This is an optimization exercise on Yosys and OpenROAD, whose aim is small area, not a production implementation.
Where RTL was checked, it was by simulation tests only, not by an equivalence proof against the original.
The series may have gaps, and a smaller design here may also do less where the tests do not look.
Only the layout flow was run in runs 2 and 4 to 9; the RTL was not checked for function there.
Power is estimated from default activity; no workload was simulated.

**flow/config.mk**
```make
export PLATFORM = sky130hd
export DESIGN_NAME = main
export DESIGN_NICKNAME = main
export VERILOG_FILES = /design/flow/design.v
export SDC_FILE = /design/flow/constraint.sdc
export NUM_CORES = 4
export LEC_CHECK = 0
export CAP_MARGIN = 20
export CORE_MARGIN = 2
export CORE_UTILIZATION = 40
export SLEW_MARGIN = 20
export SYNTH_MEMORY_MAX_BITS = 16384
```
**flow/constraint.sdc**
```tcl
create_clock -name core_clock -period 10.0 [get_ports {clk}]
set_input_delay 2.0000 -clock core_clock [delete_from_list [all_inputs] [get_ports {clk}]]
set_output_delay 2.0000 -clock core_clock [all_outputs]
set_load 0.01 [all_outputs]
```
**flow/design.v**
```verilog
`timescale 1ns / 1ps
module monostable (clk, rst, button, out);
input wire clk, rst;
input wire button;
output logic out;
logic prev;
always_ff @(posedge clk) begin : monostable_fsm
    prev <= rst ? 0 : button;
end
always_comb begin
    out = button & ~prev;
end
endmodule
`timescale 1ns / 1ps
module debouncer(clk, rst, bouncy_in, debounced_out);
parameter BOUNCE_TICKS = 10;
input wire clk, rst;
input wire bouncy_in;
output logic debounced_out;
enum logic [1:0] {
  S_0 = 2'b00,
  S_MAYBE_1 = 2'b01,
  S_1 = 2'b10,
  S_MAYBE_0 = 2'b11
} state;
logic [$clog2(BOUNCE_TICKS):0] counter;
always_ff @(posedge clk) begin : main_FSM
  if(rst) begin
    state <= S_0;
    counter <= 0;
  end else begin
    case (state)
      S_0: begin
        if(bouncy_in) begin
          state <= S_MAYBE_1;
          counter <= 0;
        end
      end
      S_1: begin
        if(~bouncy_in) begin
            state <= S_MAYBE_0;
            counter <= 0;
        end
      end
      S_MAYBE_0: begin
        if(counter >= BOUNCE_TICKS) begin  
           state <= bouncy_in ? S_1 : S_0;
        end else begin
           counter <= counter + 1;
        end
      end
      S_MAYBE_1: begin
        if(counter >= BOUNCE_TICKS) begin  
          state <= bouncy_in ? S_1 : S_0;
        end else begin
           counter <= counter + 1;
        end
      end
      default: state <= S_0;  
    endcase
  end
end
always_comb begin
   case (state)
     S_0       : debounced_out = 0;
     S_MAYBE_1 : debounced_out = 0;
     S_1       : debounced_out = 1;
     S_MAYBE_0 : debounced_out = 1;
   endcase
end
endmodule
`timescale 1ns / 1ps
module bus_debouncer(clk, rst, bouncy_in, debounced_out);
parameter N = 1;
input wire clk, rst;
input wire [N-1:0] bouncy_in;
output logic [N-1:0] debounced_out;
generate
    genvar i;
    for (i=0; i<N; i++) begin
        debouncer DEBOUNCE_ONE_BIT (
            .clk(clk),
            .rst(rst),
            .bouncy_in(bouncy_in[i]),
            .debounced_out(debounced_out[i])
        );
    end
endgenerate
endmodule
`timescale 1ns / 1ps
module clock_divider( 
   clk_divided,
   clk, divide, rst
   );
   parameter N = 8;
   input  wire  clk, rst;
   output logic clk_divided;
   input  wire  [N-1:0] divide;
   logic [N-1:0] counter;
   always_ff @(posedge clk) begin
      if (rst) begin
         clk_divided <= 0;
         counter     <= 0;
      end
      else begin
         if (counter >= divide) begin  
            clk_divided <= ~clk_divided;
            counter     <= 0;
         end
         else begin
            counter <= counter + 1;
         end
      end
   end
endmodule
`timescale 1ns / 1ps
module sq_wave_generator( 
   square,
   period
   );
   parameter M = 6;
   parameter N = 11;
   input  wire  [M-1:0] period;
   output logic [N-1:0] square;
   always_comb square = (period[M-1]) ? -1 : 0;
endmodule
`timescale 1ns / 1ps
module tri_wave_generator( 
   triangle,
   period
   );
   parameter M = 6;
   parameter N = 11;
   input  wire  [M-1:0] period;
   output logic [N-1:0] triangle;
   always_comb begin
      triangle = period[M-1] ? {~period[M-2:0], ~{(N-M+1){period[0]}}}
                             : { period[M-2:0],  {(N-M+1){period[0]}}};
   end
endmodule
`timescale 1ns / 1ps
module saw_wave_generator( 
   saw,
   period
   );
   parameter M = 6;
   parameter N = 11;
   input  wire  [M-1:0] period;
   output logic [N-1:0] saw;
   always_comb saw = {period, {(N-M){period[0]}}};
endmodule
`default_nettype none
`timescale 1ns / 100ps
module channel ( 
   out,
   clk, ena, pitch, rst, waveform
   );
   parameter M = 6;
   parameter N = 11;
   parameter C = 12;
   output logic [N-1:0] out;  
   input wire [C-1:0] pitch;
   input wire [1:0]   waveform;
   input wire         clk, ena, rst;
   logic [M-1:0] period;  
   wire         clk_div;
   clock_divider #(.N(C)) CLK_DIVIDER ( 
                                        .clk_divided (clk_div),
                                        .clk         (clk),
                                        .rst         (rst),
                                        .divide      (pitch));
   wire clk_div_pulse;  
   monostable CLK_DIVIDER_MONOSTABLE ( 
                                      .out     (clk_div_pulse),
                                      .clk     (clk),
                                      .rst     (rst),
                                      .button  (clk_div));
   always_ff @(posedge clk) begin
      if (rst) begin
         period <= 0;
      end
      else begin
         period <= clk_div_pulse ? period + 1 : period;
      end
   end
   wire [N-1:0] square, triangle, sine, saw;
   sq_wave_generator #(.M(M),.N(N)) SQ_WAVE ( 
                                             .square           (square[N-1:0]),
                                             .period           (period[M-1:0]));
   tri_wave_generator #(.M(M), .N(N)) TRI_WAVE ( 
                                                .triangle       (triangle[N-1:0]),
                                                .period         (period[M-1:0]));
   saw_wave_generator #(.M(M), .N(N)) SAW_WAVE ( 
                                                .saw            (saw[N-1:0]),
                                                .period         (period[M-1:0]));
   always_comb begin
      if (~ena) begin
         out = 0;
      end
      else begin
         case (waveform)
           2'b00  : out = square;
           2'b01  : out = triangle;
           2'b10  : out = saw;
           default: out = square;
         endcase
      end
   end
endmodule
`default_nettype none
`timescale 1ns/10ps
module wave_adder( 
   audio,
   channels
   );
   parameter NUM = 4;  
   parameter N   = 8;  
   input  wire  [(N*NUM)-1:0] channels;
   output logic [11:0] audio;
   logic [12*NUM-1:0] channels_ext, sums;
   always_comb begin
      channels_ext[11:0] = {{12-N{1'b0}}, channels[N-1:0]};
      sums[11:0] = channels_ext [11:0];
      audio = sums[NUM*12-1:(NUM-1)*12];
   end
   generate
      genvar i;
      for (i=1; i<NUM; i++) begin
         always_comb begin
            channels_ext[12*(i+1)-1:12*i] = {{(12-N){1'b0}}, channels[N*(i+1)-1:N*i]};
            sums[12*(i+1)-1:12*i] = sums[12*(i)-1:12*(i-1)] + channels_ext[12*(i+1)-1:12*i];
         end
      end
   endgenerate
endmodule
`default_nettype none
`timescale 1ns/10ps
module channel_mixer ( 
   audio,
   channel_ena, clk, pitches, rst, waveforms
   );
   parameter NUM = 4;   
   parameter M   = 6;   
   parameter C   = 12;  
   parameter N   =  $clog2(4095/NUM);  
   output logic [11:0] audio;
   input wire [(NUM*C)-1:0] pitches;      
   input wire [    NUM-1:0] channel_ena;  
   input wire [(NUM*2)-1:0] waveforms;    
   input wire               clk, rst;
   wire [(NUM*N)-1:0] channels;  
   generate
      genvar i;
      for (i=0; i<NUM; i = i+1) begin
         channel #(.M(M), .N(N), .C(C))
         CHANNEL ( 
                  .out      (channels    [(N*(i+1))-1:(N*i)]),
                  .pitch    (pitches     [(C*(i+1))-1:(C*i)]),
                  .waveform (waveforms   [(2*(i+1))-1:(2*i)]),
                  .ena      (channel_ena [i]),
                  .clk      (clk),
                  .rst      (rst));
      end
   endgenerate
   wave_adder #(.NUM(NUM), .N(N)) WAVE_ADDER ( 
                                              .audio    (audio),
                                              .channels (channels));
endmodule
`timescale 1ns/1ps
`default_nettype none
module audio_pwm_generator( 
   pwm_out,
   audio, clk, ena, rst
   );
   parameter RELOAD = 272;  
   output logic pwm_out;  
   input wire [11:0] audio;  
   input wire        clk,    
                     ena,
                     rst;
   logic [              11:0] sample;        
   logic [$clog2(RELOAD)-1:0] sample_timer;  
   always_ff @(posedge clk) begin
      if (rst) begin
         sample       <= audio;
         sample_timer <= RELOAD;
      end
      else if (ena) begin
         if (sample_timer == 0) begin  
            sample       <= audio;
            sample_timer <= RELOAD;
         end
         else begin  
            sample_timer <= sample_timer - 1;
         end
      end
   end
   logic [11:0] pwm_counter;
   wire  [11:0] pwm_counter_rev;  
   generate  
      genvar i;
      for (i=0; i<12; i++) begin
         assign pwm_counter_rev[i] = pwm_counter[11-i];
      end
   endgenerate
   always_ff @(posedge clk) begin  
      if (rst) begin
         pwm_counter <= 0;
      end
      else if (ena) begin
         pwm_counter <= pwm_counter + 1;
      end
   end
   always_ff @(posedge clk) begin
      if (ena) begin
         pwm_out <= (sample >= pwm_counter_rev) & (sample != 0);
      end
   end
endmodule
`default_nettype none
`timescale 1ns / 1ps
module get_waveform(clk, rst, ena, waveform_button, waveform_out);
input wire clk, rst, ena;
input wire waveform_button;
output logic [1:0] waveform_out;
logic waveform_db_and_mono;
monostable MONO (.clk(clk), .rst(rst), .button(waveform_button), .out(waveform_db_and_mono));
enum logic [1:0] {
    S_SQUARE   = 0,
    S_TRIANGLE = 1,
    S_SAWTOOTH = 2
} state;
always_ff @(posedge clk) begin : waveform_fsm
    if (rst) begin
        state <= S_SQUARE;
    end else if (ena) begin
       if (waveform_db_and_mono) begin
          case (state)
            S_SQUARE   : state <= S_TRIANGLE;
            S_TRIANGLE : state <= S_SAWTOOTH;
            S_SAWTOOTH : state <= S_SQUARE;
            default    : state <= S_SQUARE;
          endcase
       end
    end
end
always_comb begin : state_defs
   case (state)
     S_SQUARE   : waveform_out = 2'b00;
     S_TRIANGLE : waveform_out = 2'b01;
     S_SAWTOOTH : waveform_out = 2'b10;
     default    : waveform_out = 2'b00;
   endcase
end
endmodule
`timescale 1ns/1ps
`default_nettype none
module block_rom(clk, addr, data);
parameter W = 8;  
parameter L = 32;  
parameter INIT = "demo1.mem";  
input wire clk;
input wire [$clog2(L)-1:0] addr;
output logic [W-1:0] data;
logic [W-1:0] rom [0:L-1];
initial begin
  $display("Initializing block rom from file %s.", INIT);
  $readmemh("demo1.mem", rom);  
end
always_ff @(posedge clk) begin : synthesizable_rom
  data <= rom[addr];
end
endmodule
`default_nettype none
`timescale 1ns / 1ps
module demo_decoder( 
   demo_addr, demo_channel_ena, demo_pitches, demo_waveforms,
   clk, demo_data, ena, rst
   );
   parameter DEMO_SONG_LENGTH = 128;
   parameter DEMO_CLK_DIVIDE = 100;  
   parameter NUM    = 25;  
   parameter C      = 12;  
   output logic [(NUM*C)-1:0] demo_pitches;
   output logic [    NUM-1:0] demo_channel_ena;
   output logic [(NUM*2)-1:0] demo_waveforms;
   input  wire  [95       :0] demo_data;
   input  wire                clk, rst, ena;
   output logic [$clog2(DEMO_SONG_LENGTH)-1:0] demo_addr;
   wire clk_divided;
   wire clk_divided_pulse;
   clock_divider #(.N($clog2(DEMO_CLK_DIVIDE)))
   DEMO_DIVIDER ( 
                 .clk_divided (clk_divided),
                 .clk         (clk),
                 .rst         (rst),
                 .divide      (DEMO_CLK_DIVIDE));
   monostable DEMO_MONOSTABLE ( 
                               .out    (clk_divided_pulse),
                               .clk    (clk),
                               .rst    (rst),
                               .button (clk_divided));
   always_ff @(posedge clk) begin
      if (rst) begin
         demo_addr <= 0;
      end
      if (clk_divided_pulse) begin
         if (demo_addr == DEMO_SONG_LENGTH-1) begin
            demo_addr <= 0;
         end else begin
            demo_addr <= ena ? demo_addr + 1 : 0;
         end
      end
   end
   logic [15:0] voice0, voice1, voice2,
                voice3, voice4, voice5;
   logic [11:0] voice0_pitch, voice1_pitch, voice2_pitch,
                voice3_pitch, voice4_pitch, voice5_pitch;
   logic [3:0]  voice0_vol, voice1_vol, voice2_vol,
                voice3_vol, voice4_vol, voice5_vol;
   logic [1:0]  voice0_wave, voice1_wave, voice2_wave,
                voice3_wave, voice4_wave, voice5_wave;
   always_comb begin
      voice0           = demo_data[15:00];
      voice1           = demo_data[31:16];
      voice2           = demo_data[47:32];
      voice3           = demo_data[63:48];
      voice4           = demo_data[79:64];
      voice5           = demo_data[95:80];
      voice0_pitch     = voice0[15:4];
      voice1_pitch     = voice1[15:4];
      voice2_pitch     = voice2[15:4];
      voice3_pitch     = voice3[15:4];
      voice4_pitch     = voice4[15:4];
      voice5_pitch     = voice5[15:4];
      case(voice0[3:2])
        0: voice0_vol  = 4'b0000;
        1: voice0_vol  = 4'b0001;
        2: voice0_vol  = 4'b0011;
        3: voice0_vol  = 4'b1111;
      endcase
      case(voice1[3:2])
        0: voice1_vol  = 4'b0000;
        1: voice1_vol  = 4'b0001;
        2: voice1_vol  = 4'b0011;
        3: voice1_vol  = 4'b1111;
      endcase
      case(voice2[3:2])
        0: voice2_vol  = 4'b0000;
        1: voice2_vol  = 4'b0001;
        2: voice2_vol  = 4'b0011;
        3: voice2_vol  = 4'b1111;
      endcase
      case(voice3[3:2])
        0: voice3_vol  = 4'b0000;
        1: voice3_vol  = 4'b0001;
        2: voice3_vol  = 4'b0011;
        3: voice3_vol  = 4'b1111;
      endcase
      case(voice4[3:2])
        0: voice4_vol  = 4'b0000;
        1: voice4_vol  = 4'b0001;
        2: voice4_vol  = 4'b0011;
        3: voice4_vol  = 4'b1111;
      endcase
      case(voice5[3:2])
        0: voice5_vol  = 4'b0000;
        1: voice5_vol  = 4'b0001;
        2: voice5_vol  = 4'b0011;
        3: voice5_vol  = 4'b1111;
      endcase
      voice0_wave      = voice0[1:0];
      voice1_wave      = voice1[1:0];
      voice2_wave      = voice2[1:0];
      voice3_wave      = voice3[1:0];
      voice4_wave      = voice4[1:0];
      voice5_wave      = voice5[1:0];
      demo_pitches     = {12'b0,
                          {4{voice0_pitch}},
                          {4{voice1_pitch}},
                          {4{voice2_pitch}},
                          {4{voice3_pitch}},
                          {4{voice4_pitch}},
                          {4{voice5_pitch}}};
      demo_waveforms   = {2'b0,
                          {4{voice0_wave}},
                          {4{voice1_wave}},
                          {4{voice2_wave}},
                          {4{voice3_wave}},
                          {4{voice4_wave}},
                          {4{voice5_wave}}};
      demo_channel_ena = {1'b0,
                          voice0_vol,
                          voice1_vol,
                          voice2_vol,
                          voice3_vol,
                          voice4_vol,
                          voice5_vol};
   end
endmodule
`default_nettype none
`timescale 1ns / 1ps
module main( 
   gain, leds, pwm_out, shutdown_b,
   buttons, clk, rst
   );
   parameter NUM_CHANNELS = 25;
   parameter NUM_BUTTONS = 4;
   parameter DEMO_SONG = "demo1.mem";
   parameter DEMO_SONG_LENGTH = 128;
   parameter DEMO_SONG_CLK_DIVIDE = 1499;  
   parameter DEMO_SONG_ADDR_SIZE = $clog2(DEMO_SONG_LENGTH);
   input wire clk, rst;
   input  wire  [NUM_BUTTONS-1:0] buttons;  
   output wire                    pwm_out;  
   output logic                   shutdown_b, gain;  
   output logic [1:0]             leds;
   logic [NUM_BUTTONS-1:0] buttons_db;
   bus_debouncer #(.N(NUM_BUTTONS)) BUS_DEBOUNCER (.clk           (clk),
                                                   .rst           (rst),
                                                   .bouncy_in     (buttons),
                                                   .debounced_out (buttons_db));
   always_comb begin
      leds[0] = state;
      leds[1] = 0;
   end
   always_comb begin
      shutdown_b = 1;  
      gain       = 1;  
   end
   enum logic {PLAY=0, DEMO=1} state;
   always_ff @(posedge clk) begin
      if (rst) begin
         state <= PLAY;
      end
      if (button_demo_db) begin
         state <= DEMO;
      end else if (|buttons_db) begin
         state <= PLAY;
      end
   end
   logic [     NUM_CHANNELS-1:0] channel_ena;
   logic [(NUM_CHANNELS* 2)-1:0] waveforms;
   logic [(NUM_CHANNELS*12)-1:0] pitches;
   logic                         button_waveform, button_demo_db;
   always_comb begin
      button_waveform     = buttons_db[0];
      button_demo_db      = buttons_db[1];
      case (state)
        PLAY: begin
           channel_ena [1:0] = buttons[NUM_BUTTONS-1:2];
           channel_ena [NUM_CHANNELS-1:2] = 0;
           pitches = 0;  
           waveforms      = {NUM_CHANNELS{waveform_type}};
           pitches[11: 0] = 212;  
           pitches[23:12] = 106;  
           demo_ena       = 0;
        end
        DEMO: begin
           channel_ena    = demo_channel_ena;
           waveforms      = demo_waveforms;
           pitches        = demo_pitches;
           demo_ena       = 1;
        end
      endcase
   end
   logic [1:0] waveform_type;
   get_waveform WAVEFORM_MODE( 
                              .waveform_out    (waveform_type),
                              .clk             (clk),
                              .rst             (rst),
                              .ena             (1'b1),
                              .waveform_button (button_waveform));
   wire [11:0] audio;
   channel_mixer #(.NUM(NUM_CHANNELS), .C(12))
   CHANNEL_MIXER( 
                 .audio       (audio),
                 .pitches     (pitches),
                 .channel_ena (channel_ena),
                 .waveforms   (waveforms),
                 .clk         (clk),
                 .rst         (rst));
   audio_pwm_generator PWM_GENERATOR (.ena              (1'b1),
                                      .pwm_out          (pwm_out),
                                      .audio            (audio[11:0]),
                                      .clk              (clk),
                                      .rst              (rst));
   wire [95:0] demo_data;
   wire [DEMO_SONG_ADDR_SIZE-1:0] demo_addr;
   block_rom #(.W(96), .L(DEMO_SONG_LENGTH), .INIT(DEMO_SONG))
   DEMO_ROM ( 
             .data (demo_data),
             .clk  (clk),
             .addr (demo_addr));
   wire  [     NUM_CHANNELS-1:0] demo_channel_ena;
   wire  [(NUM_CHANNELS* 2)-1:0] demo_waveforms;
   wire  [(NUM_CHANNELS*12)-1:0] demo_pitches;
   logic                         demo_ena;
   demo_decoder #(.DEMO_SONG_LENGTH(DEMO_SONG_LENGTH),
                  .DEMO_CLK_DIVIDE (DEMO_SONG_CLK_DIVIDE))
   DEMO_DECODER ( 
                 .demo_addr        (demo_addr),
                 .demo_pitches     (demo_pitches),
                 .demo_channel_ena (demo_channel_ena),
                 .demo_waveforms   (demo_waveforms),
                 .demo_data        (demo_data),
                 .clk              (clk),
                 .rst              (rst),
                 .ena              (demo_ena));
endmodule
```
**flow/demo1.mem**
```
165c0d400d400d400d400d40
165c0d400d400d400d400d40
165c0d400d400d400d400d40
165c0d400d400d400d400d40
165c0d400d400d400d400d40
165c0d400d400d400d400d40
165c0d400d400d400d400d40
165c0d400d400d400d400d40
165c0d400d400d400d400d40
165c0d400d400d400d400d40
165c0d400d400d400d400d40
165c0d400d400d400d400d40
165c0d400d400d400d400d40
165c0d400d400d400d400d40
165c0d400d400d400d400d40
165c0d400d400d400d400d40
165c11bc0d400d400d400d40
165c11bc0d400d400d400d40
165c11bc0d400d400d400d40
165c11bc0d400d400d400d40
165c11bc0d400d400d400d40
165c11bc0d400d400d400d40
165c11bc0d400d400d400d40
165c11bc0d400d400d400d40
165c11bc0d400d400d400d40
165c11bc0d400d400d400d40
165c11bc0d400d400d400d40
165c11bc0d400d400d400d40
165c11bc0d400d400d400d40
165c11bc0d400d400d400d40
165c11bc0d400d400d400d40
165c11bc0d400d400d400d40
165c11bc0eec0d400d400d40
165c11bc0eec0d400d400d40
165c11bc0eec0d400d400d40
165c11bc0eec0d400d400d40
165c11bc0eec0d400d400d40
165c11bc0eec0d400d400d40
165c11bc0eec0d400d400d40
165c11bc0eec0d400d400d40
165c11bc0eec0d400d400d40
165c11bc0eec0d400d400d40
165c11bc0eec0d400d400d40
165c11bc0eec0d400d400d40
165c11bc0eec0d400d400d40
165c11bc0eec0d400d400d40
165c11bc0eec0d400d400d40
165c11bc0eec0d400d400d40
165c11bc0eec0b2c0d400d40
165c11bc0eec0b2c0d400d40
165c11bc0eec0b2c0d400d40
165c11bc0eec0b2c0d400d40
165c11bc0eec0b2c0d400d40
165c11bc0eec0b2c0d400d40
165c11bc0eec0b2c0d400d40
165c11bc0eec0b2c0d400d40
165c11bc0eec0b2c0d400d40
165c11bc0eec0b2c0d400d40
165c11bc0eec0b2c0d400d40
165c11bc0eec0b2c0d400d40
165c11bc0eec0b2c0d400d40
165c11bc0eec0b2c0d400d40
165c11bc0eec0b2c0d400d40
165c11bc0eec0b2c0d400d40
165811b80ee80b2808dc0d48
165811b80ee80b2808dc0d48
165811b80ee80b2808dc0d48
165811b80ee80b2808dc0d48
165811b80ee80b2808dc0d48
165811b80ee80b2808dc0d48
165811b80ee80b2808dc0d48
165811b80ee80b2808dc0d48
165811b80ee80b2808dc0d48
165811b80ee80b2808dc0d48
165811b80ee80b2808dc0d48
165811b80ee80b2808dc0d48
165811b80ee80b2808dc0d48
165811b80ee80b2808dc0d48
165811b80ee80b2808dc0d48
165811b80ee80b2808dc0d48
165811b80ee80b2808dc076c
165811b80ee80b2808dc076c
165811b80ee80b2808dc076c
165811b80ee80b2808dc076c
165811b80ee80b2808dc076c
165811b80ee80b2808dc076c
165811b80ee80b2808dc076c
165811b80ee80b2808dc076c
165811b80ee80b2808dc076c
165811b80ee80b2808dc076c
165811b80ee80b2808dc076c
165811b80ee80b2808dc076c
165811b80ee80b2808dc076c
165811b80ee80b2808dc076c
165811b80ee80b2808dc076c
165811b80ee80b2808dc076c
165411b40ee40b2808d80768
165411b40ee40b2808d80768
165411b40ee40b2808d80768
165411b40ee40b2808d80768
165411b40ee40b2808d80768
165411b40ee40b2808d80768
165411b40ee40b2808d80768
165411b40ee40b2808d80768
165411b40ee40b2808d80768
165411b40ee40b2808d80768
165411b40ee40b2808d80768
165411b40ee40b2808d80768
165411b40ee40b2808d80768
165411b40ee40b2808d80768
165411b40ee40b2808d80768
165411b40ee40b2808d80768
165411b40ee40b2408d40764
165411b40ee40b2408d40764
165411b40ee40b2408d40764
165411b40ee40b2408d40764
165411b40ee40b2408d40764
165411b40ee40b2408d40764
165411b40ee40b2408d40764
165411b40ee40b2408d40764
165411b40ee40b2408d40764
165411b40ee40b2408d40764
165411b40ee40b2408d40764
165411b40ee40b2408d40764
165411b40ee40b2408d40764
165411b40ee40b2408d40764
165411b40ee40b2408d40764
165411b40ee40b2408d40764
```
**flow/run.sh**
```bash
#!/bin/bash
# synth_recipe.tcl (not shown) runs the flow's synth.tcl, then flattens the netlist and writes it again
# the make line also repeats each setting of config.mk as NAME=value (left out here)
make -C /OpenROAD-flow-scripts/flow DESIGN_CONFIG=/design/flow/config.mk WORK_HOME=/design/flow/orfs CLKGATE_MAP_FILE= SYNTH_SCRIPT=/design/flow/synth_recipe.tcl finish
```
==> key figures, run 1 <==
Setup path
  • Reg2Reg Setup Slack: 1.13 ns
  • Setup crit end: PWM_GENERATOR.sample[11]
  • Required time of the critical path: 10.34 ns
  • Reg-to-Reg End: PWM_GENERATOR.sample[11]
  • CP arrival: 9.21 ns
  • CP Class: reg -> reg
  • RR Startpoint: WAVEFORM_MODE.state[0]
  • CP startpoint: WAVEFORM_MODE.state[0]

Job
  • Max-Cap Viols: 0

Layout
  • Non-clk bufs: 18
  • Multi-input gate area: 19900 sq um
  • N_diodes: 0
  • Fraction of area in multi-input gates: 54.4%
  • Share of cells above drive strength 1: 3.95%
  • Clkbuf count: 96
  • Layout area overhead: 10.4%
  • Leading cell kind: multi-input gates
  • Number of flip-flops in the largest register: 288
  • Nets: 4131

Place
  • GP Congestion: 0.824
  • Post-DP HPWL: 48.5 mm
  • IO buf count: 7

Synthesis
  • Main combinational cell family by area after synthesis: adder cells
  • Area contributors post-synth: dfxtp_1, ha_1, fa_1
  • Mapped cell area: 33100 sq um
  • Primary FF master, synth: dfxtp_1
  • Top cell type's share of synthesized area: 34.3%
  • Top-count cell post-synth: dfxtp_1
  • Yosys top cell by area: dfxtp_1
  • Post-Synth Adder-Cell Area: 18.6%
  • Syn. warnings: 15
  • Synth cell count leaders: dfxtp_1, nor2_1, inv_1
  • Library cells used by synthesis: 65
  • Share of the yosys chip area belonging to registers: 36.1%

GRT
  • GRT Total Usage: 16.0%
  • First-pass GRT wire length: 114 mm
  • Initial antenna violation count: 0
  • Largest net degree at the start of global routing: 86

Drt
  • Routed WL: 67.8 mm
  • Routed vias/inst: 4.93
  • Routed wire per std cell: 14.0 um

Pwr
  • Leakage power: 15.1 nW
  • Cell Pwr Density: 139 nW/um^2
  • Final Power: 5.07 mW

Clocking
  • CTS tree: done
  • Setup bufs post-CTS: 0
  • Clock buffer depth: 3
  • Total CTS buffers: 68

Floorplanning
  • Chip width: 292 um
  • Chip Height: 292 um
  • # rows: 105
  • Initial core utilization: 40.4%
  • Die area: 85100 sq um

STA
  • F_max: 113 MHz
  • Final setup viols: 0
  • Setup ws final: 1.13 ns
  • Clock skew: 0.0288 ns
  • Final Hold Vio Count: 0

Run status
  • Status: finished clean
-- run 1: worst max-delay path, cell delays in order, from the launching register on --
cell	delay, ns
dfxtp_1	0.39
nand3b_1	0.19
inv_1	0.09
ha_4	0.69
clkinv_1	0.91
o211ai_1	0.70
nor2_1	0.14
fa_1	0.56
inv_1	0.06
fa_1	0.53
inv_1	0.06
fa_1	0.54
fa_1	0.54
fa_1	0.52
fa_1	0.56
inv_1	0.06
fa_1	0.53
inv_1	0.05
ha_1	0.35
and3_1	0.18
a2111oi_2	0.50
o21ai_0	0.16
a21oi_1	0.19
xnor2_1	0.07
-- run 1: metal layers --
layer	track usage (%)	part of all wire [%]	vias to the layer above
met5	0	0	-
li1	-	-	12400
met3	2.43	3.0	115
met2	25.4	44	247
met1	22.2	50	11100
met4	5.48	2.9	0
-- run 1: layout by cell type (no fill, tap or decap), types with 9 or more instances in the layout --
cell type / netlist / final
a211oi_1: 15 / 15
a21o_1: 22 / 22
a21oi_1: 231 / 231
a221oi_1: 38 / 38
a31oi_1: 12 / 12
and2_1: 15 / 15
and3_1: 73 / 73
and4_1: 12 / 12
buf_4: 4 / 10
clkbuf_1: 93 / 18
clkbuf_16: 0 / 69
clkbuf_8: 0 / 10
clkinv_2: 0 / 9
conb_1: 2 / 67
dfxtp_1: 568 / 567
edfxtp_1: 19 / 19
fa_1: 144 / 144
ha_1: 263 / 261
inv_1: 280 / 278
mux2_2: 9 / 9
mux2i_1: 29 / 29
nand2_1: 261 / 261
nand2b_1: 24 / 24
nand3_1: 121 / 121
nand3b_1: 11 / 11
nand4_1: 78 / 78
nor2_1: 515 / 515
nor2b_1: 60 / 60
nor3_1: 25 / 25
nor4_1: 28 / 28
o211ai_1: 16 / 16
o21a_1: 11 / 11
o21ai_0: 105 / 105
o21bai_1: 9 / 9
o221ai_1: 10 / 10
or2_2: 18 / 18
or3_1: 23 / 23
xnor2_1: 176 / 176
xor2_1: 256 / 256
-- run 1: per-stage QoR --
step,hold WS (ns),utilization [%],area (sq um)
2_1_floorplan,0.346,-,33400
5_1_grt,0.490,44.6,36600
3_5_place_dp,0.441,41.9,34400
3_3_place_gp,0.434,41.9,34400
4_1_cts,0.454,44.6,36500
6_report,0.451,44.6,36600
-- run 1: power breakdown --
group	switching [mW]	internal, mW	total [mW]
logic	0.0961	0.0782	0.174
clock network	0.999	1.42	2.42
registers	0.0625	2.42	2.48
total	1.16	3.92	5.07
**Run 1: where the registers sit**

Scale bar: 100 um. Other sequential cells in the stronger grey, the rest of the logic in the fainter grey.
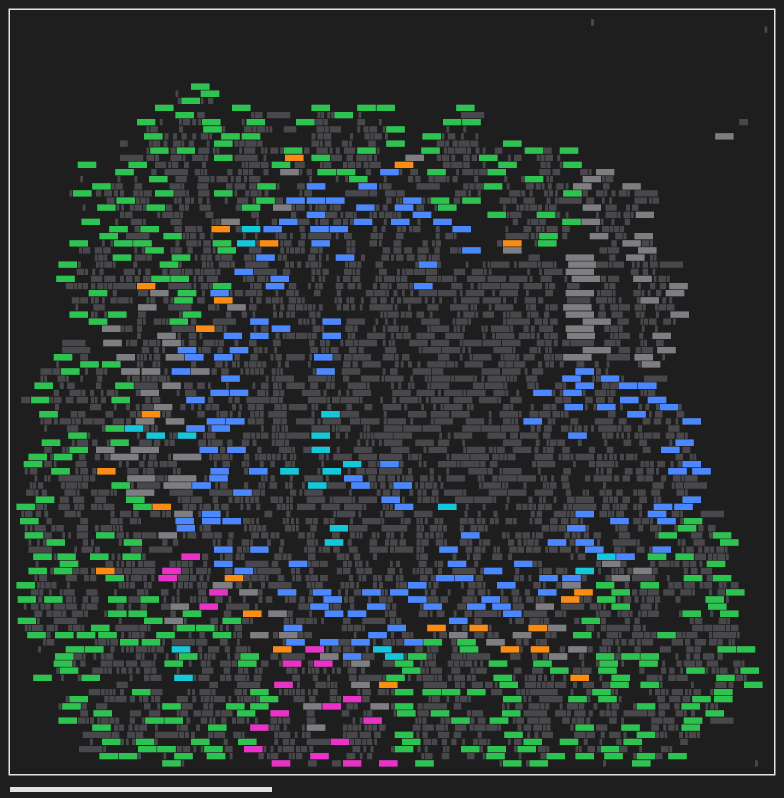
| colour | netlist name | sequential cells |
|---|---|---|
| cyan | DEMO_ROM.data | 21 |
| magenta | BUS_DEBOUNCER.genblk1.DEBOUNCE_ONE_BIT.counter | 20 |
| green | CHANNEL_MIXER.genblk1.CHANNEL.CLK_DIVIDER.counter | 288 |
| blue | CHANNEL_MIXER.genblk1.CHANNEL.period | 144 |
| orange | CHANNEL_MIXER.genblk1.CHANNEL.CLK_DIVIDER.clk_divided | 24 |
not coloured: 90
final core area utilization: 44.6%
Reg area: 11900 sq um
fraction of area in registers: 32.7%
sequential power: 2.48 mW

**Run 1: close-up of the layout**

Scale bar: 20 um. Window x 48 to 98, y 48 to 98 um. Cells in grey, sequential cells in the stronger grey; small squares are vias.
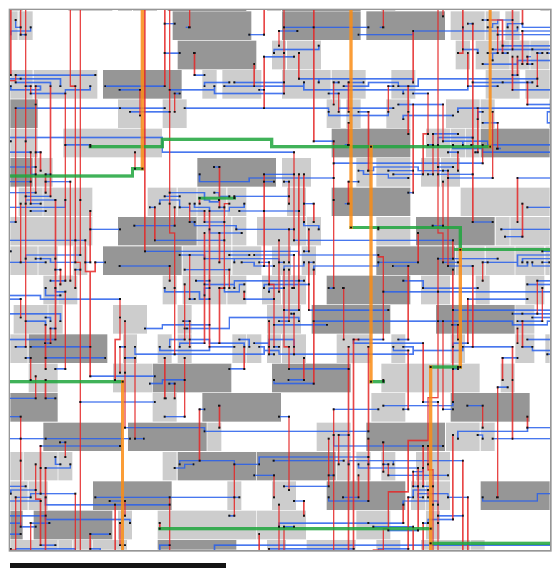
| colour | layer |
|---|---|
| orange | metal 4 |
| blue | metal 1 |
| red | metal 2 |
| green | metal 3 |
netlist names of flops here include: CHANNEL_MIXER.genblk1.CHANNEL.CLK_DIVIDER.counter (10), CHANNEL_MIXER.genblk1.CHANNEL.period (8), BUS_DEBOUNCER.genblk1.DEBOUNCE_ONE_BIT.counter (5)
sequential cells in the window: 31
cells with their middle in the window: 150
most frequent: dfxtp_1 (30), nor2_1 (23), nand2_1 (12)

**Run 1: cell outlines without signal wires**

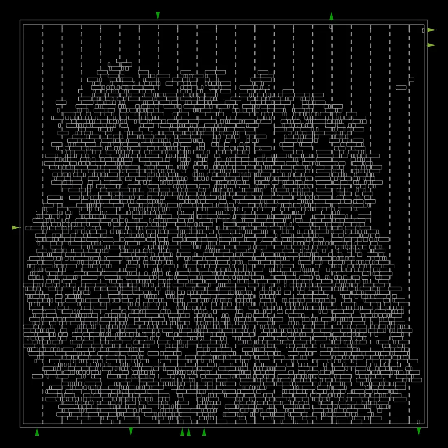
sequential cells: 587
filler cell count in the final layout: 8040
core box area: 82000 sq um
TAP cells: 1070

**Run 1: gate families picked out**

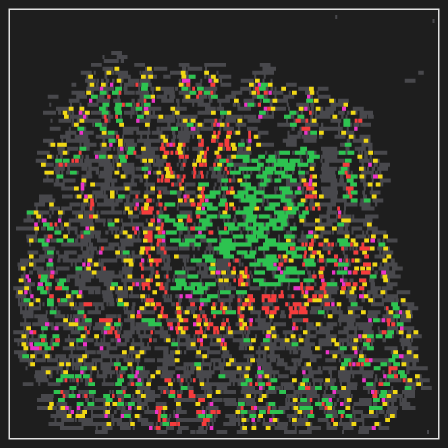

## Run 2: files that changed since run 1, shown whole
removed: flow/demo1.mem
==> flow/design.v <==
`timescale 1ns / 1ps
module debouncer #(parameter RISE = 0)
   (input wire clk, rst, bouncy_in,
    output logic debounced_out,
    output wire  rise);
   logic [3:0] cnt;
   wire settled = cnt[3] & cnt[2];
   always_ff @(posedge clk) begin
      if (rst) begin
         debounced_out <= 0;
         cnt           <= 4'd12;
      end
      else if (settled) begin
         cnt <= (bouncy_in != debounced_out) ? 4'd0 : 4'd12;
      end
      else if (cnt[3] & cnt[1]) begin  
         debounced_out <= bouncy_in;
         cnt           <= (RISE && bouncy_in && !debounced_out) ? 4'd14 : 4'd12;
      end
      else begin
         cnt <= cnt + 1'b1;
      end
   end
   assign rise = RISE ? (cnt[3] & cnt[2] & cnt[1]) : 1'b0;
endmodule
`default_nettype none
`timescale 1ns / 100ps
module channel #(parameter W = 9, parameter PP = 0, parameter PA = 0,
                 parameter PB = 0)
   (input  wire       clk, rst, demo, alt,
    output logic [5:0] period);
   logic [W-1:0] counter;
   logic         clk_div, prev;
   wire wrap = demo ? (alt ? (counter >= PB) : (counter >= PA))
                    : (counter >= PP);
   always_ff @(posedge clk) begin
      if (rst) begin
         counter <= 0;
         clk_div <= 0;
         prev    <= 0;
         period  <= 0;
      end
      else begin
         counter <= wrap ? 0 : counter + 1'b1;
         clk_div <= clk_div ^ wrap;
         prev    <= clk_div;
         if (clk_div & ~prev) period <= period + 1'b1;
      end
   end
endmodule
`default_nettype none
`timescale 1ns / 1ps
module main( 
   gain, leds, pwm_out, shutdown_b,
   buttons, clk, rst
   );
   input wire clk, rst;
   input  wire  [3:0] buttons;
   output logic       pwm_out;
   output logic       shutdown_b, gain;
   output logic [1:0] leds;
   logic [3:0] buttons_db;
   wire        waveform_rise;
   wire [2:0]  unused_rise;
   debouncer #(.RISE(1)) DB0 (.clk(clk), .rst(rst), .bouncy_in(buttons[0]),
                              .debounced_out(buttons_db[0]), .rise(waveform_rise));
   debouncer DB1 (.clk(clk), .rst(rst), .bouncy_in(buttons[1]),
                  .debounced_out(buttons_db[1]), .rise(unused_rise[0]));
   debouncer DB2 (.clk(clk), .rst(rst), .bouncy_in(buttons[2]),
                  .debounced_out(buttons_db[2]), .rise(unused_rise[1]));
   debouncer DB3 (.clk(clk), .rst(rst), .bouncy_in(buttons[3]),
                  .debounced_out(buttons_db[3]), .rise(unused_rise[2]));
   logic state;
   always_ff @(posedge clk) begin
      if (rst) begin
         state <= 0;
      end
      if (buttons_db[1]) begin
         state <= 1;
      end else if (|buttons_db) begin
         state <= 0;
      end
   end
   always_comb begin
      leds[0]    = state;
      leds[1]    = 0;
      shutdown_b = 1;
      gain       = 1;
   end
   logic [1:0] waveform_type;
   always_ff @(posedge clk) begin
      if (rst) begin
         waveform_type <= 0;
      end else if (waveform_rise) begin
         waveform_type <= {waveform_type[0], ~waveform_type[0] & ~waveform_type[1]};
      end
   end
   logic [11:0] pwm_counter;
   logic [1:0]  mod3;    
   logic [2:0]  mod7;    
   logic [3:0]  mod13;   
   logic [6:0]  mod125;  
   always_ff @(posedge clk) begin
      if (rst) begin
         pwm_counter <= 0;
         mod3        <= 0;
         mod7        <= 0;
         mod13       <= 0;
         mod125      <= 0;
      end
      else begin
         pwm_counter <= pwm_counter + 1'b1;
         mod3        <= {mod3[0], ~(mod3[0] | mod3[1])};
         mod7        <= {mod7[1:0], ~(mod7[1] ^ mod7[2])};
         mod13       <= (mod13 == 4'b1010) ? 4'd0 : {mod13[2:0], ~(mod13[2] ^ mod13[3])};
         mod125      <= (mod125 == 7'b1010000) ? 7'd0 : {mod125[5:0], ~(mod125[5] ^ mod125[6])};
      end
   end
   wire take_sample = mod3[1] & (mod7 == 3'b100) & (mod13 == 4'b1010);
   wire song_step = (pwm_counter[2:0] == 3'd5) & mod3[0] & (mod125 == 7'b0000001);
   logic [6:0] song_pos;
   logic       was_demo;
   always_ff @(posedge clk) begin
      was_demo <= state;
      if (rst) begin
         song_pos <= 0;
      end else if (song_step) begin
         song_pos <= was_demo ? song_pos + 1'b1 : 7'd0;
      end
   end
   wire [2:0] row = song_pos[6:4];
   logic [11:0] vols;
   always_comb begin
      case (row)
        3'd0: vols = 12'b11_00_00_00_00_00;
        3'd1: vols = 12'b11_11_00_00_00_00;
        3'd2: vols = 12'b11_11_11_00_00_00;
        3'd3: vols = 12'b11_11_11_11_00_00;
        3'd4: vols = 12'b10_10_10_10_11_10;
        3'd5: vols = 12'b10_10_10_10_11_11;
        3'd6: vols = 12'b01_01_01_10_10_10;
        default: vols = 12'b01_01_01_01_01_01;
      endcase
   end
   wire [5:0] p0, p1, p2, p4, p8, p12, p16, p20;
   channel #(.W(9), .PP(212), .PA(357), .PB(357)) CH0
     (.clk(clk), .rst(rst), .demo(state), .alt(1'b0), .period(p0));
   channel #(.W(9), .PP(106), .PA(357), .PB(357)) CH1
     (.clk(clk), .rst(rst), .demo(state), .alt(1'b0), .period(p1));
   channel #(.W(9), .PP(0), .PA(357), .PB(357)) CH2
     (.clk(clk), .rst(rst), .demo(state), .alt(1'b0), .period(p2));
   channel #(.W(9), .PP(0), .PA(212), .PB(283)) CH4
     (.clk(clk), .rst(rst), .demo(state), .alt(row >= 3'd1), .period(p4));
   channel #(.W(8), .PP(0), .PA(212), .PB(238)) CH8
     (.clk(clk), .rst(rst), .demo(state), .alt(row >= 3'd2), .period(p8));
   channel #(.W(8), .PP(0), .PA(212), .PB(178)) CH12
     (.clk(clk), .rst(rst), .demo(state), .alt(row >= 3'd3), .period(p12));
   channel #(.W(8), .PP(0), .PA(212), .PB(141)) CH16
     (.clk(clk), .rst(rst), .demo(state), .alt(row >= 3'd4), .period(p16));
   channel #(.W(8), .PP(0), .PA(212), .PB(118)) CH20
     (.clk(clk), .rst(rst), .demo(state), .alt(row >= 3'd5), .period(p20));
   logic [7:0] w0, w1;
   always_comb begin
      case (waveform_type)
        2'd1: begin
           w0 = {p0[4:0], {3{p0[0]}}} ^ {8{p0[5]}};
           w1 = {p1[4:0], {3{p1[0]}}} ^ {8{p1[5]}};
        end
        2'd2: begin
           w0 = {p0, {2{p0[0]}}};
           w1 = {p1, {2{p1[0]}}};
        end
        default: begin
           w0 = {8{p0[5]}};
           w1 = {8{p1[5]}};
        end
      endcase
   end
   wire [8:0] play_audio = (buttons[2] ? w0 : 8'd0) + (buttons[3] ? w1 : 8'd0);
   function automatic [2:0] vol_count(input [1:0] vol);
      vol_count = (vol == 2'd3) ? 3'd4 : {1'b0, vol};
   endfunction
   wire [4:0] high_count =
        {4'd0, p0[5] & (vols[11:10] != 2'd0)}
      + {4'd0, p1[5] & vols[11]}
      + {3'd0, p2[5] & (vols[11:10] == 2'd3), 1'b0}
      + ({5{p4[5]}}  & {2'd0, vol_count(vols[9:8])})
      + ({5{p8[5]}}  & {2'd0, vol_count(vols[7:6])})
      + ({5{p12[5]}} & {2'd0, vol_count(vols[5:4])})
      + ({5{p16[5]}} & {2'd0, vol_count(vols[3:2])})
      + ({5{p20[5]}} & {2'd0, vol_count(vols[1:0])});
   wire [11:0] demo_audio = {high_count, 8'd0} - {7'd0, high_count};
   wire [11:0] audio = state ? demo_audio : {3'd0, play_audio};
   logic [11:0] sample;
   wire  [11:0] pwm_counter_rev;
   genvar i;
   generate
      for (i = 0; i < 12; i++) begin : REV
         assign pwm_counter_rev[i] = pwm_counter[11-i];
      end
   endgenerate
   always_ff @(posedge clk) begin
      if (rst | take_sample) begin
         sample <= audio;
      end
      pwm_out <= (sample >= pwm_counter_rev) & (sample != 0);
   end
endmodule
==> flow/config.mk <==
export PLATFORM = sky130hd
export DESIGN_NAME = main
export DESIGN_NICKNAME = main
export VERILOG_FILES = /design/flow/design.v
export SDC_FILE = /design/flow/constraint.sdc
export NUM_CORES = 4
export LEC_CHECK = 0
export CAP_MARGIN = 20
export CORE_MARGIN = 2
export CORE_UTILIZATION = 70
export SLEW_MARGIN = 20
export SYNTH_MEMORY_MAX_BITS = 16384
**Run 2: gate families picked out**

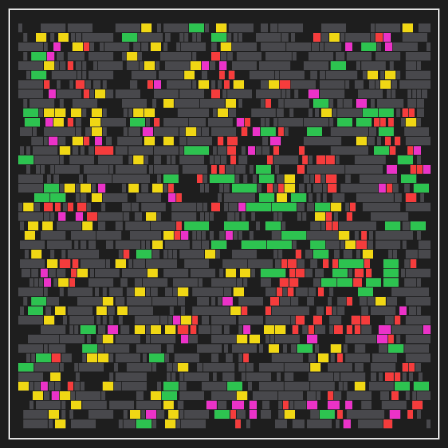
| colour | family | cells | where |
|---|---|---|---|
| green | fa/ha/maj cells | 76 | all over the die |
| yellow | xor and xnor cells | 114 | all over the die |
| magenta | and/or cells | 54 | all over the die |
| red | aoi and oai cells | 129 | all over the die |

**Run 2: clock wires, drivers and flops**

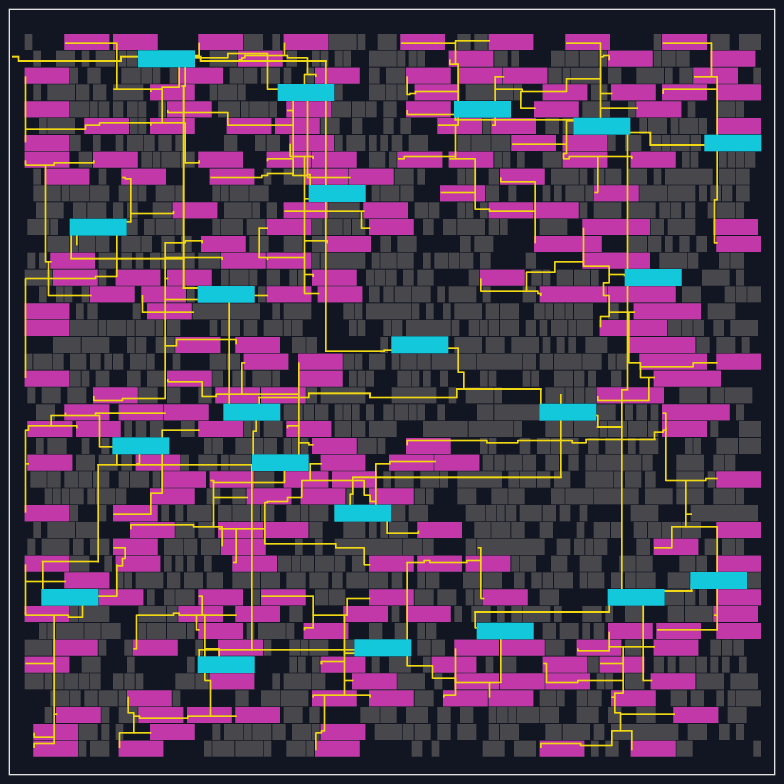
[cyan] clock drivers | count: 21
[yellow] clock wires | length: 2330 um
[magenta] flip-flops | count: 204
routed clock nets: 22
clock latency (worst-skew pair): 0.50 ns
clock skew: 0.00812 ns

==> key figures, run 2 <==
Setup path
  • Critical Path, Cell by Cell: inv_1 > nor2_1 > nand2_1 > fa_1 > fa_1 > inv_1 > fa_1 > inv_1 > fa_1 > nand2b_1 > a21oi_1 > xor2_1 > inv_1 > ha_1 > xor2_1 > nand2_1 > o21ai_0 > o21ai_0
  • CP Class: reg -> reg
  • CP max FO: 14
  • Reg-to-Reg End: sample[8]
  • Reg2Reg Setup Slack: 5.33 ns (+4.20 ns)
  • Worst path max stage delay: 0.57 ns (-0.34 ns)
  • CP Launch Type: flip-flop
  • Slowest CP cell: dfxtp_1
  • Crit path capture type: flip-flop
  • Required time of the critical path: 10.24 ns (-0.10 ns)
  • RR Startpoint: song_pos[6]
  • Reg2reg path depth: 18
  • CP arrival: 4.91 ns (-4.30 ns)

Layout
  • Multi-input gate area: 5400 sq um (-73%)
  • N_diodes: 0 (unchanged)
  • Commonest non-fill, non-tap cell in the layout: dfxtp_1
  • Leading registers by flop count: pwm_counter: 12 flops, sample: 12 flops
  • Layout area overhead: 9.35%
  • Reg area: 4200 sq um (-65%)
  • Share of cells above drive strength 1: 4.63% (+0.67 points)
  • Most frequent cells in the layout: dfxtp_1, nor2_1, inv_1
  • Nets: 1192 (-71%)
  • Filler cell count in the final layout: 1002 (-88%)

Run status
  • Status: finished clean

Synthesis
  • Yosys top cell by area: dfxtp_1
  • Multiplexer share of the synthesized area: 1.23%
  • Area contributors post-synth: dfxtp_1, ha_1, nor2_1
  • Primary FF master, synth: dfxtp_1
  • Library cells used by synthesis: 62 (-4.6%)
  • Yosys reg bits: 204
  • Number of synthesized flops with an enable pin: 12
  • Main combinational cell family by area after synthesis: simple AND/OR/NAND/NOR gates
  • Syn. warnings: 11 (-4)
  • Post-Synth Adder-Cell Area: 10.4% (-8.2 points)
  • Compound-Gate Fraction of Synth Area: 10.4%
  • Synth cell count leaders: dfxtp_1, nor2_1, inv_1
  • Ys async rst share: 0%
  • Share of the yosys chip area belonging to registers: 42.1% (+6.0 points)
  • Top-count cell post-synth: dfxtp_1
  • Syn avg cell area: 9.00 sq um
  • Post-synthesis simple-gate area fraction: 21.9%
  • Post-Synthesis Cells: 1110
  • XOR/XNOR Fraction of Synth Area: 9.99%
  • Mapped cell area: 9990 sq um (-70%)
  • Top cell type's share of synthesized area: 38.5% (+4.1 points)

Drt
  • Detail Route Antenna Nets: 0
  • Via Count: 7301
  • 1st-iter DRT viols: 400
  • Post-route DRC: 0
  • Routed WL: 17.9 mm (-74%)
  • Routed vias/inst: 5.60 (+13%)
  • Routed wire per std cell: 13.7 um (-1.9%)
  • First drt pass iteration count: 7

Job
  • Max-Cap Viols: 0 (unchanged)

Clocking
  • Clock buffer depth: 3 (unchanged)
  • H-tree depth: 1
  • Setup bufs post-CTS: 0 (unchanged)
  • Post-CTS Hold Fix Bufs: 0
  • CTS tree: done
  • Total CTS buffers: 21 (-69%)
  • CTS Sinks: 204
  • Resize count post-CTS: 0
  • Clock-pin slew on the worst setup and hold paths: 0.06 ns
  • Root Buffer: clkbuf_16

Pwr
  • Cell Pwr Density: 167 nW/um^2 (+20%)
  • Internal: 1.44 mW (-63%)
  • Leakage power: 4.29 nW (-72%)
  • Sequential share of power: 47.9% (-1.0 points)
  • Clk pwr share: 47.2% (-0.5 points)
  • Comb pwr share: 4.9% (+1.5 points)
  • Switching Share: 21.4% (-1.4 points)
  • Maximum VDD drop: 166 uV
  • Sw Pwr: 0.391 mW (-66%)

Place
  • IO buf count: 7 (unchanged)
  • Worst slack, placed: 5.34 ns
  • GP Congestion: 0.855 (+3.7%)
  • Post-DP HPWL: 12.1 mm (-75%)

Worst hold path
  • Worst Hold End: mod3[0]
  • Hold Crit Start: mod3[1]
  • Hold depth: 1
  • HP Class: reg -> reg

Floorplanning
  • # rows: 43 (-59%)
  • Initial core utilization: 71.7% (+31 points)
  • Chip Height: 123 um (-58%)
  • Core box area: 13900 sq um (-83%)
  • I/O pin count: 11
  • Die area: 15200 sq um (-82%)
  • Chip width: 123 um (-58%)

STA
  • Fin crit period: 4.67 ns
  • F_max: 214 MHz (+90%)
  • Period utilization: 46.7%
  • Max-slew violation count: 0
  • Setup ws final: 5.33 ns (+4.20 ns)
  • Final Hold Vio Count: 0 (unchanged)
  • Final setup viols: 0 (unchanged)
  • Worst-margin pin slew: 1.01 ns
  • Post-route setup TNS: 0 ns
  • Unrepaired setup endpoints after global routing: false
  • Max-slew headroom: 32.3%

GRT
  • Largest net degree at the start of global routing: 80 (-7.0%)
  • Gr ovfl total: 0
  • Vias in the first global route: 6862
  • GRT Total Usage: 24.1% (+8.1 points)
  • First-pass GRT wire length: 30.2 mm (-74%)
  • Initial antenna violation count: 0 (unchanged)
[run 2: cell count changes in the layout (fill, tap and decap cells not counted), sizes merged, moves of 70 or more]
cell	change
a21oi	-191
clkbuf	-70
dfxtp	-376
fa	-132
ha	-199
inv	-218
nand2	-200
nand3	-73
nor2	-342
xnor2	-123
xor2	-195
[run 2: layer usage]
metal  part of all wire [%]  vias up  wire length [um]  global-route usage (%)
met5                      0        -                 0                       0
met4                    1.8        0               327                    6.32
met3                    3.0       27               545                    3.83
met2                     48      105              8590                    42.3
met1                     47     3402              8460                    30.8
li1                       -     3767                 -                       -
[run 2: per-stage QoR]
| stage | cell area, sq um | instances | hold slack, ns | power (mW) | util, % |
|---|---|---|---|---|---|
| floorplan | 10000 | 1111 | 0.391 | 0.959 | - |
| CTS | 10900 | 1304 | 0.425 | 1.84 | 78.4 |
| finish | 10900 | 1304 | 0.423 | 1.83 | 78.4 |
| global placement | 10200 | 1267 | 0.403 | 0.977 | 72.9 |
| detailed placement | 10200 | 1267 | 0.410 | 0.980 | 72.9 |
| global route | 10900 | 1304 | 0.460 | 1.89 | 78.4 |
[run 2: worst max-delay path: cells and delay by family, from the launching register on]
kind / cells / cell delay, ns
xor+xnor: 2 / 0.39
compound gates: 3 / 0.31
flops: 1 / 0.57
buf+inv: 4 / 0.40
fa+ha+maj: 5 / 2.24
simple gates: 4 / 0.49
[run 2: cell type report]
type                       instances  area share [%]
tap                              180            2.06
clock inverter                    10            1.67
multi-input combinational        808            49.4
clock buffer                      27            5.38
sequential                       204            38.5
inverter                          66            2.27
timing repair buffer               9           0.756
[run 2: power by group through the flow]
| stage | sequential [mW] | clock, mW | combinational, mW |
|---|---|---|---|
| finish | 0.874 | 0.862 | 0.0901 |
| global route | 0.878 | 0.909 | 0.103 |
| CTS | 0.874 | 0.872 | 0.0910 |
| detailed placement | 0.891 | 0 | 0.0889 |
| global placement | 0.890 | 0 | 0.0861 |
| floorplan | 0.885 | 0 | 0.0737 |
[run 2: worst max-delay path by stage]
stage / slack [ns] / cells after the start / endpoint / from
floorplan: 5.62 / 18 / sample[8] / song_pos[5]
global placement: 5.46 / 18 / sample[8] / song_pos[6]
detailed placement: 5.34 / 18 / sample[8] / song_pos[6]
CTS: 5.34 / 18 / sample[8] / song_pos[6]
global route: 4.95 / 18 / sample[8] / song_pos[6]
finish: 5.33 / 18 / sample[8] / song_pos[6]
**Run 2: close-up of the layout**

Scale bar: 20 um. Window x 6 to 56, y 6 to 56 um. Cells in grey, sequential cells in the stronger grey; small squares are vias.
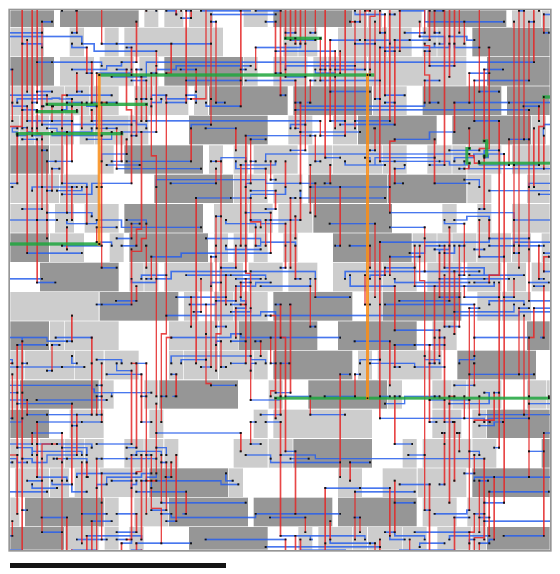

==> inputs of run 3 (changes only) <==
--- a/flow/design.v
+++ b/flow/design.v
@@ -98,24 +98,18 @@
    logic [11:0] pwm_counter;
-   logic [1:0]  mod3;    
-   logic [2:0]  mod7;    
-   logic [3:0]  mod13;   
-   logic [6:0]  mod125;  
-   always_ff @(posedge clk) begin
-      if (rst) begin
-         pwm_counter <= 0;
-         mod3        <= 0;
-         mod7        <= 0;
-         mod13       <= 0;
-         mod125      <= 0;
+   logic [8:0]  sample_timer;
+   logic [8:0]  song_timer;
+   always_ff @(posedge clk) begin
+      if (rst) begin
+         pwm_counter  <= 0;
+         sample_timer <= 0;
+         song_timer   <= 0;
       end
       else begin
-         pwm_counter <= pwm_counter + 1'b1;
-         mod3        <= {mod3[0], ~(mod3[0] | mod3[1])};
-         mod7        <= {mod7[1:0], ~(mod7[1] ^ mod7[2])};
-         mod13       <= (mod13 == 4'b1010) ? 4'd0 : {mod13[2:0], ~(mod13[2] ^ mod13[3])};
-         mod125      <= (mod125 == 7'b1010000) ? 7'd0 : {mod125[5:0], ~(mod125[5] ^ mod125[6])};
-      end
-   end
-   wire take_sample = mod3[1] & (mod7 == 3'b100) & (mod13 == 4'b1010);
-   wire song_step = (pwm_counter[2:0] == 3'd5) & mod3[0] & (mod125 == 7'b0000001);
+         pwm_counter  <= pwm_counter + 1'b1;
+         sample_timer <= (sample_timer == 272) ? 9'd0 : sample_timer + 1'b1;
+         song_timer   <= (song_timer   == 374) ? 9'd0 : song_timer + 1'b1;
+      end
+   end
+   wire take_sample = (sample_timer == 272);
+   wire song_step = (pwm_counter[2:0] == 3'd5) & (song_timer == 9'd1);
    logic [6:0] song_pos;
@@ -202,3 +196,5 @@
    always_ff @(posedge clk) begin
-      if (rst | take_sample) begin
+      if (rst) begin
+         sample <= 0;
+      end else if (take_sample) begin
          sample <= audio;
--- a/flow/config.mk
+++ b/flow/config.mk
@@ -9,3 +9,3 @@
 export CORE_MARGIN = 2
-export CORE_UTILIZATION = 70
+export CORE_UTILIZATION = 40
 export SLEW_MARGIN = 20
**Run 3: close-up of the layout**

Scale bar: 20 um. Window x 16 to 66, y 16 to 66 um. Cells in grey, sequential cells in the stronger grey; small squares are vias.
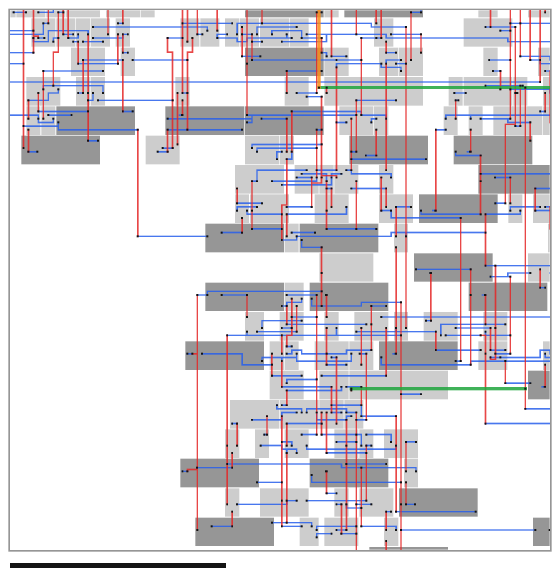
| colour | layer |
|---|---|
| orange | metal 4 |
| green | metal 3 |
| blue | metal 1 |
| red | metal 2 |
most frequent: dfxtp_1 (21), nor2_1 (21)
cells with their middle in the window: 108
sequential cells in the window: 21
netlist names of flops here include: CH8.counter (7), CH2.period (5), CH2.counter (3)

**Run 3: cell outlines without signal wires**

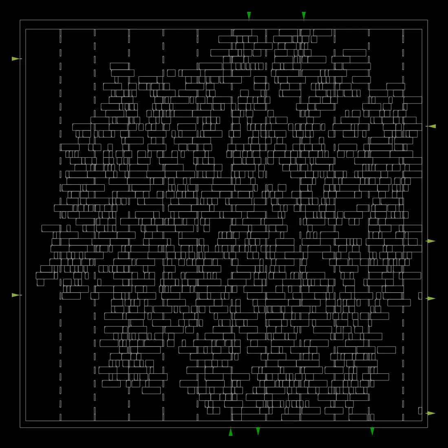
# rows: 58
fraction of area in registers: 36.0%
core box area: 25200 sq um

==> key figures, run 3 <==
Place
  • Post-DP Area: 10600 sq um (+4.5%)
  • GP Congestion: 0.793 (-7.2%)

GRT
  • Largest net degree at the start of global routing: 90 (+13%)
  • GRT Total Usage: 13.9% (-10 points)
  • Initial antenna violation count: 0 (unchanged)

Layout
  • Share of cells above drive strength 1: 4.57% (-0.054 points)
  • Layout area overhead: 11.4%
  • Nets: 1250 (+4.9%)
  • Leading registers by flop count: pwm_counter: 12 flops, sample: 12 flops
  • N_diodes: 0 (unchanged)

Clocking
  • Clock buffer depth: 3 (unchanged)
  • Setup bufs post-CTS: 0 (unchanged)
  • Clock-pin slew on the worst setup and hold paths: 0.06 ns (about the same)
  • Total CTS buffers: 24 (+14%)
  • Clock latency (worst-skew pair): 0.51 ns (about the same)
  • H-tree depth: 1 (unchanged)

STA
  • Worst-margin pin slew: 0.917 ns (-0.0949 ns)
  • Max-slew violation count: 0 (unchanged)
  • F_max: 195 MHz (-9.2%)
  • Final Hold Vio Count: 0 (unchanged)
  • Post-route setup TNS: 0 ns (unchanged)

Synthesis
  • Yosys reg bits: 206 (+0.98%)
  • Number of synthesized flops with an enable pin: 0 (-12)
  • Share of the yosys chip area belonging to registers: 40.2% (-1.9 points)
  • Library cells used by synthesis: 71 (+15%)
  • Primary FF master, synth: dfxtp_1
  • Top-count cell post-synth: dfxtp_1

Drt
  • Routed wire per std cell: 12.1 um (-12%)
  • First drt pass iteration count: 4 (-3)

Floorplanning
  • Chip Height: 164 um (+33%)
  • Chip width: 164 um (+33%)

Setup path
  • CP arrival: 5.57 ns (+0.66 ns)
  • Worst path max stage delay: 0.56 ns (about the same)
  • Crit path capture type: flip-flop
  • Top delay family on crit path: adder cells
  • Required time of the critical path: 10.43 ns (+0.19 ns)
  • CP max FO: 13 (-1)

Run status
  • Status: finished clean

Job
  • Max-Cap Viols: 0 (unchanged)

Pwr
  • Final Power: 1.85 mW (+1.1%)
  • Maximum VDD drop: 107 uV (-36%)
  • Cell Pwr Density: 161 nW/um^2 (-3.5%)
==> run 3: changes by cell type after synthesis, moves of 7 or more <==
| cell | before | now |
|---|---|---|
| nor2_1 | 173 | 180 |
| a211oi_1 | 4 | 14 |
| nor2b_1 | 39 | 31 |
| and4_1 | 8 | 1 |
| xor2_1 | 61 | 70 |
| nand2_1 | 61 | 69 |
| dfxtp_1 | 192 | 206 |
| edfxtp_1 | 12 | 0 |
| nand4_1 | 22 | 33 |
==> run 3: kinds of logic after synthesis <==
group,synth area share (%)
multiplexers,1.68
AO/OA/AOI/OAI,11.7
XOR/XNOR,10.2
adder cells (fa/ha/maj),10.6
other,0.0732
AND/OR/NAND/NOR,21.9
flip-flops,40.2
buffers and inverters,3.75
==> run 3: where the power goes <==
group          internal (mW)  leakage (nW)  switching [mW]  total (mW)
Sequential             0.845          1.67          0.0257       0.871
Clock                  0.566         0.409           0.327       0.893
Combinational         0.0373          2.34          0.0442      0.0814
Total                   1.45          4.42           0.397        1.85
==> run 3: per-stage QoR <==
stage	util, %	instances
5_1_grt	45.4	1511
3_5_place_dp	42.1	1468
4_1_cts	45.4	1511
3_3_place_gp	42.1	1468
2_1_floorplan	-	1163
6_report	45.4	1511
==> run 3: worst paths after layout <==
kind,start,end,slack (ns),depth (start not counted)
max,song_pos[6],sample[8],4.86,17
min,DB1.cnt[0],DB1.cnt[0],0.45,1
max reg2reg,song_pos[6],sample[8],4.86,17
min reg2reg,DB1.cnt[0],DB1.cnt[0],0.45,1
==> run 3: routing by layer <==
layer,vias up,global-route usage (%),wire length [um]
met4,0,3.11,264
li1,4001,-,-
met5,-,0,0
met3,22,2.58,628
met2,74,22.9,8020
met1,3475,19.0,9350
==> run 3: layout make-up <==
type	instances	area [sq um]
clock buffers	39	758
clock inverters	4	70.1
fillers	2431	13700
inverters	62	233
multi-input cells	861	5760
flip-flops and latches	206	4120
well taps	330	413
repair buffers	9	82.6
**Run 3: clock wires, drivers and flops**

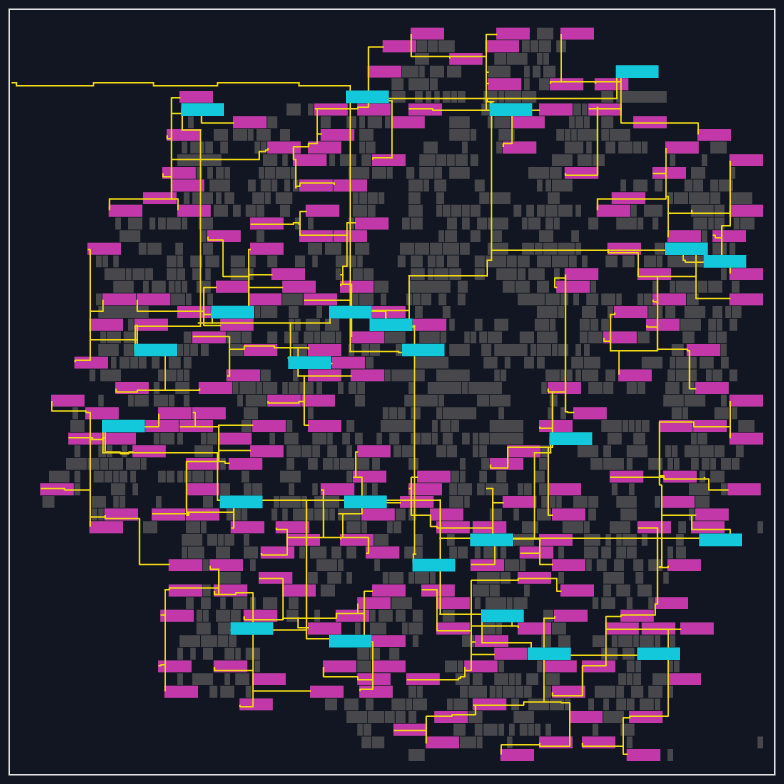

==> inputs of run 4 (changes only) <==
--- a/flow/design.v
+++ b/flow/design.v
@@ -98,18 +98,24 @@
    logic [11:0] pwm_counter;
-   logic [8:0]  sample_timer;
-   logic [8:0]  song_timer;
-   always_ff @(posedge clk) begin
-      if (rst) begin
-         pwm_counter  <= 0;
-         sample_timer <= 0;
-         song_timer   <= 0;
+   logic [1:0]  mod3;    
+   logic [2:0]  mod7;    
+   logic [3:0]  mod13;   
+   logic [6:0]  mod125;  
+   always_ff @(posedge clk) begin
+      if (rst) begin
+         pwm_counter <= 0;
+         mod3        <= 0;
+         mod7        <= 0;
+         mod13       <= 0;
+         mod125      <= 0;
       end
       else begin
-         pwm_counter  <= pwm_counter + 1'b1;
-         sample_timer <= (sample_timer == 272) ? 9'd0 : sample_timer + 1'b1;
-         song_timer   <= (song_timer   == 374) ? 9'd0 : song_timer + 1'b1;
-      end
-   end
-   wire take_sample = (sample_timer == 272);
-   wire song_step = (pwm_counter[2:0] == 3'd5) & (song_timer == 9'd1);
+         pwm_counter <= pwm_counter + 1'b1;
+         mod3        <= {mod3[0], ~(mod3[0] | mod3[1])};
+         mod7        <= {mod7[1:0], ~(mod7[1] ^ mod7[2])};
+         mod13       <= (mod13 == 4'b1010) ? 4'd0 : {mod13[2:0], ~(mod13[2] ^ mod13[3])};
+         mod125      <= (mod125 == 7'b1010000) ? 7'd0 : {mod125[5:0], ~(mod125[5] ^ mod125[6])};
+      end
+   end
+   wire take_sample = mod3[1] & (mod7 == 3'b100) & (mod13 == 4'b1010);
+   wire song_step = (pwm_counter[2:0] == 3'd5) & mod3[0] & (mod125 == 7'b0000001);
    logic [6:0] song_pos;
@@ -196,5 +202,3 @@
    always_ff @(posedge clk) begin
-      if (rst) begin
-         sample <= 0;
-      end else if (take_sample) begin
+      if (rst | take_sample) begin
          sample <= audio;
==> flow/flow/run.sh (new file) <==
#!/bin/bash
# Own layout flow: the standard synthesis, then the combinational logic
# between the flip-flops is re-mapped by ABC for area (flip-flops, their
# names and cell types untouched), checked equivalent by a SAT miter with the
# flip-flops cut, and the standard layout steps run on the result.
# Each tool's output goes to a log file in the work folder.
set -euo pipefail
W=$PWD
F=$W/flow
LIB=$FLOW_HOME/platforms/sky130hd/lib/sky130_fd_sc_hd__tt_025C_1v80.lib
YOSYS=${YOSYS_EXE:-$(command -v yosys || echo $FLOW_HOME/../tools/install/yosys/bin/yosys)}
R=$W/orfs/results/$FLOW_PLATFORM/main/base

bash standard.sh synth > $W/log_1_standard_synth.txt 2>&1
cp $R/1_2_yosys.v $W/synth_standard.v

sed -e "s|@LIB@|$LIB|g" -e "s|@IN@|$W/synth_standard.v|g" -e "s|@OUT@|$W/synth_reopt.v|g" \
    -e "s|@ABC@|$F/area.abc|g" $F/reopt.tcl > $W/reopt_run.tcl
ok=0
if $YOSYS -c $W/reopt_run.tcl > $W/log_2_reopt.txt 2>&1; then
  python3 $F/cutff.py $W/synth_standard.v $W/eq_gold.v gold
  python3 $F/cutff.py $W/synth_reopt.v $W/eq_gate.v gate
  sed -e "s|@LIB@|$LIB|g" -e "s|@GOLD@|$W/eq_gold.v|g" -e "s|@GATE@|$W/eq_gate.v|g" \
      $F/equiv.tcl > $W/equiv_run.tcl
  if $YOSYS -c $W/equiv_run.tcl > $W/log_3_equiv.txt 2>&1 \
     && grep -q "SUCCESS" $W/log_3_equiv.txt \
     && ! grep -q 'assign .*\(>>\|[&|^~]\)' $W/synth_reopt.v \
     && [ "$(grep -c 'sky130_fd_sc_hd__e\?dfxtp_[0-9]' $W/synth_standard.v)" = \
          "$(grep -c 'sky130_fd_sc_hd__e\?dfxtp_[0-9]' $W/synth_reopt.v)" ]; then
    ok=1
  fi
fi
if [ $ok = 1 ]; then
  echo "re-mapped netlist is equivalent: using it" > $W/log_4_choice.txt
  cp $W/synth_reopt.v $R/1_2_yosys.v
  rm -f $R/1_synth.odb $R/1_synth.sdc
else
  echo "re-mapped netlist not used: standard synthesis kept" > $W/log_4_choice.txt
fi
bash standard.sh > $W/log_5_layout.txt 2>&1
==> flow/flow/area.abc (new file) <==
strash; &get -n; &deepsyn -T 30; &put; strash; dch -f; &get -n; &nf -a -R 1000; &put
==> flow/flow/cutff.py (new file) <==
#!/usr/bin/env python3
"""Cut flip-flops out of a flat yosys netlist: each FF's Q becomes an input
port, each data/enable pin an output port, named after the instance."""
import re, sys
src = open(sys.argv[1]).read()
name_ = sys.argv[3]
inst_re = re.compile(r'\n\s*(sky130_fd_sc_hd__(?:dfxtp|edfxtp|dfrtp|dfstp|dfbbp|sdf\w*|dfxbp)_\d+)\s+(\S+)\s*\((.*?)\);', re.S)
ins, outs, assigns = [], [], []
k = 0
def repl(m):
    global k
    cell, inst, body = m.groups()
    pins = dict(re.findall(r'\.(\w+)\(([^()]*)\)', body))
    tag = re.sub(r'[^A-Za-z0-9_]', '_', inst)
    for p, net in pins.items():
        net = net.strip() + " "
        if p in ('Q', 'Q_N'):
            port = f'ffq_{tag}_{p}'
            ins.append(port); assigns.append(f'  assign {net} = {port};' if p == 'Q' else f'  assign {net} = ~{port.replace("_Q_N","_Q")};')
        elif p in ('CLK',):
            pass
        else:
            port = f'ffd_{tag}_{p}'
            outs.append(port); assigns.append(f'  assign {port} = {net};')
    return '\n'
src = inst_re.sub(repl, src)
m = re.search(r'module\s+main\s*\((.*?)\);', src, re.S)
plist = m.group(1).strip()
newports = ', '.join(ins + outs)
src = src[:m.start()] + f'module {name_}({plist}, {newports});' + src[m.end():]
decl = '\n'.join([f'  input {p};' for p in sorted(set(i for i in ins if not i.endswith('_Q_N')))] + [f'  output {p};' for p in outs])
src = src.replace('endmodule', decl + '\n' + '\n'.join(assigns) + '\nendmodule', 1)
open(sys.argv[2], 'w').write(src)
==> flow/flow/equiv.tcl (new file) <==
yosys read_liberty -overwrite -ignore_miss_func @LIB@
yosys read_verilog @GOLD@
yosys read_verilog @GATE@
yosys flatten gold gate
yosys opt_clean -purge
yosys miter -equiv -flatten -make_assert gold gate miter
yosys hierarchy -top miter
yosys sat -verify -prove-asserts miter
==> flow/flow/reopt.tcl (new file) <==
yosys read_liberty -overwrite -ignore_miss_func @LIB@
yosys read_verilog -overwrite @IN@
yosys hierarchy -top main
foreach m {sky130_fd_sc_hd__dfxtp_1 sky130_fd_sc_hd__edfxtp_1} { yosys blackbox $m }
yosys flatten
yosys opt_clean -purge
yosys abc -liberty @LIB@ -dont_use *lpflow* -dont_use *probe* -script @ABC@
yosys opt_clean -purge
yosys splitnets
yosys opt_clean -purge
yosys hilomap -singleton -hicell sky130_fd_sc_hd__conb_1 HI -locell sky130_fd_sc_hd__conb_1 LO
yosys insbuf -buf sky130_fd_sc_hd__buf_1 A X
yosys stat -liberty @LIB@
yosys check
yosys write_verilog -noattr -nohex -nodec -selected @OUT@
==> flow/standard.sh (new file) <==
#!/bin/bash
# synth_recipe.tcl (not shown) runs the flow's synth.tcl, then flattens the netlist and writes it again
# the make line also repeats each setting of config.mk as NAME=value (left out here)
make -C /OpenROAD-flow-scripts/flow DESIGN_CONFIG=/design/flow/config.mk WORK_HOME=/design/flow/orfs CLKGATE_MAP_FILE= SYNTH_SCRIPT=/design/flow/synth_recipe.tcl "${@:-finish}"
--- a/flow/config.mk
+++ b/flow/config.mk
@@ -9,3 +9,3 @@
 export CORE_MARGIN = 2
-export CORE_UTILIZATION = 40
+export CORE_UTILIZATION = 70
 export SLEW_MARGIN = 20
removed: flow/run.sh
**Run 4: clock wires, drivers and flops**

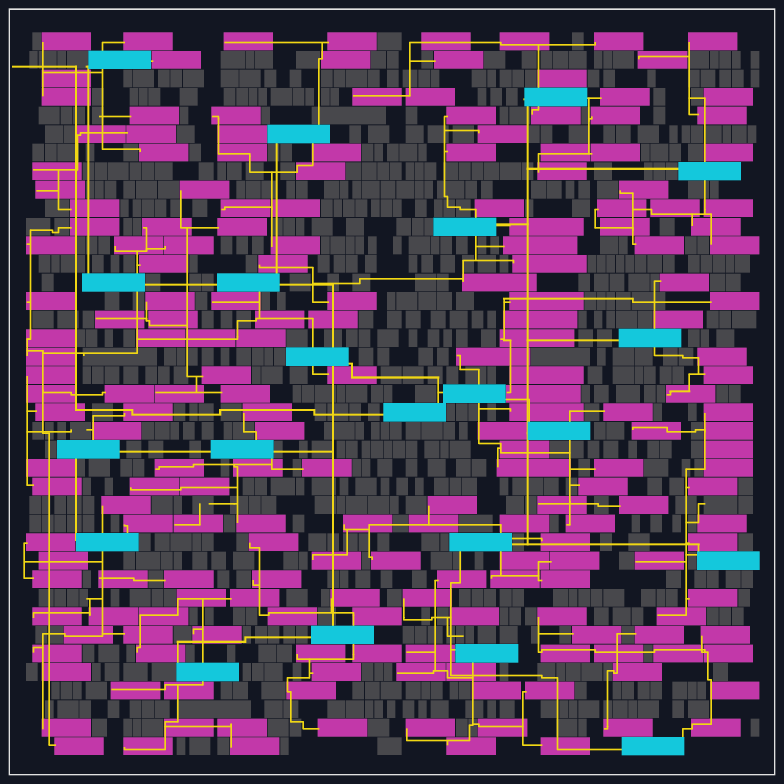
[yellow] clock wires | length: 2070 um
[cyan] clock drivers | count: 21
[magenta] flip-flops | count: 204
flops lie: all over the die
routed clock nets: 22
clk pwr: 0.794 mW
Clk pwr share: 43.1%
clock latency (worst-skew pair): 0.48 ns
clock skew: 0.0131 ns

**Run 4: the metal 2 layer**

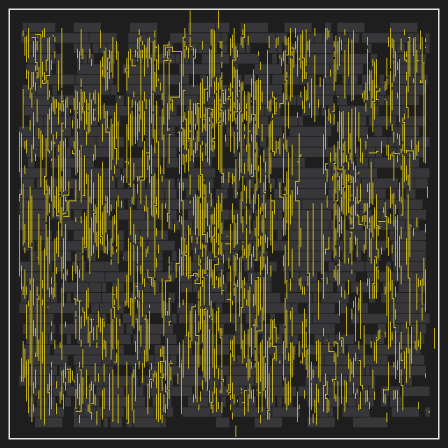
share of all routed wire: 49%
nets with wire on the layer: 838
grt met2 use: 45.6%
Via Count: 6650
Routed WL: 16.1 mm

==> key figures, run 4 <==
Worst hold path
  • HP Class: reg -> reg

GRT
  • GRT Total Usage: 25.8% (+12 points)
  • Vias in the first global route: 6365
  • Initial antenna violation count: 0 (unchanged)
  • Largest net degree at the start of global routing: 61 (-32%)

Layout
  • Leading registers by flop count: pwm_counter: 12 flops, sample: 12 flops
  • Final core area utilization: 80.1% (+35 points)
  • Nets: 963 (-23%)
  • Layout area overhead: 12.0%
  • N_diodes: 0 (unchanged)
  • Most frequent cells in the layout: dfxtp_1, nor2_1, a21oi_1
  • Cell Count, Final, Fillers Out: 1113 (-26%)
  • Share of cells above drive strength 1: 3.81% (-0.76 points)

Setup path
  • CP max FO: 5 (-8)
  • CP Launch Type: input port
  • Required time of the critical path: 10.19 ns (-0.24 ns)
  • Reg2Reg Setup Slack: 6.14 ns (+1.28 ns)
  • CP arrival: 5.03 ns (-0.54 ns)
  • Crit path capture type: flip-flop

STA
  • F_max: 207 MHz (+6.3%)
  • Post-route setup TNS: 0 ns (unchanged)
  • Max-slew violation count: 0 (unchanged)
  • Fin crit period: 4.83 ns
  • Final Hold Vio Count: 0 (unchanged)
  • Max-slew headroom: 29.5%
  • Final setup viols: 0
  • Worst-margin pin slew: 1.05 ns (+0.129 ns)
  • Period utilization: 48.3%

Drt
  • Routed vias/inst: 5.97
  • Routed wire per std cell: 14.5 um (+20%)
  • First drt pass iteration count: 5 (+1)
  • Post-route DRC: 0
  • 1st-iter DRT viols: 302

Pwr
  • Maximum VDD drop: 185 uV (+74%)
  • Final Power: 1.84 mW (about the same)
  • Internal: 1.42 mW (-1.7%)
  • Switching Share: 22.8% (+1.3 points)
  • Sequential share of power: 50.5% (+3.3 points)
  • Sw Pwr: 0.420 mW (+5.7%)
  • Cell Pwr Density: 202 nW/um^2 (+25%)
  • Comb pwr share: 6.4% (+2.0 points)

Synthesis
  • Syn avg cell area: 8.80 sq um
  • Mapped cell area: 8170 sq um

Place
  • Placed insts: 1077 (-27%)
  • GP Congestion: 0.914 (+15%)
  • IO buf count: 7

Clocking
  • Clock buffer depth: 3 (unchanged)
  • Resize count post-CTS: 0
  • Clock-pin slew on the worst setup and hold paths: 0.06 ns (about the same)
  • Total CTS buffers: 21 (-13%)
  • CTS Sinks: 204
  • H-tree depth: 1 (unchanged)
  • Post-CTS Hold Fix Bufs: 0
  • Setup bufs post-CTS: 0 (unchanged)

Job
  • Max-Cap Viols: 0 (unchanged)

Floorplanning
  • Chip width: 112 um (-32%)
  • I/O pin count: 11
  • Core box area: 11400 sq um (-55%)
  • Initial core utilization: 71.5%
  • Chip Height: 112 um (-32%)
  • # rows: 39 (-33%)

Run status
  • Status: finished clean
## run 4: changes by cell type in the layout (fill, tap and decap cells not counted), sizes merged, moves of 16 or more
cell	delta
or3	-18
nand3	-34
nand4	-31
and3	+33
ha	-69
o21ai	+16
inv	-60
a21oi	+70
clkinv	+32
nor2	-60
nor3	+51
xor2	-52
## run 4: cell type report
| class | instances | area, sq um |
|---|---|---|
| clock buffer | 28 | 592 |
| clock inverter | 8 | 125 |
| fill | 748 | 2270 |
| inverter | 32 | 120 |
| multi-input combinational | 689 | 3850 |
| sequential | 204 | 4200 |
| tap | 143 | 179 |
| timing repair buffer | 9 | 80.1 |
## run 4: power by group through the flow
stage               combinational (mW)  sequential, mW  clock (mW)
floorplan                       0.0871           0.934           0
detailed placement               0.115           0.947           0
finish                           0.118           0.931       0.794
global route                     0.134           0.939       0.834
global placement                 0.106           0.941           0
CTS                              0.118           0.931       0.808
## run 4: path summary, 6_finish.rpt
path / from / depth (start not counted) / end
worst min-delay path: mod3[1] / 1 / mod3[0]
worst min register to register: mod3[1] / 1 / mod3[0]
worst max-delay path: buttons[2] / 16 / sample[8]
worst max register to register: song_pos[6] / 12 / sample[3]
## run 4: critical path, stage by stage
cell	delay, ns
clkdlybuf4s50_1	0.56
nand2_1	0.11
nor3_1	0.39
nor2_1	0.10
nand2_1	0.10
and2_0	0.21
xnor2_1	0.09
nor2b_1	0.19
mux2_1	0.36
nor2_1	0.17
or3_1	0.16
a21oi_1	0.09
o21bai_1	0.18
nand2b_1	0.16
nand3_1	0.07
o21ai_0	0.09
## run 4: layer usage
| layer | vias to the layer above | GRT usage [%] | wire (um) |
|---|---|---|---|
| met5 | - | 0 | 0 |
| li1 | 3355 | - | - |
| met3 | 44 | 3.78 | 655 |
| met4 | 0 | 9.51 | 472 |
| met2 | 141 | 45.6 | 7860 |
| met1 | 3110 | 32.4 | 7100 |
## run 4: metrics by stage
stage / hold WS, ns / cell area, sq um
CTS: 0.426 / 9140
detailed placement: 0.411 / 8420
floorplan: 0.392 / 8170
global placement: 0.410 / 8420
global route: 0.448 / 9150
finish: 0.426 / 9150
**Run 4: cell outlines without signal wires**

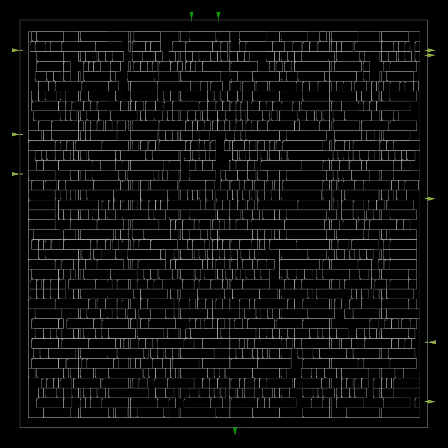

==> inputs of run 5 (changes only) <==
--- a/flow/config.mk
+++ b/flow/config.mk
@@ -10,2 +10,3 @@
 export CORE_UTILIZATION = 70
+export CTS_BUF_LIST = sky130_fd_sc_hd__clkbuf_4
 export SLEW_MARGIN = 20
**Run 5: cell outlines without signal wires**

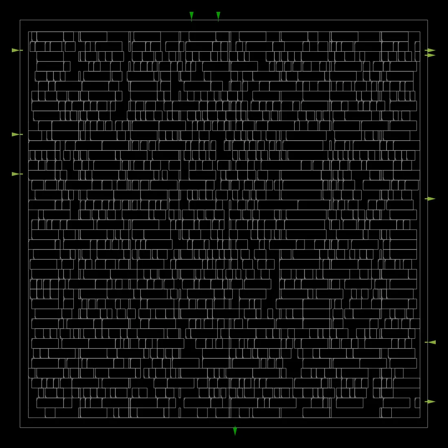
Cell Count, Final, Fillers Out: 1159
fraction of area in registers: 46.7%
# rows: 39
sequential cells: 204
final core area utilization: 78.9%

**Run 5: clock wires, drivers and flops**

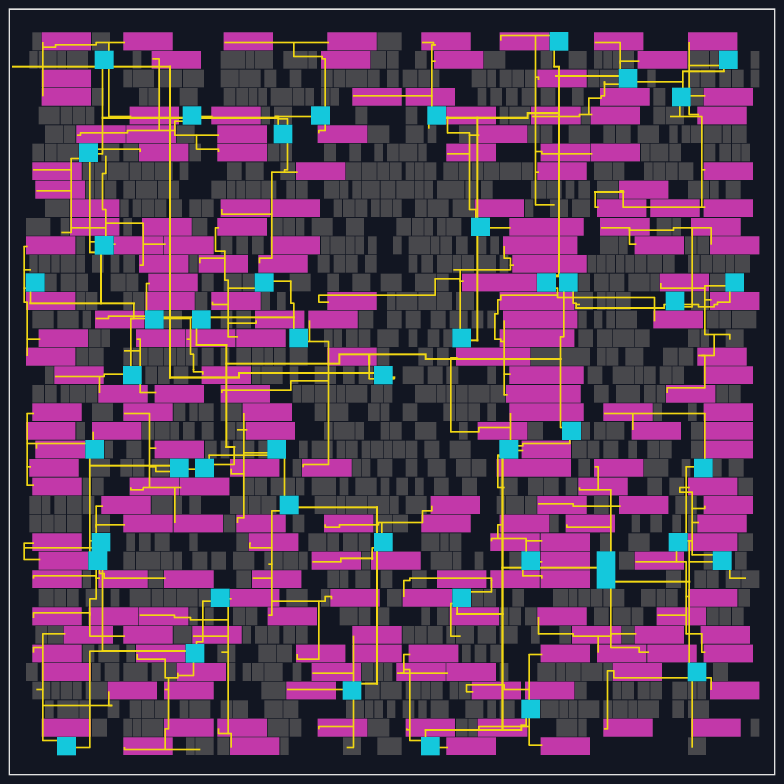
[yellow] clock wires | length: 2320 um
[magenta] flip-flops | count: 204
[cyan] clock drivers | count: 48
flops lie: all over the die
clock latency (worst-skew pair): 0.58 ns
clk pwr: 0.623 mW
Clk pwr share: 37.3%

==> key figures, run 5 <==
Pwr
  • Leakage power: 3.37 nW
  • Maximum VDD drop: 156 uV (-16%)
  • Cell Pwr Density: 185 nW/um^2 (-8.0%)

STA
  • Clock skew: 0.0229 ns (+0.00984 ns)
  • Final Hold Vio Count: 0 (unchanged)
  • Post-route setup TNS: 0 ns (unchanged)
  • F_max: 213 MHz (+3.0%)
  • Max-slew violation count: 0 (unchanged)
  • Final setup viols: 0 (unchanged)
  • Max-slew headroom: 32.4% (+2.8 points)
  • Worst-margin pin slew: 1.00 ns (-0.0421 ns)
  • Period utilization: 46.9% (-1.4 points)
  • Fin crit period: 4.69 ns (-0.141 ns)

Layout
  • Layout area overhead: 10.3%
  • Nets: 990 (+2.8%)
  • N_diodes: 0 (unchanged)
  • Reg area: 4200 sq um (unchanged)
  • Multi-input gate area: 3850 sq um (unchanged)
  • Share of cells above drive strength 1: 7.58% (+3.8 points)
  • Most frequent cells in the layout: dfxtp_1, nor2_1, a21oi_1
  • Leading registers by flop count: pwm_counter: 12 flops, sample: 12 flops
  • Commonest non-fill, non-tap cell in the layout: dfxtp_1
  • Filler cell count in the final layout: 827 (+11%)
  • Final Cell Area: 9010 sq um (-1.5%)

Synthesis
  • Syn. warnings: 11
  • Post-Synthesis Cells: 928
  • Syn avg cell area: 8.80 sq um (unchanged)
  • Mapped cell area: 8170 sq um (unchanged)

Clocking
  • CTS Sinks: 204 (unchanged)
  • Setup bufs post-CTS: 0 (unchanged)
  • Total CTS buffers: 48 (+130%)
  • Post-CTS Hold Fix Bufs: 0 (unchanged)
  • H-tree depth: 2 (+1)
  • Resize count post-CTS: 0 (unchanged)
  • Clock buffer depth: 3 (unchanged)
  • Clock-pin slew on the worst setup and hold paths: 0.07 ns (about the same)

Setup path
  • Crit path capture type: flip-flop
  • Reg-to-Reg End: sample[3]
  • CP Class: in -> reg
  • Required time of the critical path: 10.29 ns (+0.10 ns)
  • CP Launch Type: input port
  • RR Startpoint: song_pos[6]
  • Reg2Reg Setup Slack: 6.09 ns (-0.05 ns)
  • CP arrival: 4.99 ns (-0.04 ns)
  • CP max FO: 5 (unchanged)
  • Reg2reg path depth: 12 (unchanged)

Floorplanning
  • Chip Height: 112 um (unchanged)
  • Initial core utilization: 71.5% (unchanged)
  • Core box area: 11400 sq um (unchanged)
  • I/O pin count: 11 (unchanged)
  • Die area: 12600 sq um
  • Chip width: 112 um (unchanged)

GRT
  • GRT Total Usage: 25.2% (-0.59 points)
  • Largest net degree at the start of global routing: 61 (unchanged)
  • Initial antenna violation count: 0 (unchanged)
  • Vias in the first global route: 6459 (+1.5%)

Drt
  • Routed wire per std cell: 13.3 um (-8.2%)
  • Post-route DRC: 0 (unchanged)
  • First drt pass iteration count: 5 (unchanged)
  • 1st-iter DRT viols: 332 (+9.9%)
  • Via Count: 6697 (+0.71%)
  • Routed vias/inst: 5.78 (-3.3%)
  • Routed WL: 15.4 mm (-4.4%)

Worst hold path
  • Hold depth: 1 (unchanged)
  • HP Class: reg -> reg
  • Worst Hold End: mod3[0]
  • Hold Crit Start: mod3[1]

Run status
  • Status: finished clean

Place
  • GP Congestion: 0.914 (unchanged)
  • Placed insts: 1077 (unchanged)
  • Post-DP Area: 8420 sq um (unchanged)
  • IO buf count: 7 (unchanged)

Job
  • Max-Cap Viols: 0 (unchanged)
-- run 5: worst max path at each step --
stage                     from         to  slack [ns]  cells past startpoint
floorplan                  rst  sample[0]        5.55                      3
global placement    buttons[2]  sample[8]        4.89                     16
detailed placement  buttons[2]  sample[8]        4.73                     16
CTS                 buttons[2]  sample[8]        5.35                     16
global route        buttons[2]  sample[8]        5.01                     16
finish              buttons[2]  sample[8]        5.31                     16
-- run 5: cell type report --
cell class,instances,share of cell area (%)
Clock buffer,72,6.00
Sequential cell,204,46.7
Multi-Input combinational cell,689,42.7
Inverter,32,1.33
Timing Repair Buffer,9,0.889
Tap cell,143,1.99
Clock inverter,10,0.430
-- run 5: worst max-delay path: stages --
cell and delay (ns):
clkdlybuf4s50_1 0.56, nand2_1 0.11, nor3_1 0.40, nor2_1 0.10, nand2_1 0.10, and2_0 0.20
xnor2_1 0.08, nor2b_1 0.19, mux2_1 0.35, nor2_1 0.15, or3_1 0.16, a21oi_1 0.09
o21bai_1 0.18, nand2b_1 0.16, nand3_1 0.07, o21ai_0 0.08
-- run 5: per-layer routing --
layer / global-route usage, % / part of all wire, % / up-vias
li1: - / - / 3429
met1: 31.4 / 45 / 3075
met2: 42.9 / 48 / 151
met3: 5.13 / 4.5 / 42
met4: 11.0 / 2.7 / 0
met5: 0 / 0 / -
-- run 5: per-stage QoR --
| stage | hold slack, ns | utilization (%) | power, mW |
|---|---|---|---|
| finish | 0.431 | 78.9 | 1.67 |
| detailed placement | 0.411 | 73.8 | 1.06 |
| floorplan | 0.392 | - | 1.02 |
| global route | 0.448 | 78.9 | 1.75 |
| global placement | 0.410 | 73.8 | 1.05 |
| CTS | 0.426 | 78.8 | 1.69 |
-- run 5: power breakdown --
group / switching, mW / internal (mW)
Sequential: 0.0505 / 0.879
Combinational: 0.0662 / 0.0508
Clock: 0.296 / 0.327
==> inputs of run 6 (changes only) <==
--- a/flow/config.mk
+++ b/flow/config.mk
@@ -9,4 +9,4 @@
 export CORE_MARGIN = 2
-export CORE_UTILIZATION = 70
-export CTS_BUF_LIST = sky130_fd_sc_hd__clkbuf_4
+export CORE_UTILIZATION = 85
+export PLACE_DENSITY = 0.85
 export SLEW_MARGIN = 20
==> key figures, run 6 <==
Place
  • IO buf count: 7 (unchanged)
  • Post-DP HPWL: 12.5 mm
  • Worst slack, placed: 4.63 ns
  • Post-DP Area: 8410 sq um (-0.21%)
  • GP Congestion: 0.914 (about the same)

Synthesis
  • Syn avg cell area: 8.80 sq um (unchanged)
  • Post-Synthesis Cells: 928 (unchanged)
  • Syn. warnings: 11 (unchanged)
  • Mapped cell area: 8170 sq um (unchanged)

Floorplanning
  • I/O pin count: 11 (unchanged)
  • Chip width: 102 um (-8.9%)
  • Initial core utilization: 88.0% (+16 points)
  • Chip Height: 102 um (-8.9%)
  • # rows: 35 (-10%)

Clocking
  • Post-CTS Hold Fix Bufs: 0 (unchanged)
  • Total CTS buffers: 19 (-60%)
  • Clock buffer depth: 3 (unchanged)
  • Resize count post-CTS: 0 (unchanged)
  • Root Buffer: clkbuf_8
  • Setup bufs post-CTS: 0 (unchanged)
  • H-tree depth: 1 (-1)

GRT
  • GRT Total Usage: 77.3%
  • Largest net degree at the start of global routing: 46
  • Gr ovfl total: 60

Run status
  • Tool Error: [ERROR GRT-0232] Routing congestion too high. Check the congestion heatmap in the GUI.
  • Last stage reached: global routing (5_1_grt)
  • Status: did not finish
## run 6: metrics by stage
stage                     cells  hold slack, ns  util [%]  power (mW)
after detailed placement   1063           0.420      90.5        1.07
after CTS                  1092           0.464      96.3        1.73
after floorplan             929           0.392         -        1.02
after global placement     1063           0.408      90.5        1.05
## run 6: worst max-delay path by stage
stage | start | end | slack [ns]
after detailed placement | buttons[2] | sample[8] | 4.63
after CTS | buttons[3] | sample[8] | 4.84
after global placement | buttons[2] | sample[8] | 4.91
after floorplan | rst | sample[0] | 5.55
## run 6: routing by layer
layer | track usage (%) | overflow
met1 | 78.3 | 0
met3 | 58.9 | 0
met2 | 94.2 | 28
met5 | 9.62 | 0
met4 | 83.0 | 32
## run 6: power by group through the flow
stage	Combinational, mW	Clock (mW)	Sequential, mW
after floorplan	0.0871	0	0.934
after global placement	0.105	0	0.942
after detailed placement	0.117	0	0.949
after CTS	0.138	0.652	0.944
==> inputs of run 7 (changes only) <==
--- a/flow/flow/run.sh
+++ b/flow/flow/run.sh
@@ -39,2 +39,5 @@
 fi
+# Clock tree: the standard arguments, with small buffers and without the
+# dummy loads CTS adds to balance levels.
+export CTS_ARGS="-sink_clustering_enable -repair_clock_nets -dont_use_dummy_load -buf_list $(cat $F/cts_bufs.txt)"
 bash standard.sh > $W/log_5_layout.txt 2>&1
==> flow/flow/cts_bufs.txt (new file) <==
sky130_fd_sc_hd__clkbuf_4
--- a/flow/config.mk
+++ b/flow/config.mk
@@ -9,4 +9,3 @@
 export CORE_MARGIN = 2
-export CORE_UTILIZATION = 85
-export PLACE_DENSITY = 0.85
+export CORE_UTILIZATION = 70
 export SLEW_MARGIN = 20
**Run 7: close-up of the layout**

Scale bar: 20 um. Window x 3 to 53, y 3 to 53 um. Cells in grey, sequential cells in the stronger grey; small squares are vias.
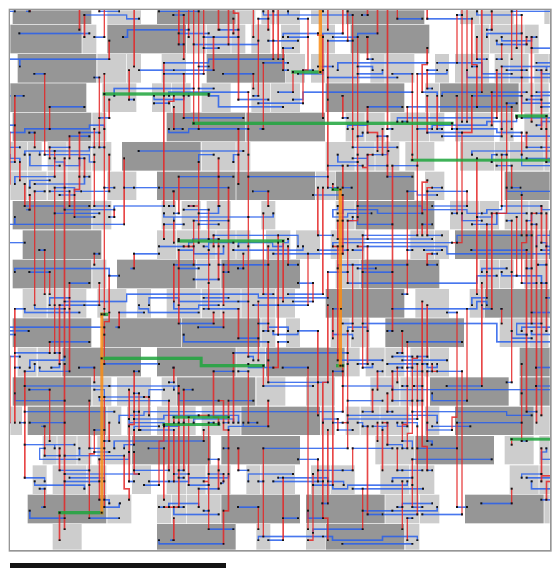
| colour | layer |
|---|---|
| green | metal 3 |
| red | metal 2 |
| blue | metal 1 |
| orange | metal 4 |
sequential cells in the window: 48
netlist names of flops here include: CH12.counter (8), CH20.counter (8), CH8.counter (8)
cells with their middle in the window: 210
most frequent: dfxtp_1 (48), nor2_1 (31), a21oi_1 (27)

**Run 7: gate families picked out**

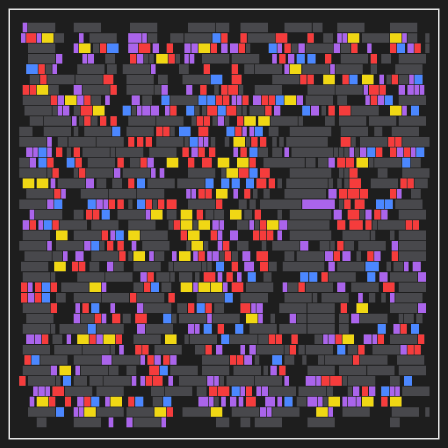
| colour | family | cells | most used | where |
|---|---|---|---|---|
| purple | nor cells | 226 | nor2_1 | all over the die |
| blue | and/or cells | 79 | and3_1 | all over the die |
| yellow | xor and xnor cells | 58 | xnor2_1 | all over the die |
| red | aoi and oai cells | 218 | a21oi_1 | all over the die |
commonest non-fill, non-tap cell in the layout: dfxtp_1
Cell Count, Final, Fillers Out: 1125

==> key figures, run 7 <==
Clocking
  • Clock buffer depth: 3 (unchanged)
  • Setup bufs post-CTS: 0 (unchanged)
  • Root Buffer: clkbuf_4
  • Post-CTS Hold Fix Bufs: 0 (unchanged)
  • Total CTS buffers: 48 (+29)
  • Clock latency (worst-skew pair): 0.57 ns
  • H-tree depth: 2 (+1)
  • Resize count post-CTS: 0 (unchanged)

STA
  • Unrepaired setup endpoints after global routing: false
  • WHS: 0.431 ns
  • Max-slew violation count: 0
  • Post-route setup TNS: 0 ns

Place
  • Placed insts: 1077 (+1.3%)
  • Post-DP HPWL: 10.5 mm (-16%)
  • GP Congestion: 0.914 (about the same)
  • Worst slack, placed: 4.73 ns (+0.102 ns)
  • IO buf count: 7 (unchanged)

Synthesis
  • Syn avg cell area: 8.80 sq um (unchanged)
  • Mapped cell area: 8170 sq um (unchanged)
  • Post-Synthesis Cells: 928 (unchanged)
  • Syn. warnings: 11 (unchanged)

Setup path
  • Crit path capture type: flip-flop
  • Reg2Reg Setup Slack: 6.09 ns
  • Reg2reg path depth: 13
  • CP Launch Type: input port

Layout
  • Leading registers by flop count: pwm_counter: 12 flops, sample: 12 flops
  • Multi-input gate area: 3850 sq um

Floorplanning
  • Initial core utilization: 71.5% (-16 points)
  • Chip Height: 112 um (+9.8%)
  • I/O pin count: 11 (unchanged)
  • Die area: 12600 sq um
  • Chip width: 112 um (+9.8%)
  • # rows: 39 (+11%)

Pwr
  • Sw Pwr: 0.378 mW
  • Leakage power: 3.25 nW
  • Maximum VDD drop: 130 uV

Drt
  • Via Count: 6654
  • Routed wire per std cell: 13.6 um
  • Routed WL: 15.3 mm
  • Detail Route Antenna Nets: 0
  • 1st-iter DRT viols: 274

Job
  • Max-Cap Viols: 0

GRT
  • Largest net degree at the start of global routing: 61
  • Gr ovfl total: 0
  • GRT Total Usage: 25.0%
  • Vias in the first global route: 6415
  • First-pass GRT wire length: 26.9 mm

Run status
  • Status: finished clean
## run 7: worst max-delay path, stage by stage
cell	delay, ns
clkdlybuf4s50_1	0.56
nand2_1	0.11
nor3_1	0.43
nor2_1	0.10
nand2_1	0.10
and2_0	0.20
xnor2_1	0.08
nor2b_1	0.19
mux2_1	0.18
nor2_1	0.06
or3_1	0.39
a21oi_1	0.21
o21bai_1	0.16
and3_1	0.18
o31ai_1	0.07
## run 7: worst max path at each step
stage                     startpoint         to  slack [ns]  cells past startpoint
after global placement    buttons[2]  sample[8]        4.89                     16
after detailed placement  buttons[2]  sample[8]        4.73                     16
after global routing      buttons[2]  sample[8]        4.99                     16
final                     buttons[2]  sample[7]        5.26                     15
after floorplan                  rst  sample[0]        5.55                      3
after CTS                 buttons[2]  sample[8]        5.34                     16
## run 7: area by class of cell
class	count	share of cell area (%)
inverter	32	1.37
sequential	204	47.8
tap	143	2.04
timing repair buffer	9	0.911
multi-input combinational	689	43.8
clock buffer	48	4.10
## run 7: per-stage QoR
stage / power (mW) / instance area [sq um]
after floorplan: 1.02 / 8170
after global placement: 1.05 / 8420
after detailed placement: 1.06 / 8420
after CTS: 1.54 / 8780
after global routing: 1.61 / 8790
final: 1.53 / 8790
## run 7: routing by layer
layer / part of all wire, % / GRT usage [%] / vias to the layer above / wire length [um]
li1: - / - / 3393 / -
met1: 46 / 31.2 / 3093 / 6980
met2: 48 / 42.6 / 132 / 7350
met3: 3.9 / 5.13 / 36 / 594
met4: 2.5 / 10.5 / 0 / 381
met5: 0 / 0 / - / 0
## run 7: power by group through the flow
stage               registers (mW)  clock network, mW  logic, mW
floorplan                    0.934                  0     0.0871
global placement             0.941                  0      0.106
detailed placement           0.947                  0      0.115
CTS                          0.930              0.497      0.117
global route                 0.939              0.533      0.133
finish                       0.931              0.481      0.117
**Run 7: cell outlines without signal wires**

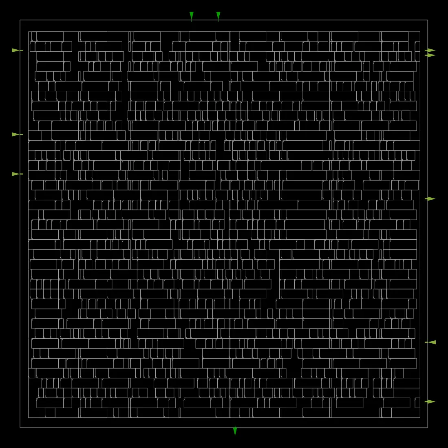

==> inputs of run 8 (changes only) <==
--- a/flow/config.mk
+++ b/flow/config.mk
@@ -9,3 +9,3 @@
 export CORE_MARGIN = 2
-export CORE_UTILIZATION = 70
+export CORE_UTILIZATION = 78
 export SLEW_MARGIN = 20
**Run 8: cell outlines without signal wires**

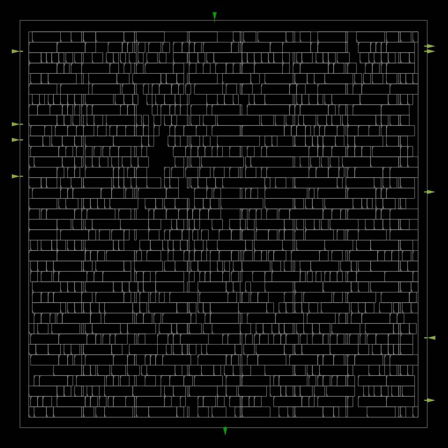
fraction of area in registers: 47.8%
TAP cells: 136

==> key figures, run 8 <==
Clocking
  • Setup bufs post-CTS: 0 (unchanged)
  • Root Buffer: clkbuf_4
  • Total CTS buffers: 49 (+2.1%)
  • Clock-pin slew on the worst setup and hold paths: 0.05 ns
  • Resize count post-CTS: 0 (unchanged)
  • Clock latency (worst-skew pair): 0.59 ns (+0.02 ns)
  • H-tree depth: 2 (unchanged)
  • CTS Sinks: 204
  • Clock buffer depth: 3 (unchanged)
  • Post-CTS Hold Fix Bufs: 0 (unchanged)

Setup path
  • CP Class: in -> reg
  • Reg2Reg Setup Slack: 5.92 ns (-0.17 ns)
  • Critical Path, Cell by Cell: clkdlybuf4s50_1 > nand2_1 > nor3_1 > nor2_1 > nand2_1 > and2_0 > xnor2_1 > nor2b_1 > mux2_1 > nor2_1 > or3_1 > a21oi_1 > o21bai_1 > nand2b_1 > nand3_1 > o21ai_0
  • Top delay family on crit path: simple AND/OR/NAND/NOR gates
  • Reg2reg path depth: 11 (-2)
  • Buf+Inv Stages, Crit Path: 1 (unchanged)
  • Reg-to-Reg End: sample[8]
  • CP Launch Type: input port
  • Required time of the critical path: 10.27 ns
  • CP arrival: 5.05 ns
  • Crit path capture type: flip-flop
  • Slowest CP cell: clkdlybuf4s50_1
  • CP max FO: 5
  • Worst path max stage delay: 0.56 ns (about the same)

Pwr
  • Internal: 1.15 mW
  • Switching Share: 25.7%
  • Sequential share of power: 60.2%
  • Leakage power: 3.25 nW (+0.14%)
  • Comb pwr share: 7.9%
  • Cell Pwr Density: 177 nW/um^2
  • Sw Pwr: 0.398 mW (+5.3%)
  • Maximum VDD drop: 152 uV (+17%)

GRT
  • Initial antenna violation count: 0
  • Largest net degree at the start of global routing: 43 (-30%)
  • First-pass GRT wire length: 30.2 mm (+12%)
  • Vias in the first global route: 7052 (+9.9%)
  • GRT Total Usage: 32.2% (+7.2 points)
  • Gr ovfl total: 0 (unchanged)

Run status
  • Status: finished clean

STA
  • F_max: 209 MHz
  • Unrepaired setup endpoints after global routing: false
  • Worst-margin pin slew: 0.821 ns
  • Period utilization: 47.9%
  • Clock skew: 0.0730 ns
  • Final Hold Vio Count: 0
  • Final setup viols: 0
  • Post-route setup TNS: 0 ns (unchanged)
  • Max-slew headroom: 44.7%
  • Max-slew violation count: 0 (unchanged)

Synthesis
  • Post-Synthesis Cells: 928 (unchanged)
  • Syn. warnings: 11 (unchanged)
  • Syn avg cell area: 8.80 sq um (unchanged)
  • Mapped cell area: 8170 sq um (unchanged)

Worst hold path
  • Hold depth: 1
  • HP Class: reg -> reg
  • Hold Crit Start: mod3[1]

Drt
  • 1st-iter DRT viols: 562 (+110%)
  • Detail Route Antenna Nets: 0 (unchanged)
  • Routed vias/inst: 6.29
  • Via Count: 7037 (+5.8%)
  • First drt pass iteration count: 5
  • Routed wire per std cell: 16.0 um (+18%)
  • Routed WL: 17.9 mm (+17%)
  • Post-route DRC: 0

Layout
  • Multi-input gate area: 3850 sq um (unchanged)
  • Share of cells above drive strength 1: 5.39%
  • Final core area utilization: 85.9%
  • Most frequent cells in the layout: dfxtp_1, nor2_1, a21oi_1
  • Layout area overhead: 7.61%
  • Reg area: 4200 sq um
  • Commonest non-fill, non-tap cell in the layout: dfxtp_1
  • Leading registers by flop count: pwm_counter: 12 flops, sample: 12 flops
  • N_diodes: 0
  • Filler cell count in the final layout: 599

Place
  • IO buf count: 7 (unchanged)
  • GP Congestion: 0.870 (-4.8%)
  • Post-DP HPWL: 11.8 mm (+12%)

Job
  • Max-Cap Viols: 0 (unchanged)

Floorplanning
  • Core box area: 10200 sq um
  • Chip width: 106 um (-5.1%)
  • I/O pin count: 11 (unchanged)
  • Chip Height: 106 um (-5.1%)
  • Die area: 11300 sq um (-9.9%)
  • Initial core utilization: 79.8% (+8.3 points)
  • # rows: 37 (-5.1%)
**Run 8: close-up of the layout**

Scale bar: 20 um. Window x 2 to 52, y 2 to 52 um. Cells in grey, sequential cells in the stronger grey; small squares are vias.
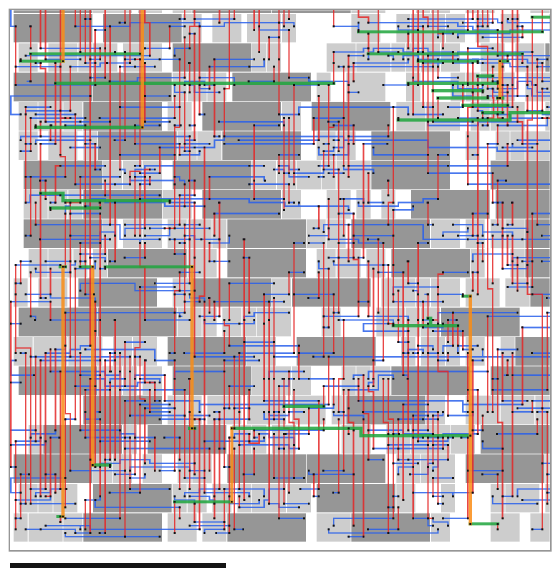
| colour | layer |
|---|---|
| orange | metal 4 |
| green | metal 3 |
| red | metal 2 |
| blue | metal 1 |
most frequent: dfxtp_1 (52), nor2_1 (34), a21oi_1 (29)
netlist names of flops here include: CH12.counter (8), CH2.counter (8), CH8.counter (8)
cells with their middle in the window: 232
sequential cells in the window: 52

==> run 8: cell count changes in the layout (fill, tap and decap cells not counted), sizes merged <==
cell    change
clkbuf      +1
==> run 8: metrics by stage <==
step,power (mW),worst slack [ns],area [sq um],cells,hold slack [ns]
after global placement,1.05,4.88,8410,1070,0.410
after floorplan,1.02,5.55,8170,929,0.392
after detailed placement,1.06,4.66,8410,1070,0.430
final,1.55,5.21,8790,1119,0.421
after CTS,1.55,5.26,8780,1119,0.413
after global routing,1.62,4.97,8790,1119,0.437
==> run 8: worst max-delay path by stage <==
stage                     from         to  slack (ns)  depth (start not counted)
floorplan                  rst  sample[0]        5.55                          3
global placement    buttons[2]  sample[8]        4.88                         16
detailed placement  buttons[3]  sample[8]        4.66                         16
CTS                 buttons[3]  sample[8]        5.26                         16
global route        buttons[3]  sample[8]        4.97                         16
finish              buttons[3]  sample[8]        5.21                         16
==> run 8: power groups by stage <==
| stage | registers, mW | logic, mW | clock network (mW) |
|---|---|---|---|
| final | 0.935 | 0.123 | 0.495 |
| after global routing | 0.941 | 0.137 | 0.539 |
| after CTS | 0.933 | 0.121 | 0.499 |
| after detailed placement | 0.948 | 0.116 | 0 |
| after global placement | 0.942 | 0.106 | 0 |
| after floorplan | 0.934 | 0.0871 | 0 |
==> run 8: metal layers <==
layer | vias to the layer above | part of all wire, % | wire (um) | track usage, %
met5 | - | 0 | 0 | 0
met4 | 0 | 2.2 | 400 | 13.4
li1 | 3406 | - | - | -
met2 | 221 | 51 | 9200 | 57.9
met3 | 49 | 4.9 | 870 | 6.01
met1 | 3361 | 42 | 7460 | 37.4
==> run 8: area by class of cell <==
type                            count  area share (%)
Sequential cell                   204            47.8
Multi-Input combinational cell    689            43.8
Clock buffer                       49            4.18
Tap cell                          136            1.94
Inverter                           32            1.37
Timing Repair Buffer                9           0.911
**Run 8: the metal 2 layer**

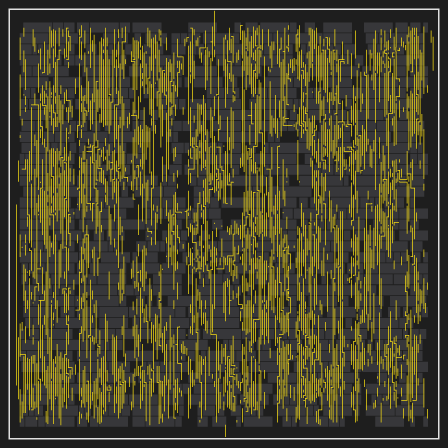

==> inputs of run 9 (changes only) <==
--- a/flow/flow/run.sh
+++ b/flow/flow/run.sh
@@ -41,3 +41,3 @@
 # dummy loads CTS adds to balance levels.
-export CTS_ARGS="-sink_clustering_enable -repair_clock_nets -dont_use_dummy_load -buf_list $(cat $F/cts_bufs.txt)"
+export CTS_ARGS="-sink_clustering_enable -repair_clock_nets -dont_use_dummy_load $(cat $F/cts_args.txt)"
 bash standard.sh > $W/log_5_layout.txt 2>&1
==> flow/flow/cts_args.txt (new file) <==
-buf_list sky130_fd_sc_hd__clkbuf_2
--- a/flow/config.mk
+++ b/flow/config.mk
@@ -9,3 +9,3 @@
 export CORE_MARGIN = 2
-export CORE_UTILIZATION = 78
+export CORE_UTILIZATION = 70
 export SLEW_MARGIN = 20
removed: flow/flow/cts_bufs.txt
**Run 9: the metal 2 layer**

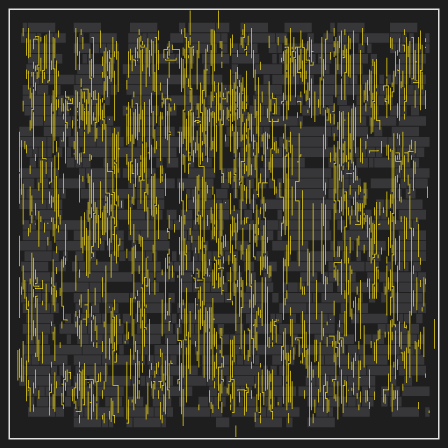
wire length on this layer: 7280 um
share of all routed wire: 48%
nets with wire on the layer: 845

==> key figures, run 9 <==
Layout
  • Most frequent cells in the layout: dfxtp_1, nor2_1, a21oi_1
  • Filler cell count in the final layout: 866 (+45%)
  • Leading registers by flop count: pwm_counter: 12 flops, sample: 12 flops
  • N_diodes: 0 (unchanged)
  • Commonest non-fill, non-tap cell in the layout: dfxtp_1
  • Share of cells above drive strength 1: 5.20% (-0.19 points)

Drt
  • Routed WL: 15.2 mm (-15%)
  • Post-route DRC: 0 (unchanged)
  • Routed wire per std cell: 13.5 um (-16%)
  • First drt pass iteration count: 5 (unchanged)
  • 1st-iter DRT viols: 325 (-42%)
  • Routed vias/inst: 5.89 (-6.4%)

Clocking
  • Setup bufs post-CTS: 0 (unchanged)
  • Total CTS buffers: 47 (-4.1%)
  • CTS Sinks: 204 (unchanged)
  • Resize count post-CTS: 0 (unchanged)
  • Clock-pin slew on the worst setup and hold paths: 0.09 ns (+0.04 ns)
  • Clock buffer depth: 3 (unchanged)
  • Root Buffer: clkbuf_2
  • H-tree depth: 2 (unchanged)

Setup path
  • Worst path max stage delay: 0.56 ns (about the same)
  • CP Launch Type: input port
  • Required time of the critical path: 10.40 ns (+0.13 ns)
  • Buf+Inv Stages, Crit Path: 1 (unchanged)
  • Critical Path, Cell by Cell: clkdlybuf4s50_1 > nand2_1 > nor3_1 > nor2_1 > nand2_1 > and2_0 > xnor2_1 > nor2b_1 > mux2_1 > nor2_1 > or3_1 > a21oi_1 > o21bai_1 > nand2b_1 > nand3_1 > o21ai_0
  • CP max FO: 5 (unchanged)
  • Slowest CP cell: clkdlybuf4s50_1
  • CP arrival: 5.02 ns (-0.03 ns)
  • Crit path capture type: flip-flop
  • Top delay family on crit path: simple AND/OR/NAND/NOR gates
  • CP Class: in -> reg

Synthesis
  • Syn avg cell area: 8.80 sq um (unchanged)
  • Syn. warnings: 11 (unchanged)
  • Post-Synthesis Cells: 928 (unchanged)
  • Mapped cell area: 8170 sq um (unchanged)

Pwr
  • Cell Pwr Density: 165 nW/um^2 (-6.7%)
  • Maximum VDD drop: 125 uV (-18%)
  • Comb pwr share: 8.1% (+0.2 points)
  • Leakage power: 3.22 nW (-0.93%)
  • Internal: 1.05 mW (-8.9%)
  • Sequential share of power: 65.1% (+4.9 points)
  • Sw Pwr: 0.376 mW (-5.5%)

STA
  • Final Hold Vio Count: 0 (unchanged)
  • Post-route setup TNS: 0 ns (unchanged)
  • Period utilization: 46.2% (-1.7 points)
  • Unrepaired setup endpoints after global routing: false
  • Clock skew: 0.0400 ns (-0.0330 ns)
  • F_max: 216 MHz (+3.6%)
  • WHS: 0.433 ns (+0.0122 ns)
  • Final setup viols: 0 (unchanged)
  • Max-slew headroom: 32.3% (-12 points)
  • Max-slew violation count: 0 (unchanged)
  • Worst-margin pin slew: 1.01 ns (+0.185 ns)
  • Setup ws final: 5.38 ns (+0.165 ns)

Place
  • GP Congestion: 0.914 (+5.1%)
  • Worst slack, placed: 4.73 ns (+0.0694 ns)
  • Post-DP Area: 8420 sq um (+0.10%)
  • Post-DP HPWL: 10.5 mm (-11%)

GRT
  • Initial antenna violation count: 0 (unchanged)
  • Largest net degree at the start of global routing: 61 (+42%)
  • Vias in the first global route: 6405 (-9.2%)
  • First-pass GRT wire length: 26.7 mm (-12%)
  • Gr ovfl total: 0 (unchanged)

Floorplanning
  • Die area: 12600 sq um (+11%)
  • Initial core utilization: 71.5% (-8.3 points)
  • Chip width: 112 um (+5.4%)
  • Chip Height: 112 um (+5.4%)
  • Core box area: 11400 sq um (+12%)

Job
  • Max-Cap Viols: 0 (unchanged)

Worst hold path
  • HP Class: reg -> reg

Run status
  • Status: finished clean
**Run 9: gate families picked out**

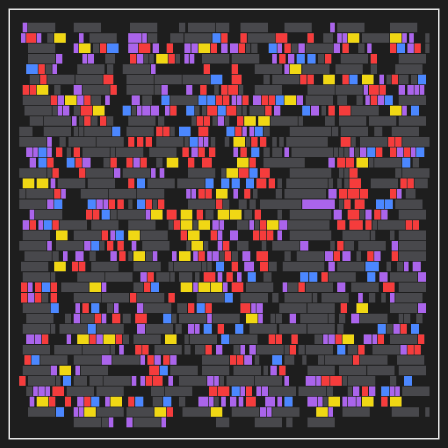
| colour | family | cells | most used | where |
|---|---|---|---|---|
| red | aoi and oai cells | 218 | a21oi_1 | all over the die |
| yellow | xor and xnor cells | 58 | xnor2_1 | all over the die |
| blue | and/or cells | 79 | and3_1 | all over the die |
| purple | nor cells | 226 | nor2_1 | all over the die |
Cell Count, Final, Fillers Out: 1124
fraction of area in multi-input gates: 44.4%

-- run 9: layout make-up --
class / count / area, sq um / share of cell area (%)
clock buffer: 47 / 235 / 2.71
inverter: 32 / 120 / 1.39
multi-input combinational: 689 / 3850 / 44.4
sequential: 204 / 4200 / 48.5
tap: 143 / 179 / 2.06
timing repair buffer: 9 / 80.1 / 0.924
-- run 9: path summary, 6_finish.rpt --
kind / cells after the start / end / slack, ns / start
worst max-delay path: 16 / sample[8] / 5.38 / buttons[2]
worst min-delay path: 1 / mod3[0] / 0.43 / mod3[1]
worst max register to register: 12 / sample[3] / 6.10 / song_pos[6]
worst min register to register: 1 / mod3[0] / 0.43 / mod3[1]
-- run 9: routing by layer --
metal / part of all wire, % / global-route usage, %
met1: 46 / 31.3
met2: 48 / 42.0
met4: 2.4 / 12.0
met5: 0 / 0
met3: 3.5 / 5.13
-- run 9: per-stage QoR --
stage	power, mW	util [%]
after floorplan	1.02	-
after global placement	1.05	73.8
after detailed placement	1.06	73.8
after CTS	1.44	75.8
after global routing	1.50	75.9
final	1.43	75.9
-- run 9: power by group through the flow --
| stage | Clock (mW) | Combinational (mW) | Sequential [mW] |
|---|---|---|---|
| floorplan | 0 | 0.0871 | 0.934 |
| global placement | 0 | 0.106 | 0.941 |
| detailed placement | 0 | 0.115 | 0.947 |
| CTS | 0.400 | 0.116 | 0.928 |
| global route | 0.432 | 0.133 | 0.938 |
| finish | 0.383 | 0.116 | 0.929 |
-- run 9: worst reg2reg max path, cell delays in order, from the launching register on --
cell,delay [ns]
dfxtp_1,0.68
nand2_1,0.22
mux2i_1,0.33
xnor2_1,0.12
xnor2_1,0.45
o21ai_0,0.18
nand2_1,0.09
a21oi_1,0.08
nor4_1,0.34
o221ai_1,0.23
o21ai_0,0.70
o21a_1,0.22
nor2_1,0.04
==> inputs of run 10 (changes only) <==
--- a/flow/design.v
+++ b/flow/design.v
@@ -32,5 +32,10 @@
    logic [W-1:0] counter;
-   logic         clk_div, prev;
-   wire wrap = demo ? (alt ? (counter >= PB) : (counter >= PA))
-                    : (counter >= PP);
+   logic         clk_div;
+   localparam PMAX = (PP > PA) ? ((PP > PB) ? PP : PB) : ((PA > PB) ? PA : PB);
+   function automatic ge(input [W-1:0] c, input integer p);
+      if (p == PMAX) ge = &(c | ~p[W-1:0]);
+      else           ge = (c >= p);
+   endfunction
+   wire wrap = demo ? (alt ? ge(counter, PB) : ge(counter, PA))
+                    : ge(counter, PP);
    always_ff @(posedge clk) begin
@@ -39,3 +44,2 @@
          clk_div <= 0;
-         prev    <= 0;
          period  <= 0;
@@ -45,4 +49,3 @@
          clk_div <= clk_div ^ wrap;
-         prev    <= clk_div;
-         if (clk_div & ~prev) period <= period + 1'b1;
+         if (clk_div & (counter == 0)) period <= period + 1'b1;
       end
@@ -191,3 +194,5 @@
       + ({5{p20[5]}} & {2'd0, vol_count(vols[1:0])});
-   wire [11:0] demo_audio = {high_count, 8'd0} - {7'd0, high_count};
+   wire [3:0]  high_less = high_count[3:0] - 1'b1;
+   wire [11:0] demo_audio = (high_count == 5'd0) ? 12'd0
+                                                 : {high_less, 4'hF, ~high_less};
    wire [11:0] audio = state ? demo_audio : {3'd0, play_audio};
==> flow/flow/cts_args.txt (replaced) <==
-buf_list sky130_fd_sc_hd__clkbuf_2 sky130_fd_sc_hd__clkbuf_4 -sink_clustering_size 8
==> key figures, run 10 <==
Floorplanning
  • Initial core utilization: 71.3% (-0.28 points)
  • Chip Height: 112 um (-0.39%)
  • # rows: 39
  • I/O pin count: 11
  • Chip width: 112 um (-0.39%)

Run status
  • Last stage reached: clock tree synthesis (4_1_cts)
  • Status: did not finish
  • Tool Error: [ERROR STA-0564] clock_tree_synthesis positional arguments not supported.

Synthesis
  • Post-Synthesis Cells: 935 (+0.75%)
  • Syn. warnings: 11 (unchanged)
  • Syn avg cell area: 8.67 sq um (-1.6%)
  • Mapped cell area: 8100 sq um (-0.81%)

Place
  • IO buf count: 7
  • Post-DP Area: 8370 sq um (-0.68%)
  • Worst slack, placed: 4.45 ns (-0.283 ns)
  • GP Congestion: 0.895 (-2.1%)
  • Post-DP HPWL: 11.1 mm (+5.3%)
==> run 10: worst max-delay path by stage <==
stage	startpoint	end	slack, ns	depth (start not counted)
2_1_floorplan	buttons[2]	sample[7]	5.44	14
3_3_place_gp	buttons[2]	sample[7]	4.64	15
3_5_place_dp	buttons[2]	sample[7]	4.45	15
==> run 10: per-stage QoR <==
step | hold slack, ns | instances
after detailed placement | 0.439 | 1085
after global placement | 0.419 | 1085
after floorplan | 0.391 | 936
==> run 10: power groups by stage <==
stage                     clock network, mW  registers [mW]  logic (mW)
after detailed placement                  0           0.918       0.140
after floorplan                           0           0.905       0.108
after global placement                    0           0.914       0.131
==> inputs of run 11 (changes only) <==
--- a/flow/flow/run.sh
+++ b/flow/flow/run.sh
@@ -42,2 +42,6 @@
 export CTS_ARGS="-sink_clustering_enable -repair_clock_nets -dont_use_dummy_load $(cat $F/cts_args.txt)"
+# Port buffers: every input and output still gets one, of the cell named here.
+if [ -f $F/buffer_ports_args.txt ]; then
+  export BUFFER_PORTS_ARGS="$(cat $F/buffer_ports_args.txt)"
+fi
 bash standard.sh > $W/log_5_layout.txt 2>&1
==> flow/flow/buffer_ports_args.txt (new file) <==
-buffer_cell sky130_fd_sc_hd__buf_1
==> flow/flow/cts_args.txt (replaced) <==
-buf_list {sky130_fd_sc_hd__clkbuf_4 sky130_fd_sc_hd__clkbuf_8}
**Run 11: the metal 2 layer**

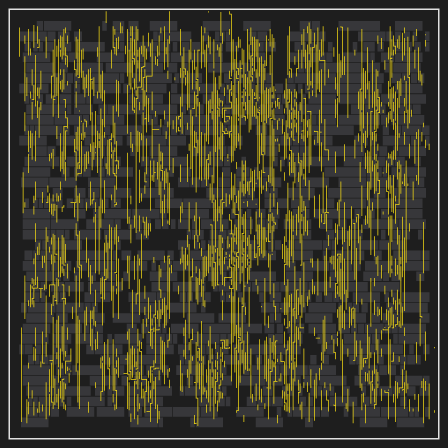
share of all routed wire: 49%
wire length on this layer: 7470 um
longest straight run: 35.0 um
grt met2 use: 44.2%
Via Count: 6610
Routed WL: 15.2 mm

**Run 11: clock wires, drivers and flops**

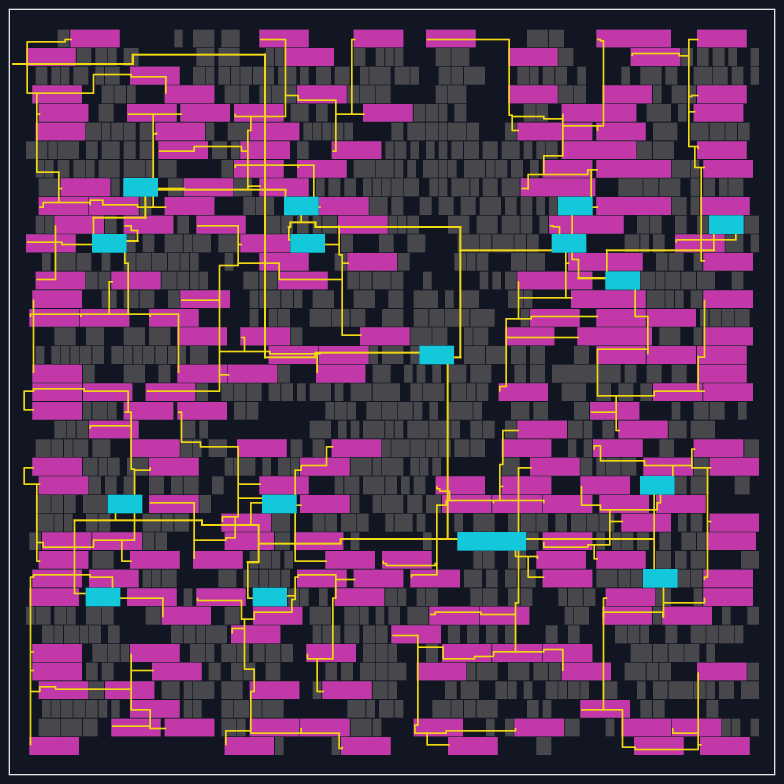
[yellow] clock wires | length: 1830 um
[cyan] clock drivers | count: 17
[magenta] flip-flops | count: 196
routed clock nets: 18

==> key figures, run 11 <==
Floorplanning
  • # rows: 39 (unchanged)
  • Initial core utilization: 71.3% (unchanged)
  • Die area: 12500 sq um
  • Core box area: 11400 sq um
  • Chip Height: 112 um (unchanged)
  • I/O pin count: 11 (unchanged)
  • Chip width: 112 um (unchanged)

Worst hold path
  • Hold depth: 1
  • HP Class: reg -> reg

Clocking
  • Setup bufs post-CTS: 0
  • Post-CTS Hold Fix Bufs: 0
  • Resize count post-CTS: 0
  • Clock buffer depth: 2
  • CTS Sinks: 196
  • Total CTS buffers: 17
  • Clock-pin slew on the worst setup and hold paths: 0.07 ns
  • Root Buffer: clkbuf_8
  • CTS tree: done
  • Clock latency (worst-skew pair): 0.45 ns
  • H-tree depth: 4

Setup path
  • CP Class: in -> reg
  • CP Launch Type: input port
  • CP arrival: 5.00 ns
  • CP max FO: 5
  • Reg2Reg Setup Slack: 6.17 ns
  • Reg2reg path depth: 14
  • Required time of the critical path: 10.14 ns
  • Crit path capture type: flip-flop

Pwr
  • Final Power: 1.41 mW
  • Maximum VDD drop: 171 uV
  • Cell Pwr Density: 165 nW/um^2

Drt
  • Post-route DRC: 0
  • 1st-iter DRT viols: 366
  • Detail Route Antenna Nets: 0
  • First drt pass iteration count: 5
  • Routed vias/inst: 6.00
  • Routed wire per std cell: 13.8 um

Layout
  • Leading registers by flop count: pwm_counter: 12 flops, sample: 12 flops
  • Filler cell count in the final layout: 856
  • Cell Count, Final, Fillers Out: 1102
  • Nets: 967
  • Final core area utilization: 75.4%
  • Commonest non-fill, non-tap cell in the layout: dfxtp_1
  • Most frequent cells in the layout: dfxtp_1, nor2_1, a21oi_1
  • N_diodes: 0
  • Share of cells above drive strength 1: 2.29%
  • Final Cell Area: 8570 sq um

Job
  • Max-Cap Viols: 0

Synthesis
  • Syn. warnings: 11 (unchanged)
  • Mapped cell area: 8100 sq um (unchanged)
  • Syn avg cell area: 8.67 sq um (unchanged)
  • Post-Synthesis Cells: 935 (unchanged)

STA
  • Max-slew violation count: 0
  • Clock skew: 0.0224 ns
  • F_max: 206 MHz
  • Final Hold Vio Count: 0
  • WHS: 0.436 ns
  • Unrepaired setup endpoints after global routing: false
  • Period utilization: 48.6%
  • Final setup viols: 0
  • Worst-margin pin slew: 0.986 ns
  • Setup ws final: 5.14 ns
  • Fin crit period: 4.86 ns
  • Post-route setup TNS: 0 ns
  • Max-slew headroom: 33.6%

Place
  • IO buf count: 7 (unchanged)
  • GP Congestion: 0.871 (-2.6%)
  • Post-DP HPWL: 11.0 mm (-0.60%)
  • Placed insts: 1085 (unchanged)
  • Post-DP Area: 8330 sq um (-0.45%)
  • Worst slack, placed: 4.83 ns (+0.381 ns)

GRT
  • Largest net degree at the start of global routing: 69
  • Vias in the first global route: 6192
  • Gr ovfl total: 0
  • Initial antenna violation count: 0
  • First-pass GRT wire length: 26.7 mm
  • GRT Total Usage: 25.6%

Run status
  • Status: finished clean
-- run 11: layout make-up --
cell class / count / share of cell area (%)
Sequential cell: 196 / 47.2
Multi-Input combinational cell: 710 / 46.3
Clock buffer: 17 / 2.73
Tap cell: 143 / 2.09
Inverter: 26 / 1.14
Timing Repair Buffer: 10 / 0.584
-- run 11: routing by layer --
layer,vias to the layer above,part of all wire [%],track usage [%]
met4,0,1.3,8.48
met3,21,3.3,5.66
met2,111,49,44.2
li1,3377,-,-
met1,3101,46,32.2
met5,-,0,0
-- run 11: path summary, 6_finish.rpt --
path                     from        end
max                buttons[2]  sample[7]
min                   mod3[1]    mod3[0]
min reg2reg           mod3[1]    mod3[0]
max reg2reg  waveform_type[0]  sample[7]
-- run 11: report_power, final --
part           total (mW)  leakage, nW  switching [mW]  internal (mW)
combinational       0.138         1.47          0.0769         0.0609
clock               0.374        0.122           0.223          0.151
sequential          0.902         1.62          0.0511          0.851
-- run 11: worst max-delay path, cell delays in order --
cell and delay, ns:
buf_1 0.18, clkinv_1 0.12, nor3b_1 0.47, o21ai_0 0.23, nand4_1 0.18, nor2b_1 0.17, a21oi_1 0.07, nor4_1 0.45
clkinv_1 0.16, a21o_1 0.21, a21o_1 0.21, a21o_1 0.19, o21ai_0 0.12, nor2b_1 0.17, o31ai_1 0.08
**Run 11: close-up of the layout**

Scale bar: 20 um. Window x 3 to 53, y 3 to 53 um. Cells in grey, sequential cells in the stronger grey; small squares are vias.
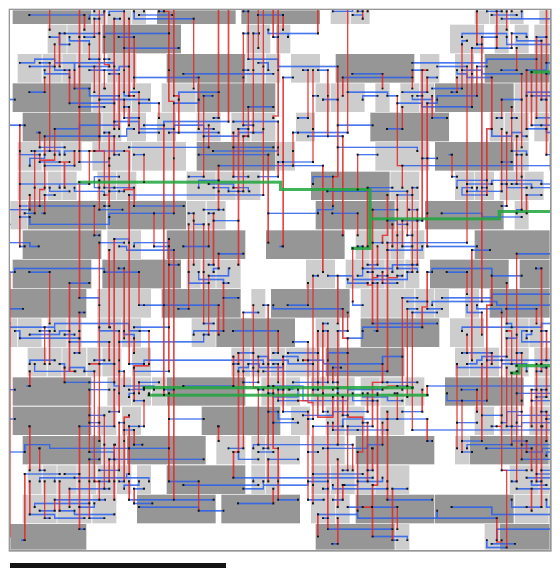

==> inputs of run 12 (changes only) <==
--- a/flow/flow/run.sh
+++ b/flow/flow/run.sh
@@ -16,20 +16,33 @@
 
-sed -e "s|@LIB@|$LIB|g" -e "s|@IN@|$W/synth_standard.v|g" -e "s|@OUT@|$W/synth_reopt.v|g" \
-    -e "s|@ABC@|$F/area.abc|g" $F/reopt.tcl > $W/reopt_run.tcl
+# Four ABC runs with different seeds in parallel; the smallest that is
+# proven equivalent is used.
+python3 $F/cutff.py $W/synth_standard.v $W/eq_gold.v gold
+for k in 1 2 3 4; do
+  (
+    sed -e "s|@SEED@|$k|" $F/area.abc > $W/area_$k.abc
+    sed -e "s|@LIB@|$LIB|g" -e "s|@IN@|$W/synth_standard.v|g" -e "s|@OUT@|$W/synth_reopt_$k.v|g" \
+        -e "s|@ABC@|$W/area_$k.abc|g" $F/reopt.tcl > $W/reopt_run_$k.tcl
+    if $YOSYS -c $W/reopt_run_$k.tcl > $W/log_2_reopt_$k.txt 2>&1; then
+      python3 $F/cutff.py $W/synth_reopt_$k.v $W/eq_gate_$k.v gate
+      sed -e "s|@LIB@|$LIB|g" -e "s|@GOLD@|$W/eq_gold.v|g" -e "s|@GATE@|$W/eq_gate_$k.v|g" \
+          $F/equiv.tcl > $W/equiv_run_$k.tcl
+      if $YOSYS -c $W/equiv_run_$k.tcl > $W/log_3_equiv_$k.txt 2>&1 \
+         && grep -q "SUCCESS" $W/log_3_equiv_$k.txt \
+         && ! grep -q 'assign .*\(>>\|[&|^~]\)' $W/synth_reopt_$k.v \
+         && [ "$(grep -c 'sky130_fd_sc_hd__e\?dfxtp_[0-9]' $W/synth_standard.v)" = \
+              "$(grep -c 'sky130_fd_sc_hd__e\?dfxtp_[0-9]' $W/synth_reopt_$k.v)" ]; then
+        grep "Chip area for module '.main'" $W/log_2_reopt_$k.txt | tail -1 | awk -v k=$k '{print $NF, k}' > $W/area_$k.txt
+      fi
+    fi
+  ) &
+done
+wait
 ok=0
-if $YOSYS -c $W/reopt_run.tcl > $W/log_2_reopt.txt 2>&1; then
-  python3 $F/cutff.py $W/synth_standard.v $W/eq_gold.v gold
-  python3 $F/cutff.py $W/synth_reopt.v $W/eq_gate.v gate
-  sed -e "s|@LIB@|$LIB|g" -e "s|@GOLD@|$W/eq_gold.v|g" -e "s|@GATE@|$W/eq_gate.v|g" \
-      $F/equiv.tcl > $W/equiv_run.tcl
-  if $YOSYS -c $W/equiv_run.tcl > $W/log_3_equiv.txt 2>&1 \
-     && grep -q "SUCCESS" $W/log_3_equiv.txt \
-     && ! grep -q 'assign .*\(>>\|[&|^~]\)' $W/synth_reopt.v \
-     && [ "$(grep -c 'sky130_fd_sc_hd__e\?dfxtp_[0-9]' $W/synth_standard.v)" = \
-          "$(grep -c 'sky130_fd_sc_hd__e\?dfxtp_[0-9]' $W/synth_reopt.v)" ]; then
-    ok=1
-  fi
+best=$(cat $W/area_*.txt 2>/dev/null | sort -g | head -1 | awk "{print \$2}" || true)
+if [ -n "$best" ]; then
+  cp $W/synth_reopt_$best.v $W/synth_reopt.v
+  ok=1
 fi
 if [ $ok = 1 ]; then
-  echo "re-mapped netlist is equivalent: using it" > $W/log_4_choice.txt
+  echo "re-mapped netlist $best is equivalent and smallest: using it" > $W/log_4_choice.txt; cat $W/area_*.txt >> $W/log_4_choice.txt || true
   cp $W/synth_reopt.v $R/1_2_yosys.v
==> flow/flow/area.abc (replaced) <==
strash; &get -n; &deepsyn -T 45 -S @SEED@; &put; strash; dch -f; &get -n; &nf -a -R 1000; &put
**Run 12: close-up of the layout**

Scale bar: 20 um. Window x 3 to 53, y 3 to 53 um. Cells in grey, sequential cells in the stronger grey; small squares are vias.
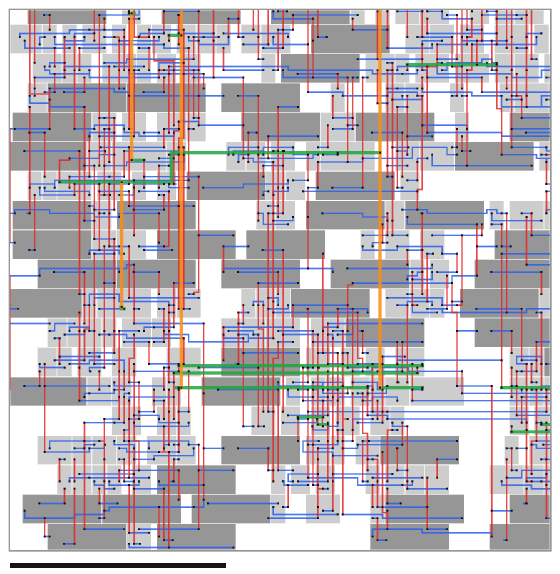
| colour | layer |
|---|---|
| orange | metal 4 |
| blue | metal 1 |
| green | metal 3 |
| red | metal 2 |
cells with their middle in the window: 206
most frequent: dfxtp_1 (46), nor2_1 (36), a21oi_1 (23)
sequential cells in the window: 46
netlist names of flops here include: CH4.counter (9), CH16.counter (8), CH16.period (6)

==> key figures, run 12 <==
Clocking
  • Clock buffer depth: 2 (unchanged)
  • CTS tree: done
  • H-tree depth: 4 (unchanged)
  • Clock latency (worst-skew pair): 0.48 ns (+0.03 ns)
  • Clock-pin slew on the worst setup and hold paths: 0.07 ns (about the same)
  • CTS Sinks: 196 (unchanged)

STA
  • Max-slew headroom: 31.0% (-2.6 points)
  • Fin crit period: 4.70 ns (-0.166 ns)
  • Worst-margin pin slew: 1.02 ns (+0.0385 ns)
  • Final setup viols: 0 (unchanged)
  • Unrepaired setup endpoints after global routing: false
  • Post-route setup TNS: 0 ns (unchanged)
  • Period utilization: 47.0% (-1.7 points)
  • Final Hold Vio Count: 0 (unchanged)

Pwr
  • Maximum VDD drop: 143 uV (-17%)
  • Comb pwr share: 9.5% (-0.2 points)
  • Internal: 1.06 mW (-0.41%)

Setup path
  • CP arrival: 4.87 ns (-0.13 ns)
  • Buf+Inv Stages, Crit Path: 1 (-2)
  • CP Class: in -> reg
  • Required time of the critical path: 10.17 ns (+0.03 ns)
  • CP startpoint: buttons[3]
  • Critical Path, Cell by Cell: buf_1 > nand2_1 > nor3_1 > nor2_1 > a22oi_1 > o21ai_0 > a21oi_1 > nor2_1 > a21oi_1 > nor2_1 > or3_1 > a21oi_1 > o21bai_1 > and3_1 > o31ai_1

Place
  • Placed insts: 1078 (-0.65%)
  • Post-DP HPWL: 10.6 mm (-4.1%)

Synthesis
  • Syn avg cell area: 8.65 sq um (-0.13%)

Floorplanning
  • Die area: 12400 sq um (-0.75%)
  • I/O pin count: 11 (unchanged)

Layout
  • Final core area utilization: 75.0% (-0.42 points)
  • Final Cell Area: 8490 sq um (-0.98%)
  • Leading registers by flop count: pwm_counter: 12 flops, sample: 12 flops
  • Nets: 961 (-0.62%)

Drt
  • Routed vias/inst: 6.01 (+0.26%)
  • 1st-iter DRT viols: 528 (+44%)
  • Routed wire per std cell: 13.6 um (-2.0%)

Worst hold path
  • HP Class: reg -> reg

Run status
  • Status: finished clean

GRT
  • First-pass GRT wire length: 26.0 mm (-2.8%)
  • Initial antenna violation count: 0 (unchanged)
  • GRT Total Usage: 25.1% (-0.57 points)
  • Largest net degree at the start of global routing: 68 (-1.4%)
**Run 12: gate families picked out**

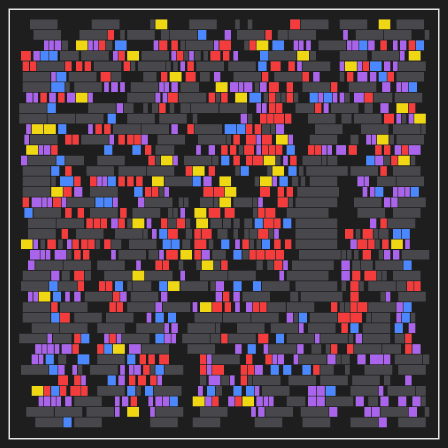
| colour | family | cells | most used | where |
|---|---|---|---|---|
| blue | and/or cells | 89 | and3_1 | all over the die |
| purple | nor cells | 238 | nor2_1 | all over the die |
| yellow | xor and xnor cells | 46 | xnor2_1 | all over the die |
| red | aoi and oai cells | 215 | a21oi_1 | all over the die |
fraction of area in multi-input gates: 45.7%
Cell Count, Final, Fillers Out: 1096

==> run 12: changes by cell type in the layout (fill, tap and decap cells not counted), moves of 4 or more <==
cell	before	now
nand2_1	65	57
a21oi_1	91	97
o21a_1	15	7
a211oi_1	8	12
==> run 12: layer usage <==
layer / up-vias / part of all wire [%]
li1: 3374 / -
met1: 3058 / 46
met2: 122 / 47
met3: 37 / 4.1
met4: 0 / 2.6
met5: - / 0
==> run 12: cell type report <==
type	instances	area (sq um)
inverters	29	109
repair buffers	10	47.5
well taps	143	179
fillers	857	2830
multi-input cells	701	3880
clock buffers	17	234
flip-flops and latches	196	4040
==> run 12: path summary, 6_finish.rpt <==
| check | to | slack (ns) | depth (start not counted) |
|---|---|---|---|
| setup / recovery | sample[7] | 5.30 | 15 |
| hold / removal | mod3[0] | 0.42 | 1 |
| setup reg to reg | sample[7] | 6.45 | 14 |
| hold reg to reg | mod3[0] | 0.42 | 1 |
==> run 12: stage by stage <==
step	hold WS (ns)	setup slack, ns	power [mW]
after floorplan	0.382	5.47	1.01
after global placement	0.398	5.06	1.03
after detailed placement	0.407	4.89	1.05
after CTS	0.414	5.36	1.42
after global routing	0.453	5.01	1.48
final	0.418	5.30	1.41
==> run 12: power by group through the flow <==
stage	registers (mW)	logic (mW)	clock network, mW
finish	0.899	0.134	0.377
global route	0.908	0.156	0.415
CTS	0.898	0.134	0.386
detailed placement	0.915	0.134	0
global placement	0.910	0.124	0
floorplan	0.902	0.106	0

Re-timed with assumed drivers on the ports (clkbuf_16 on the clock, buf_2 on other inputs), run 12 has 5.317 ns of setup slack against 5.303 ns with ideal ports, and 4.816 ns once port delays also move by the mid clock arrival of 0.500 ns.
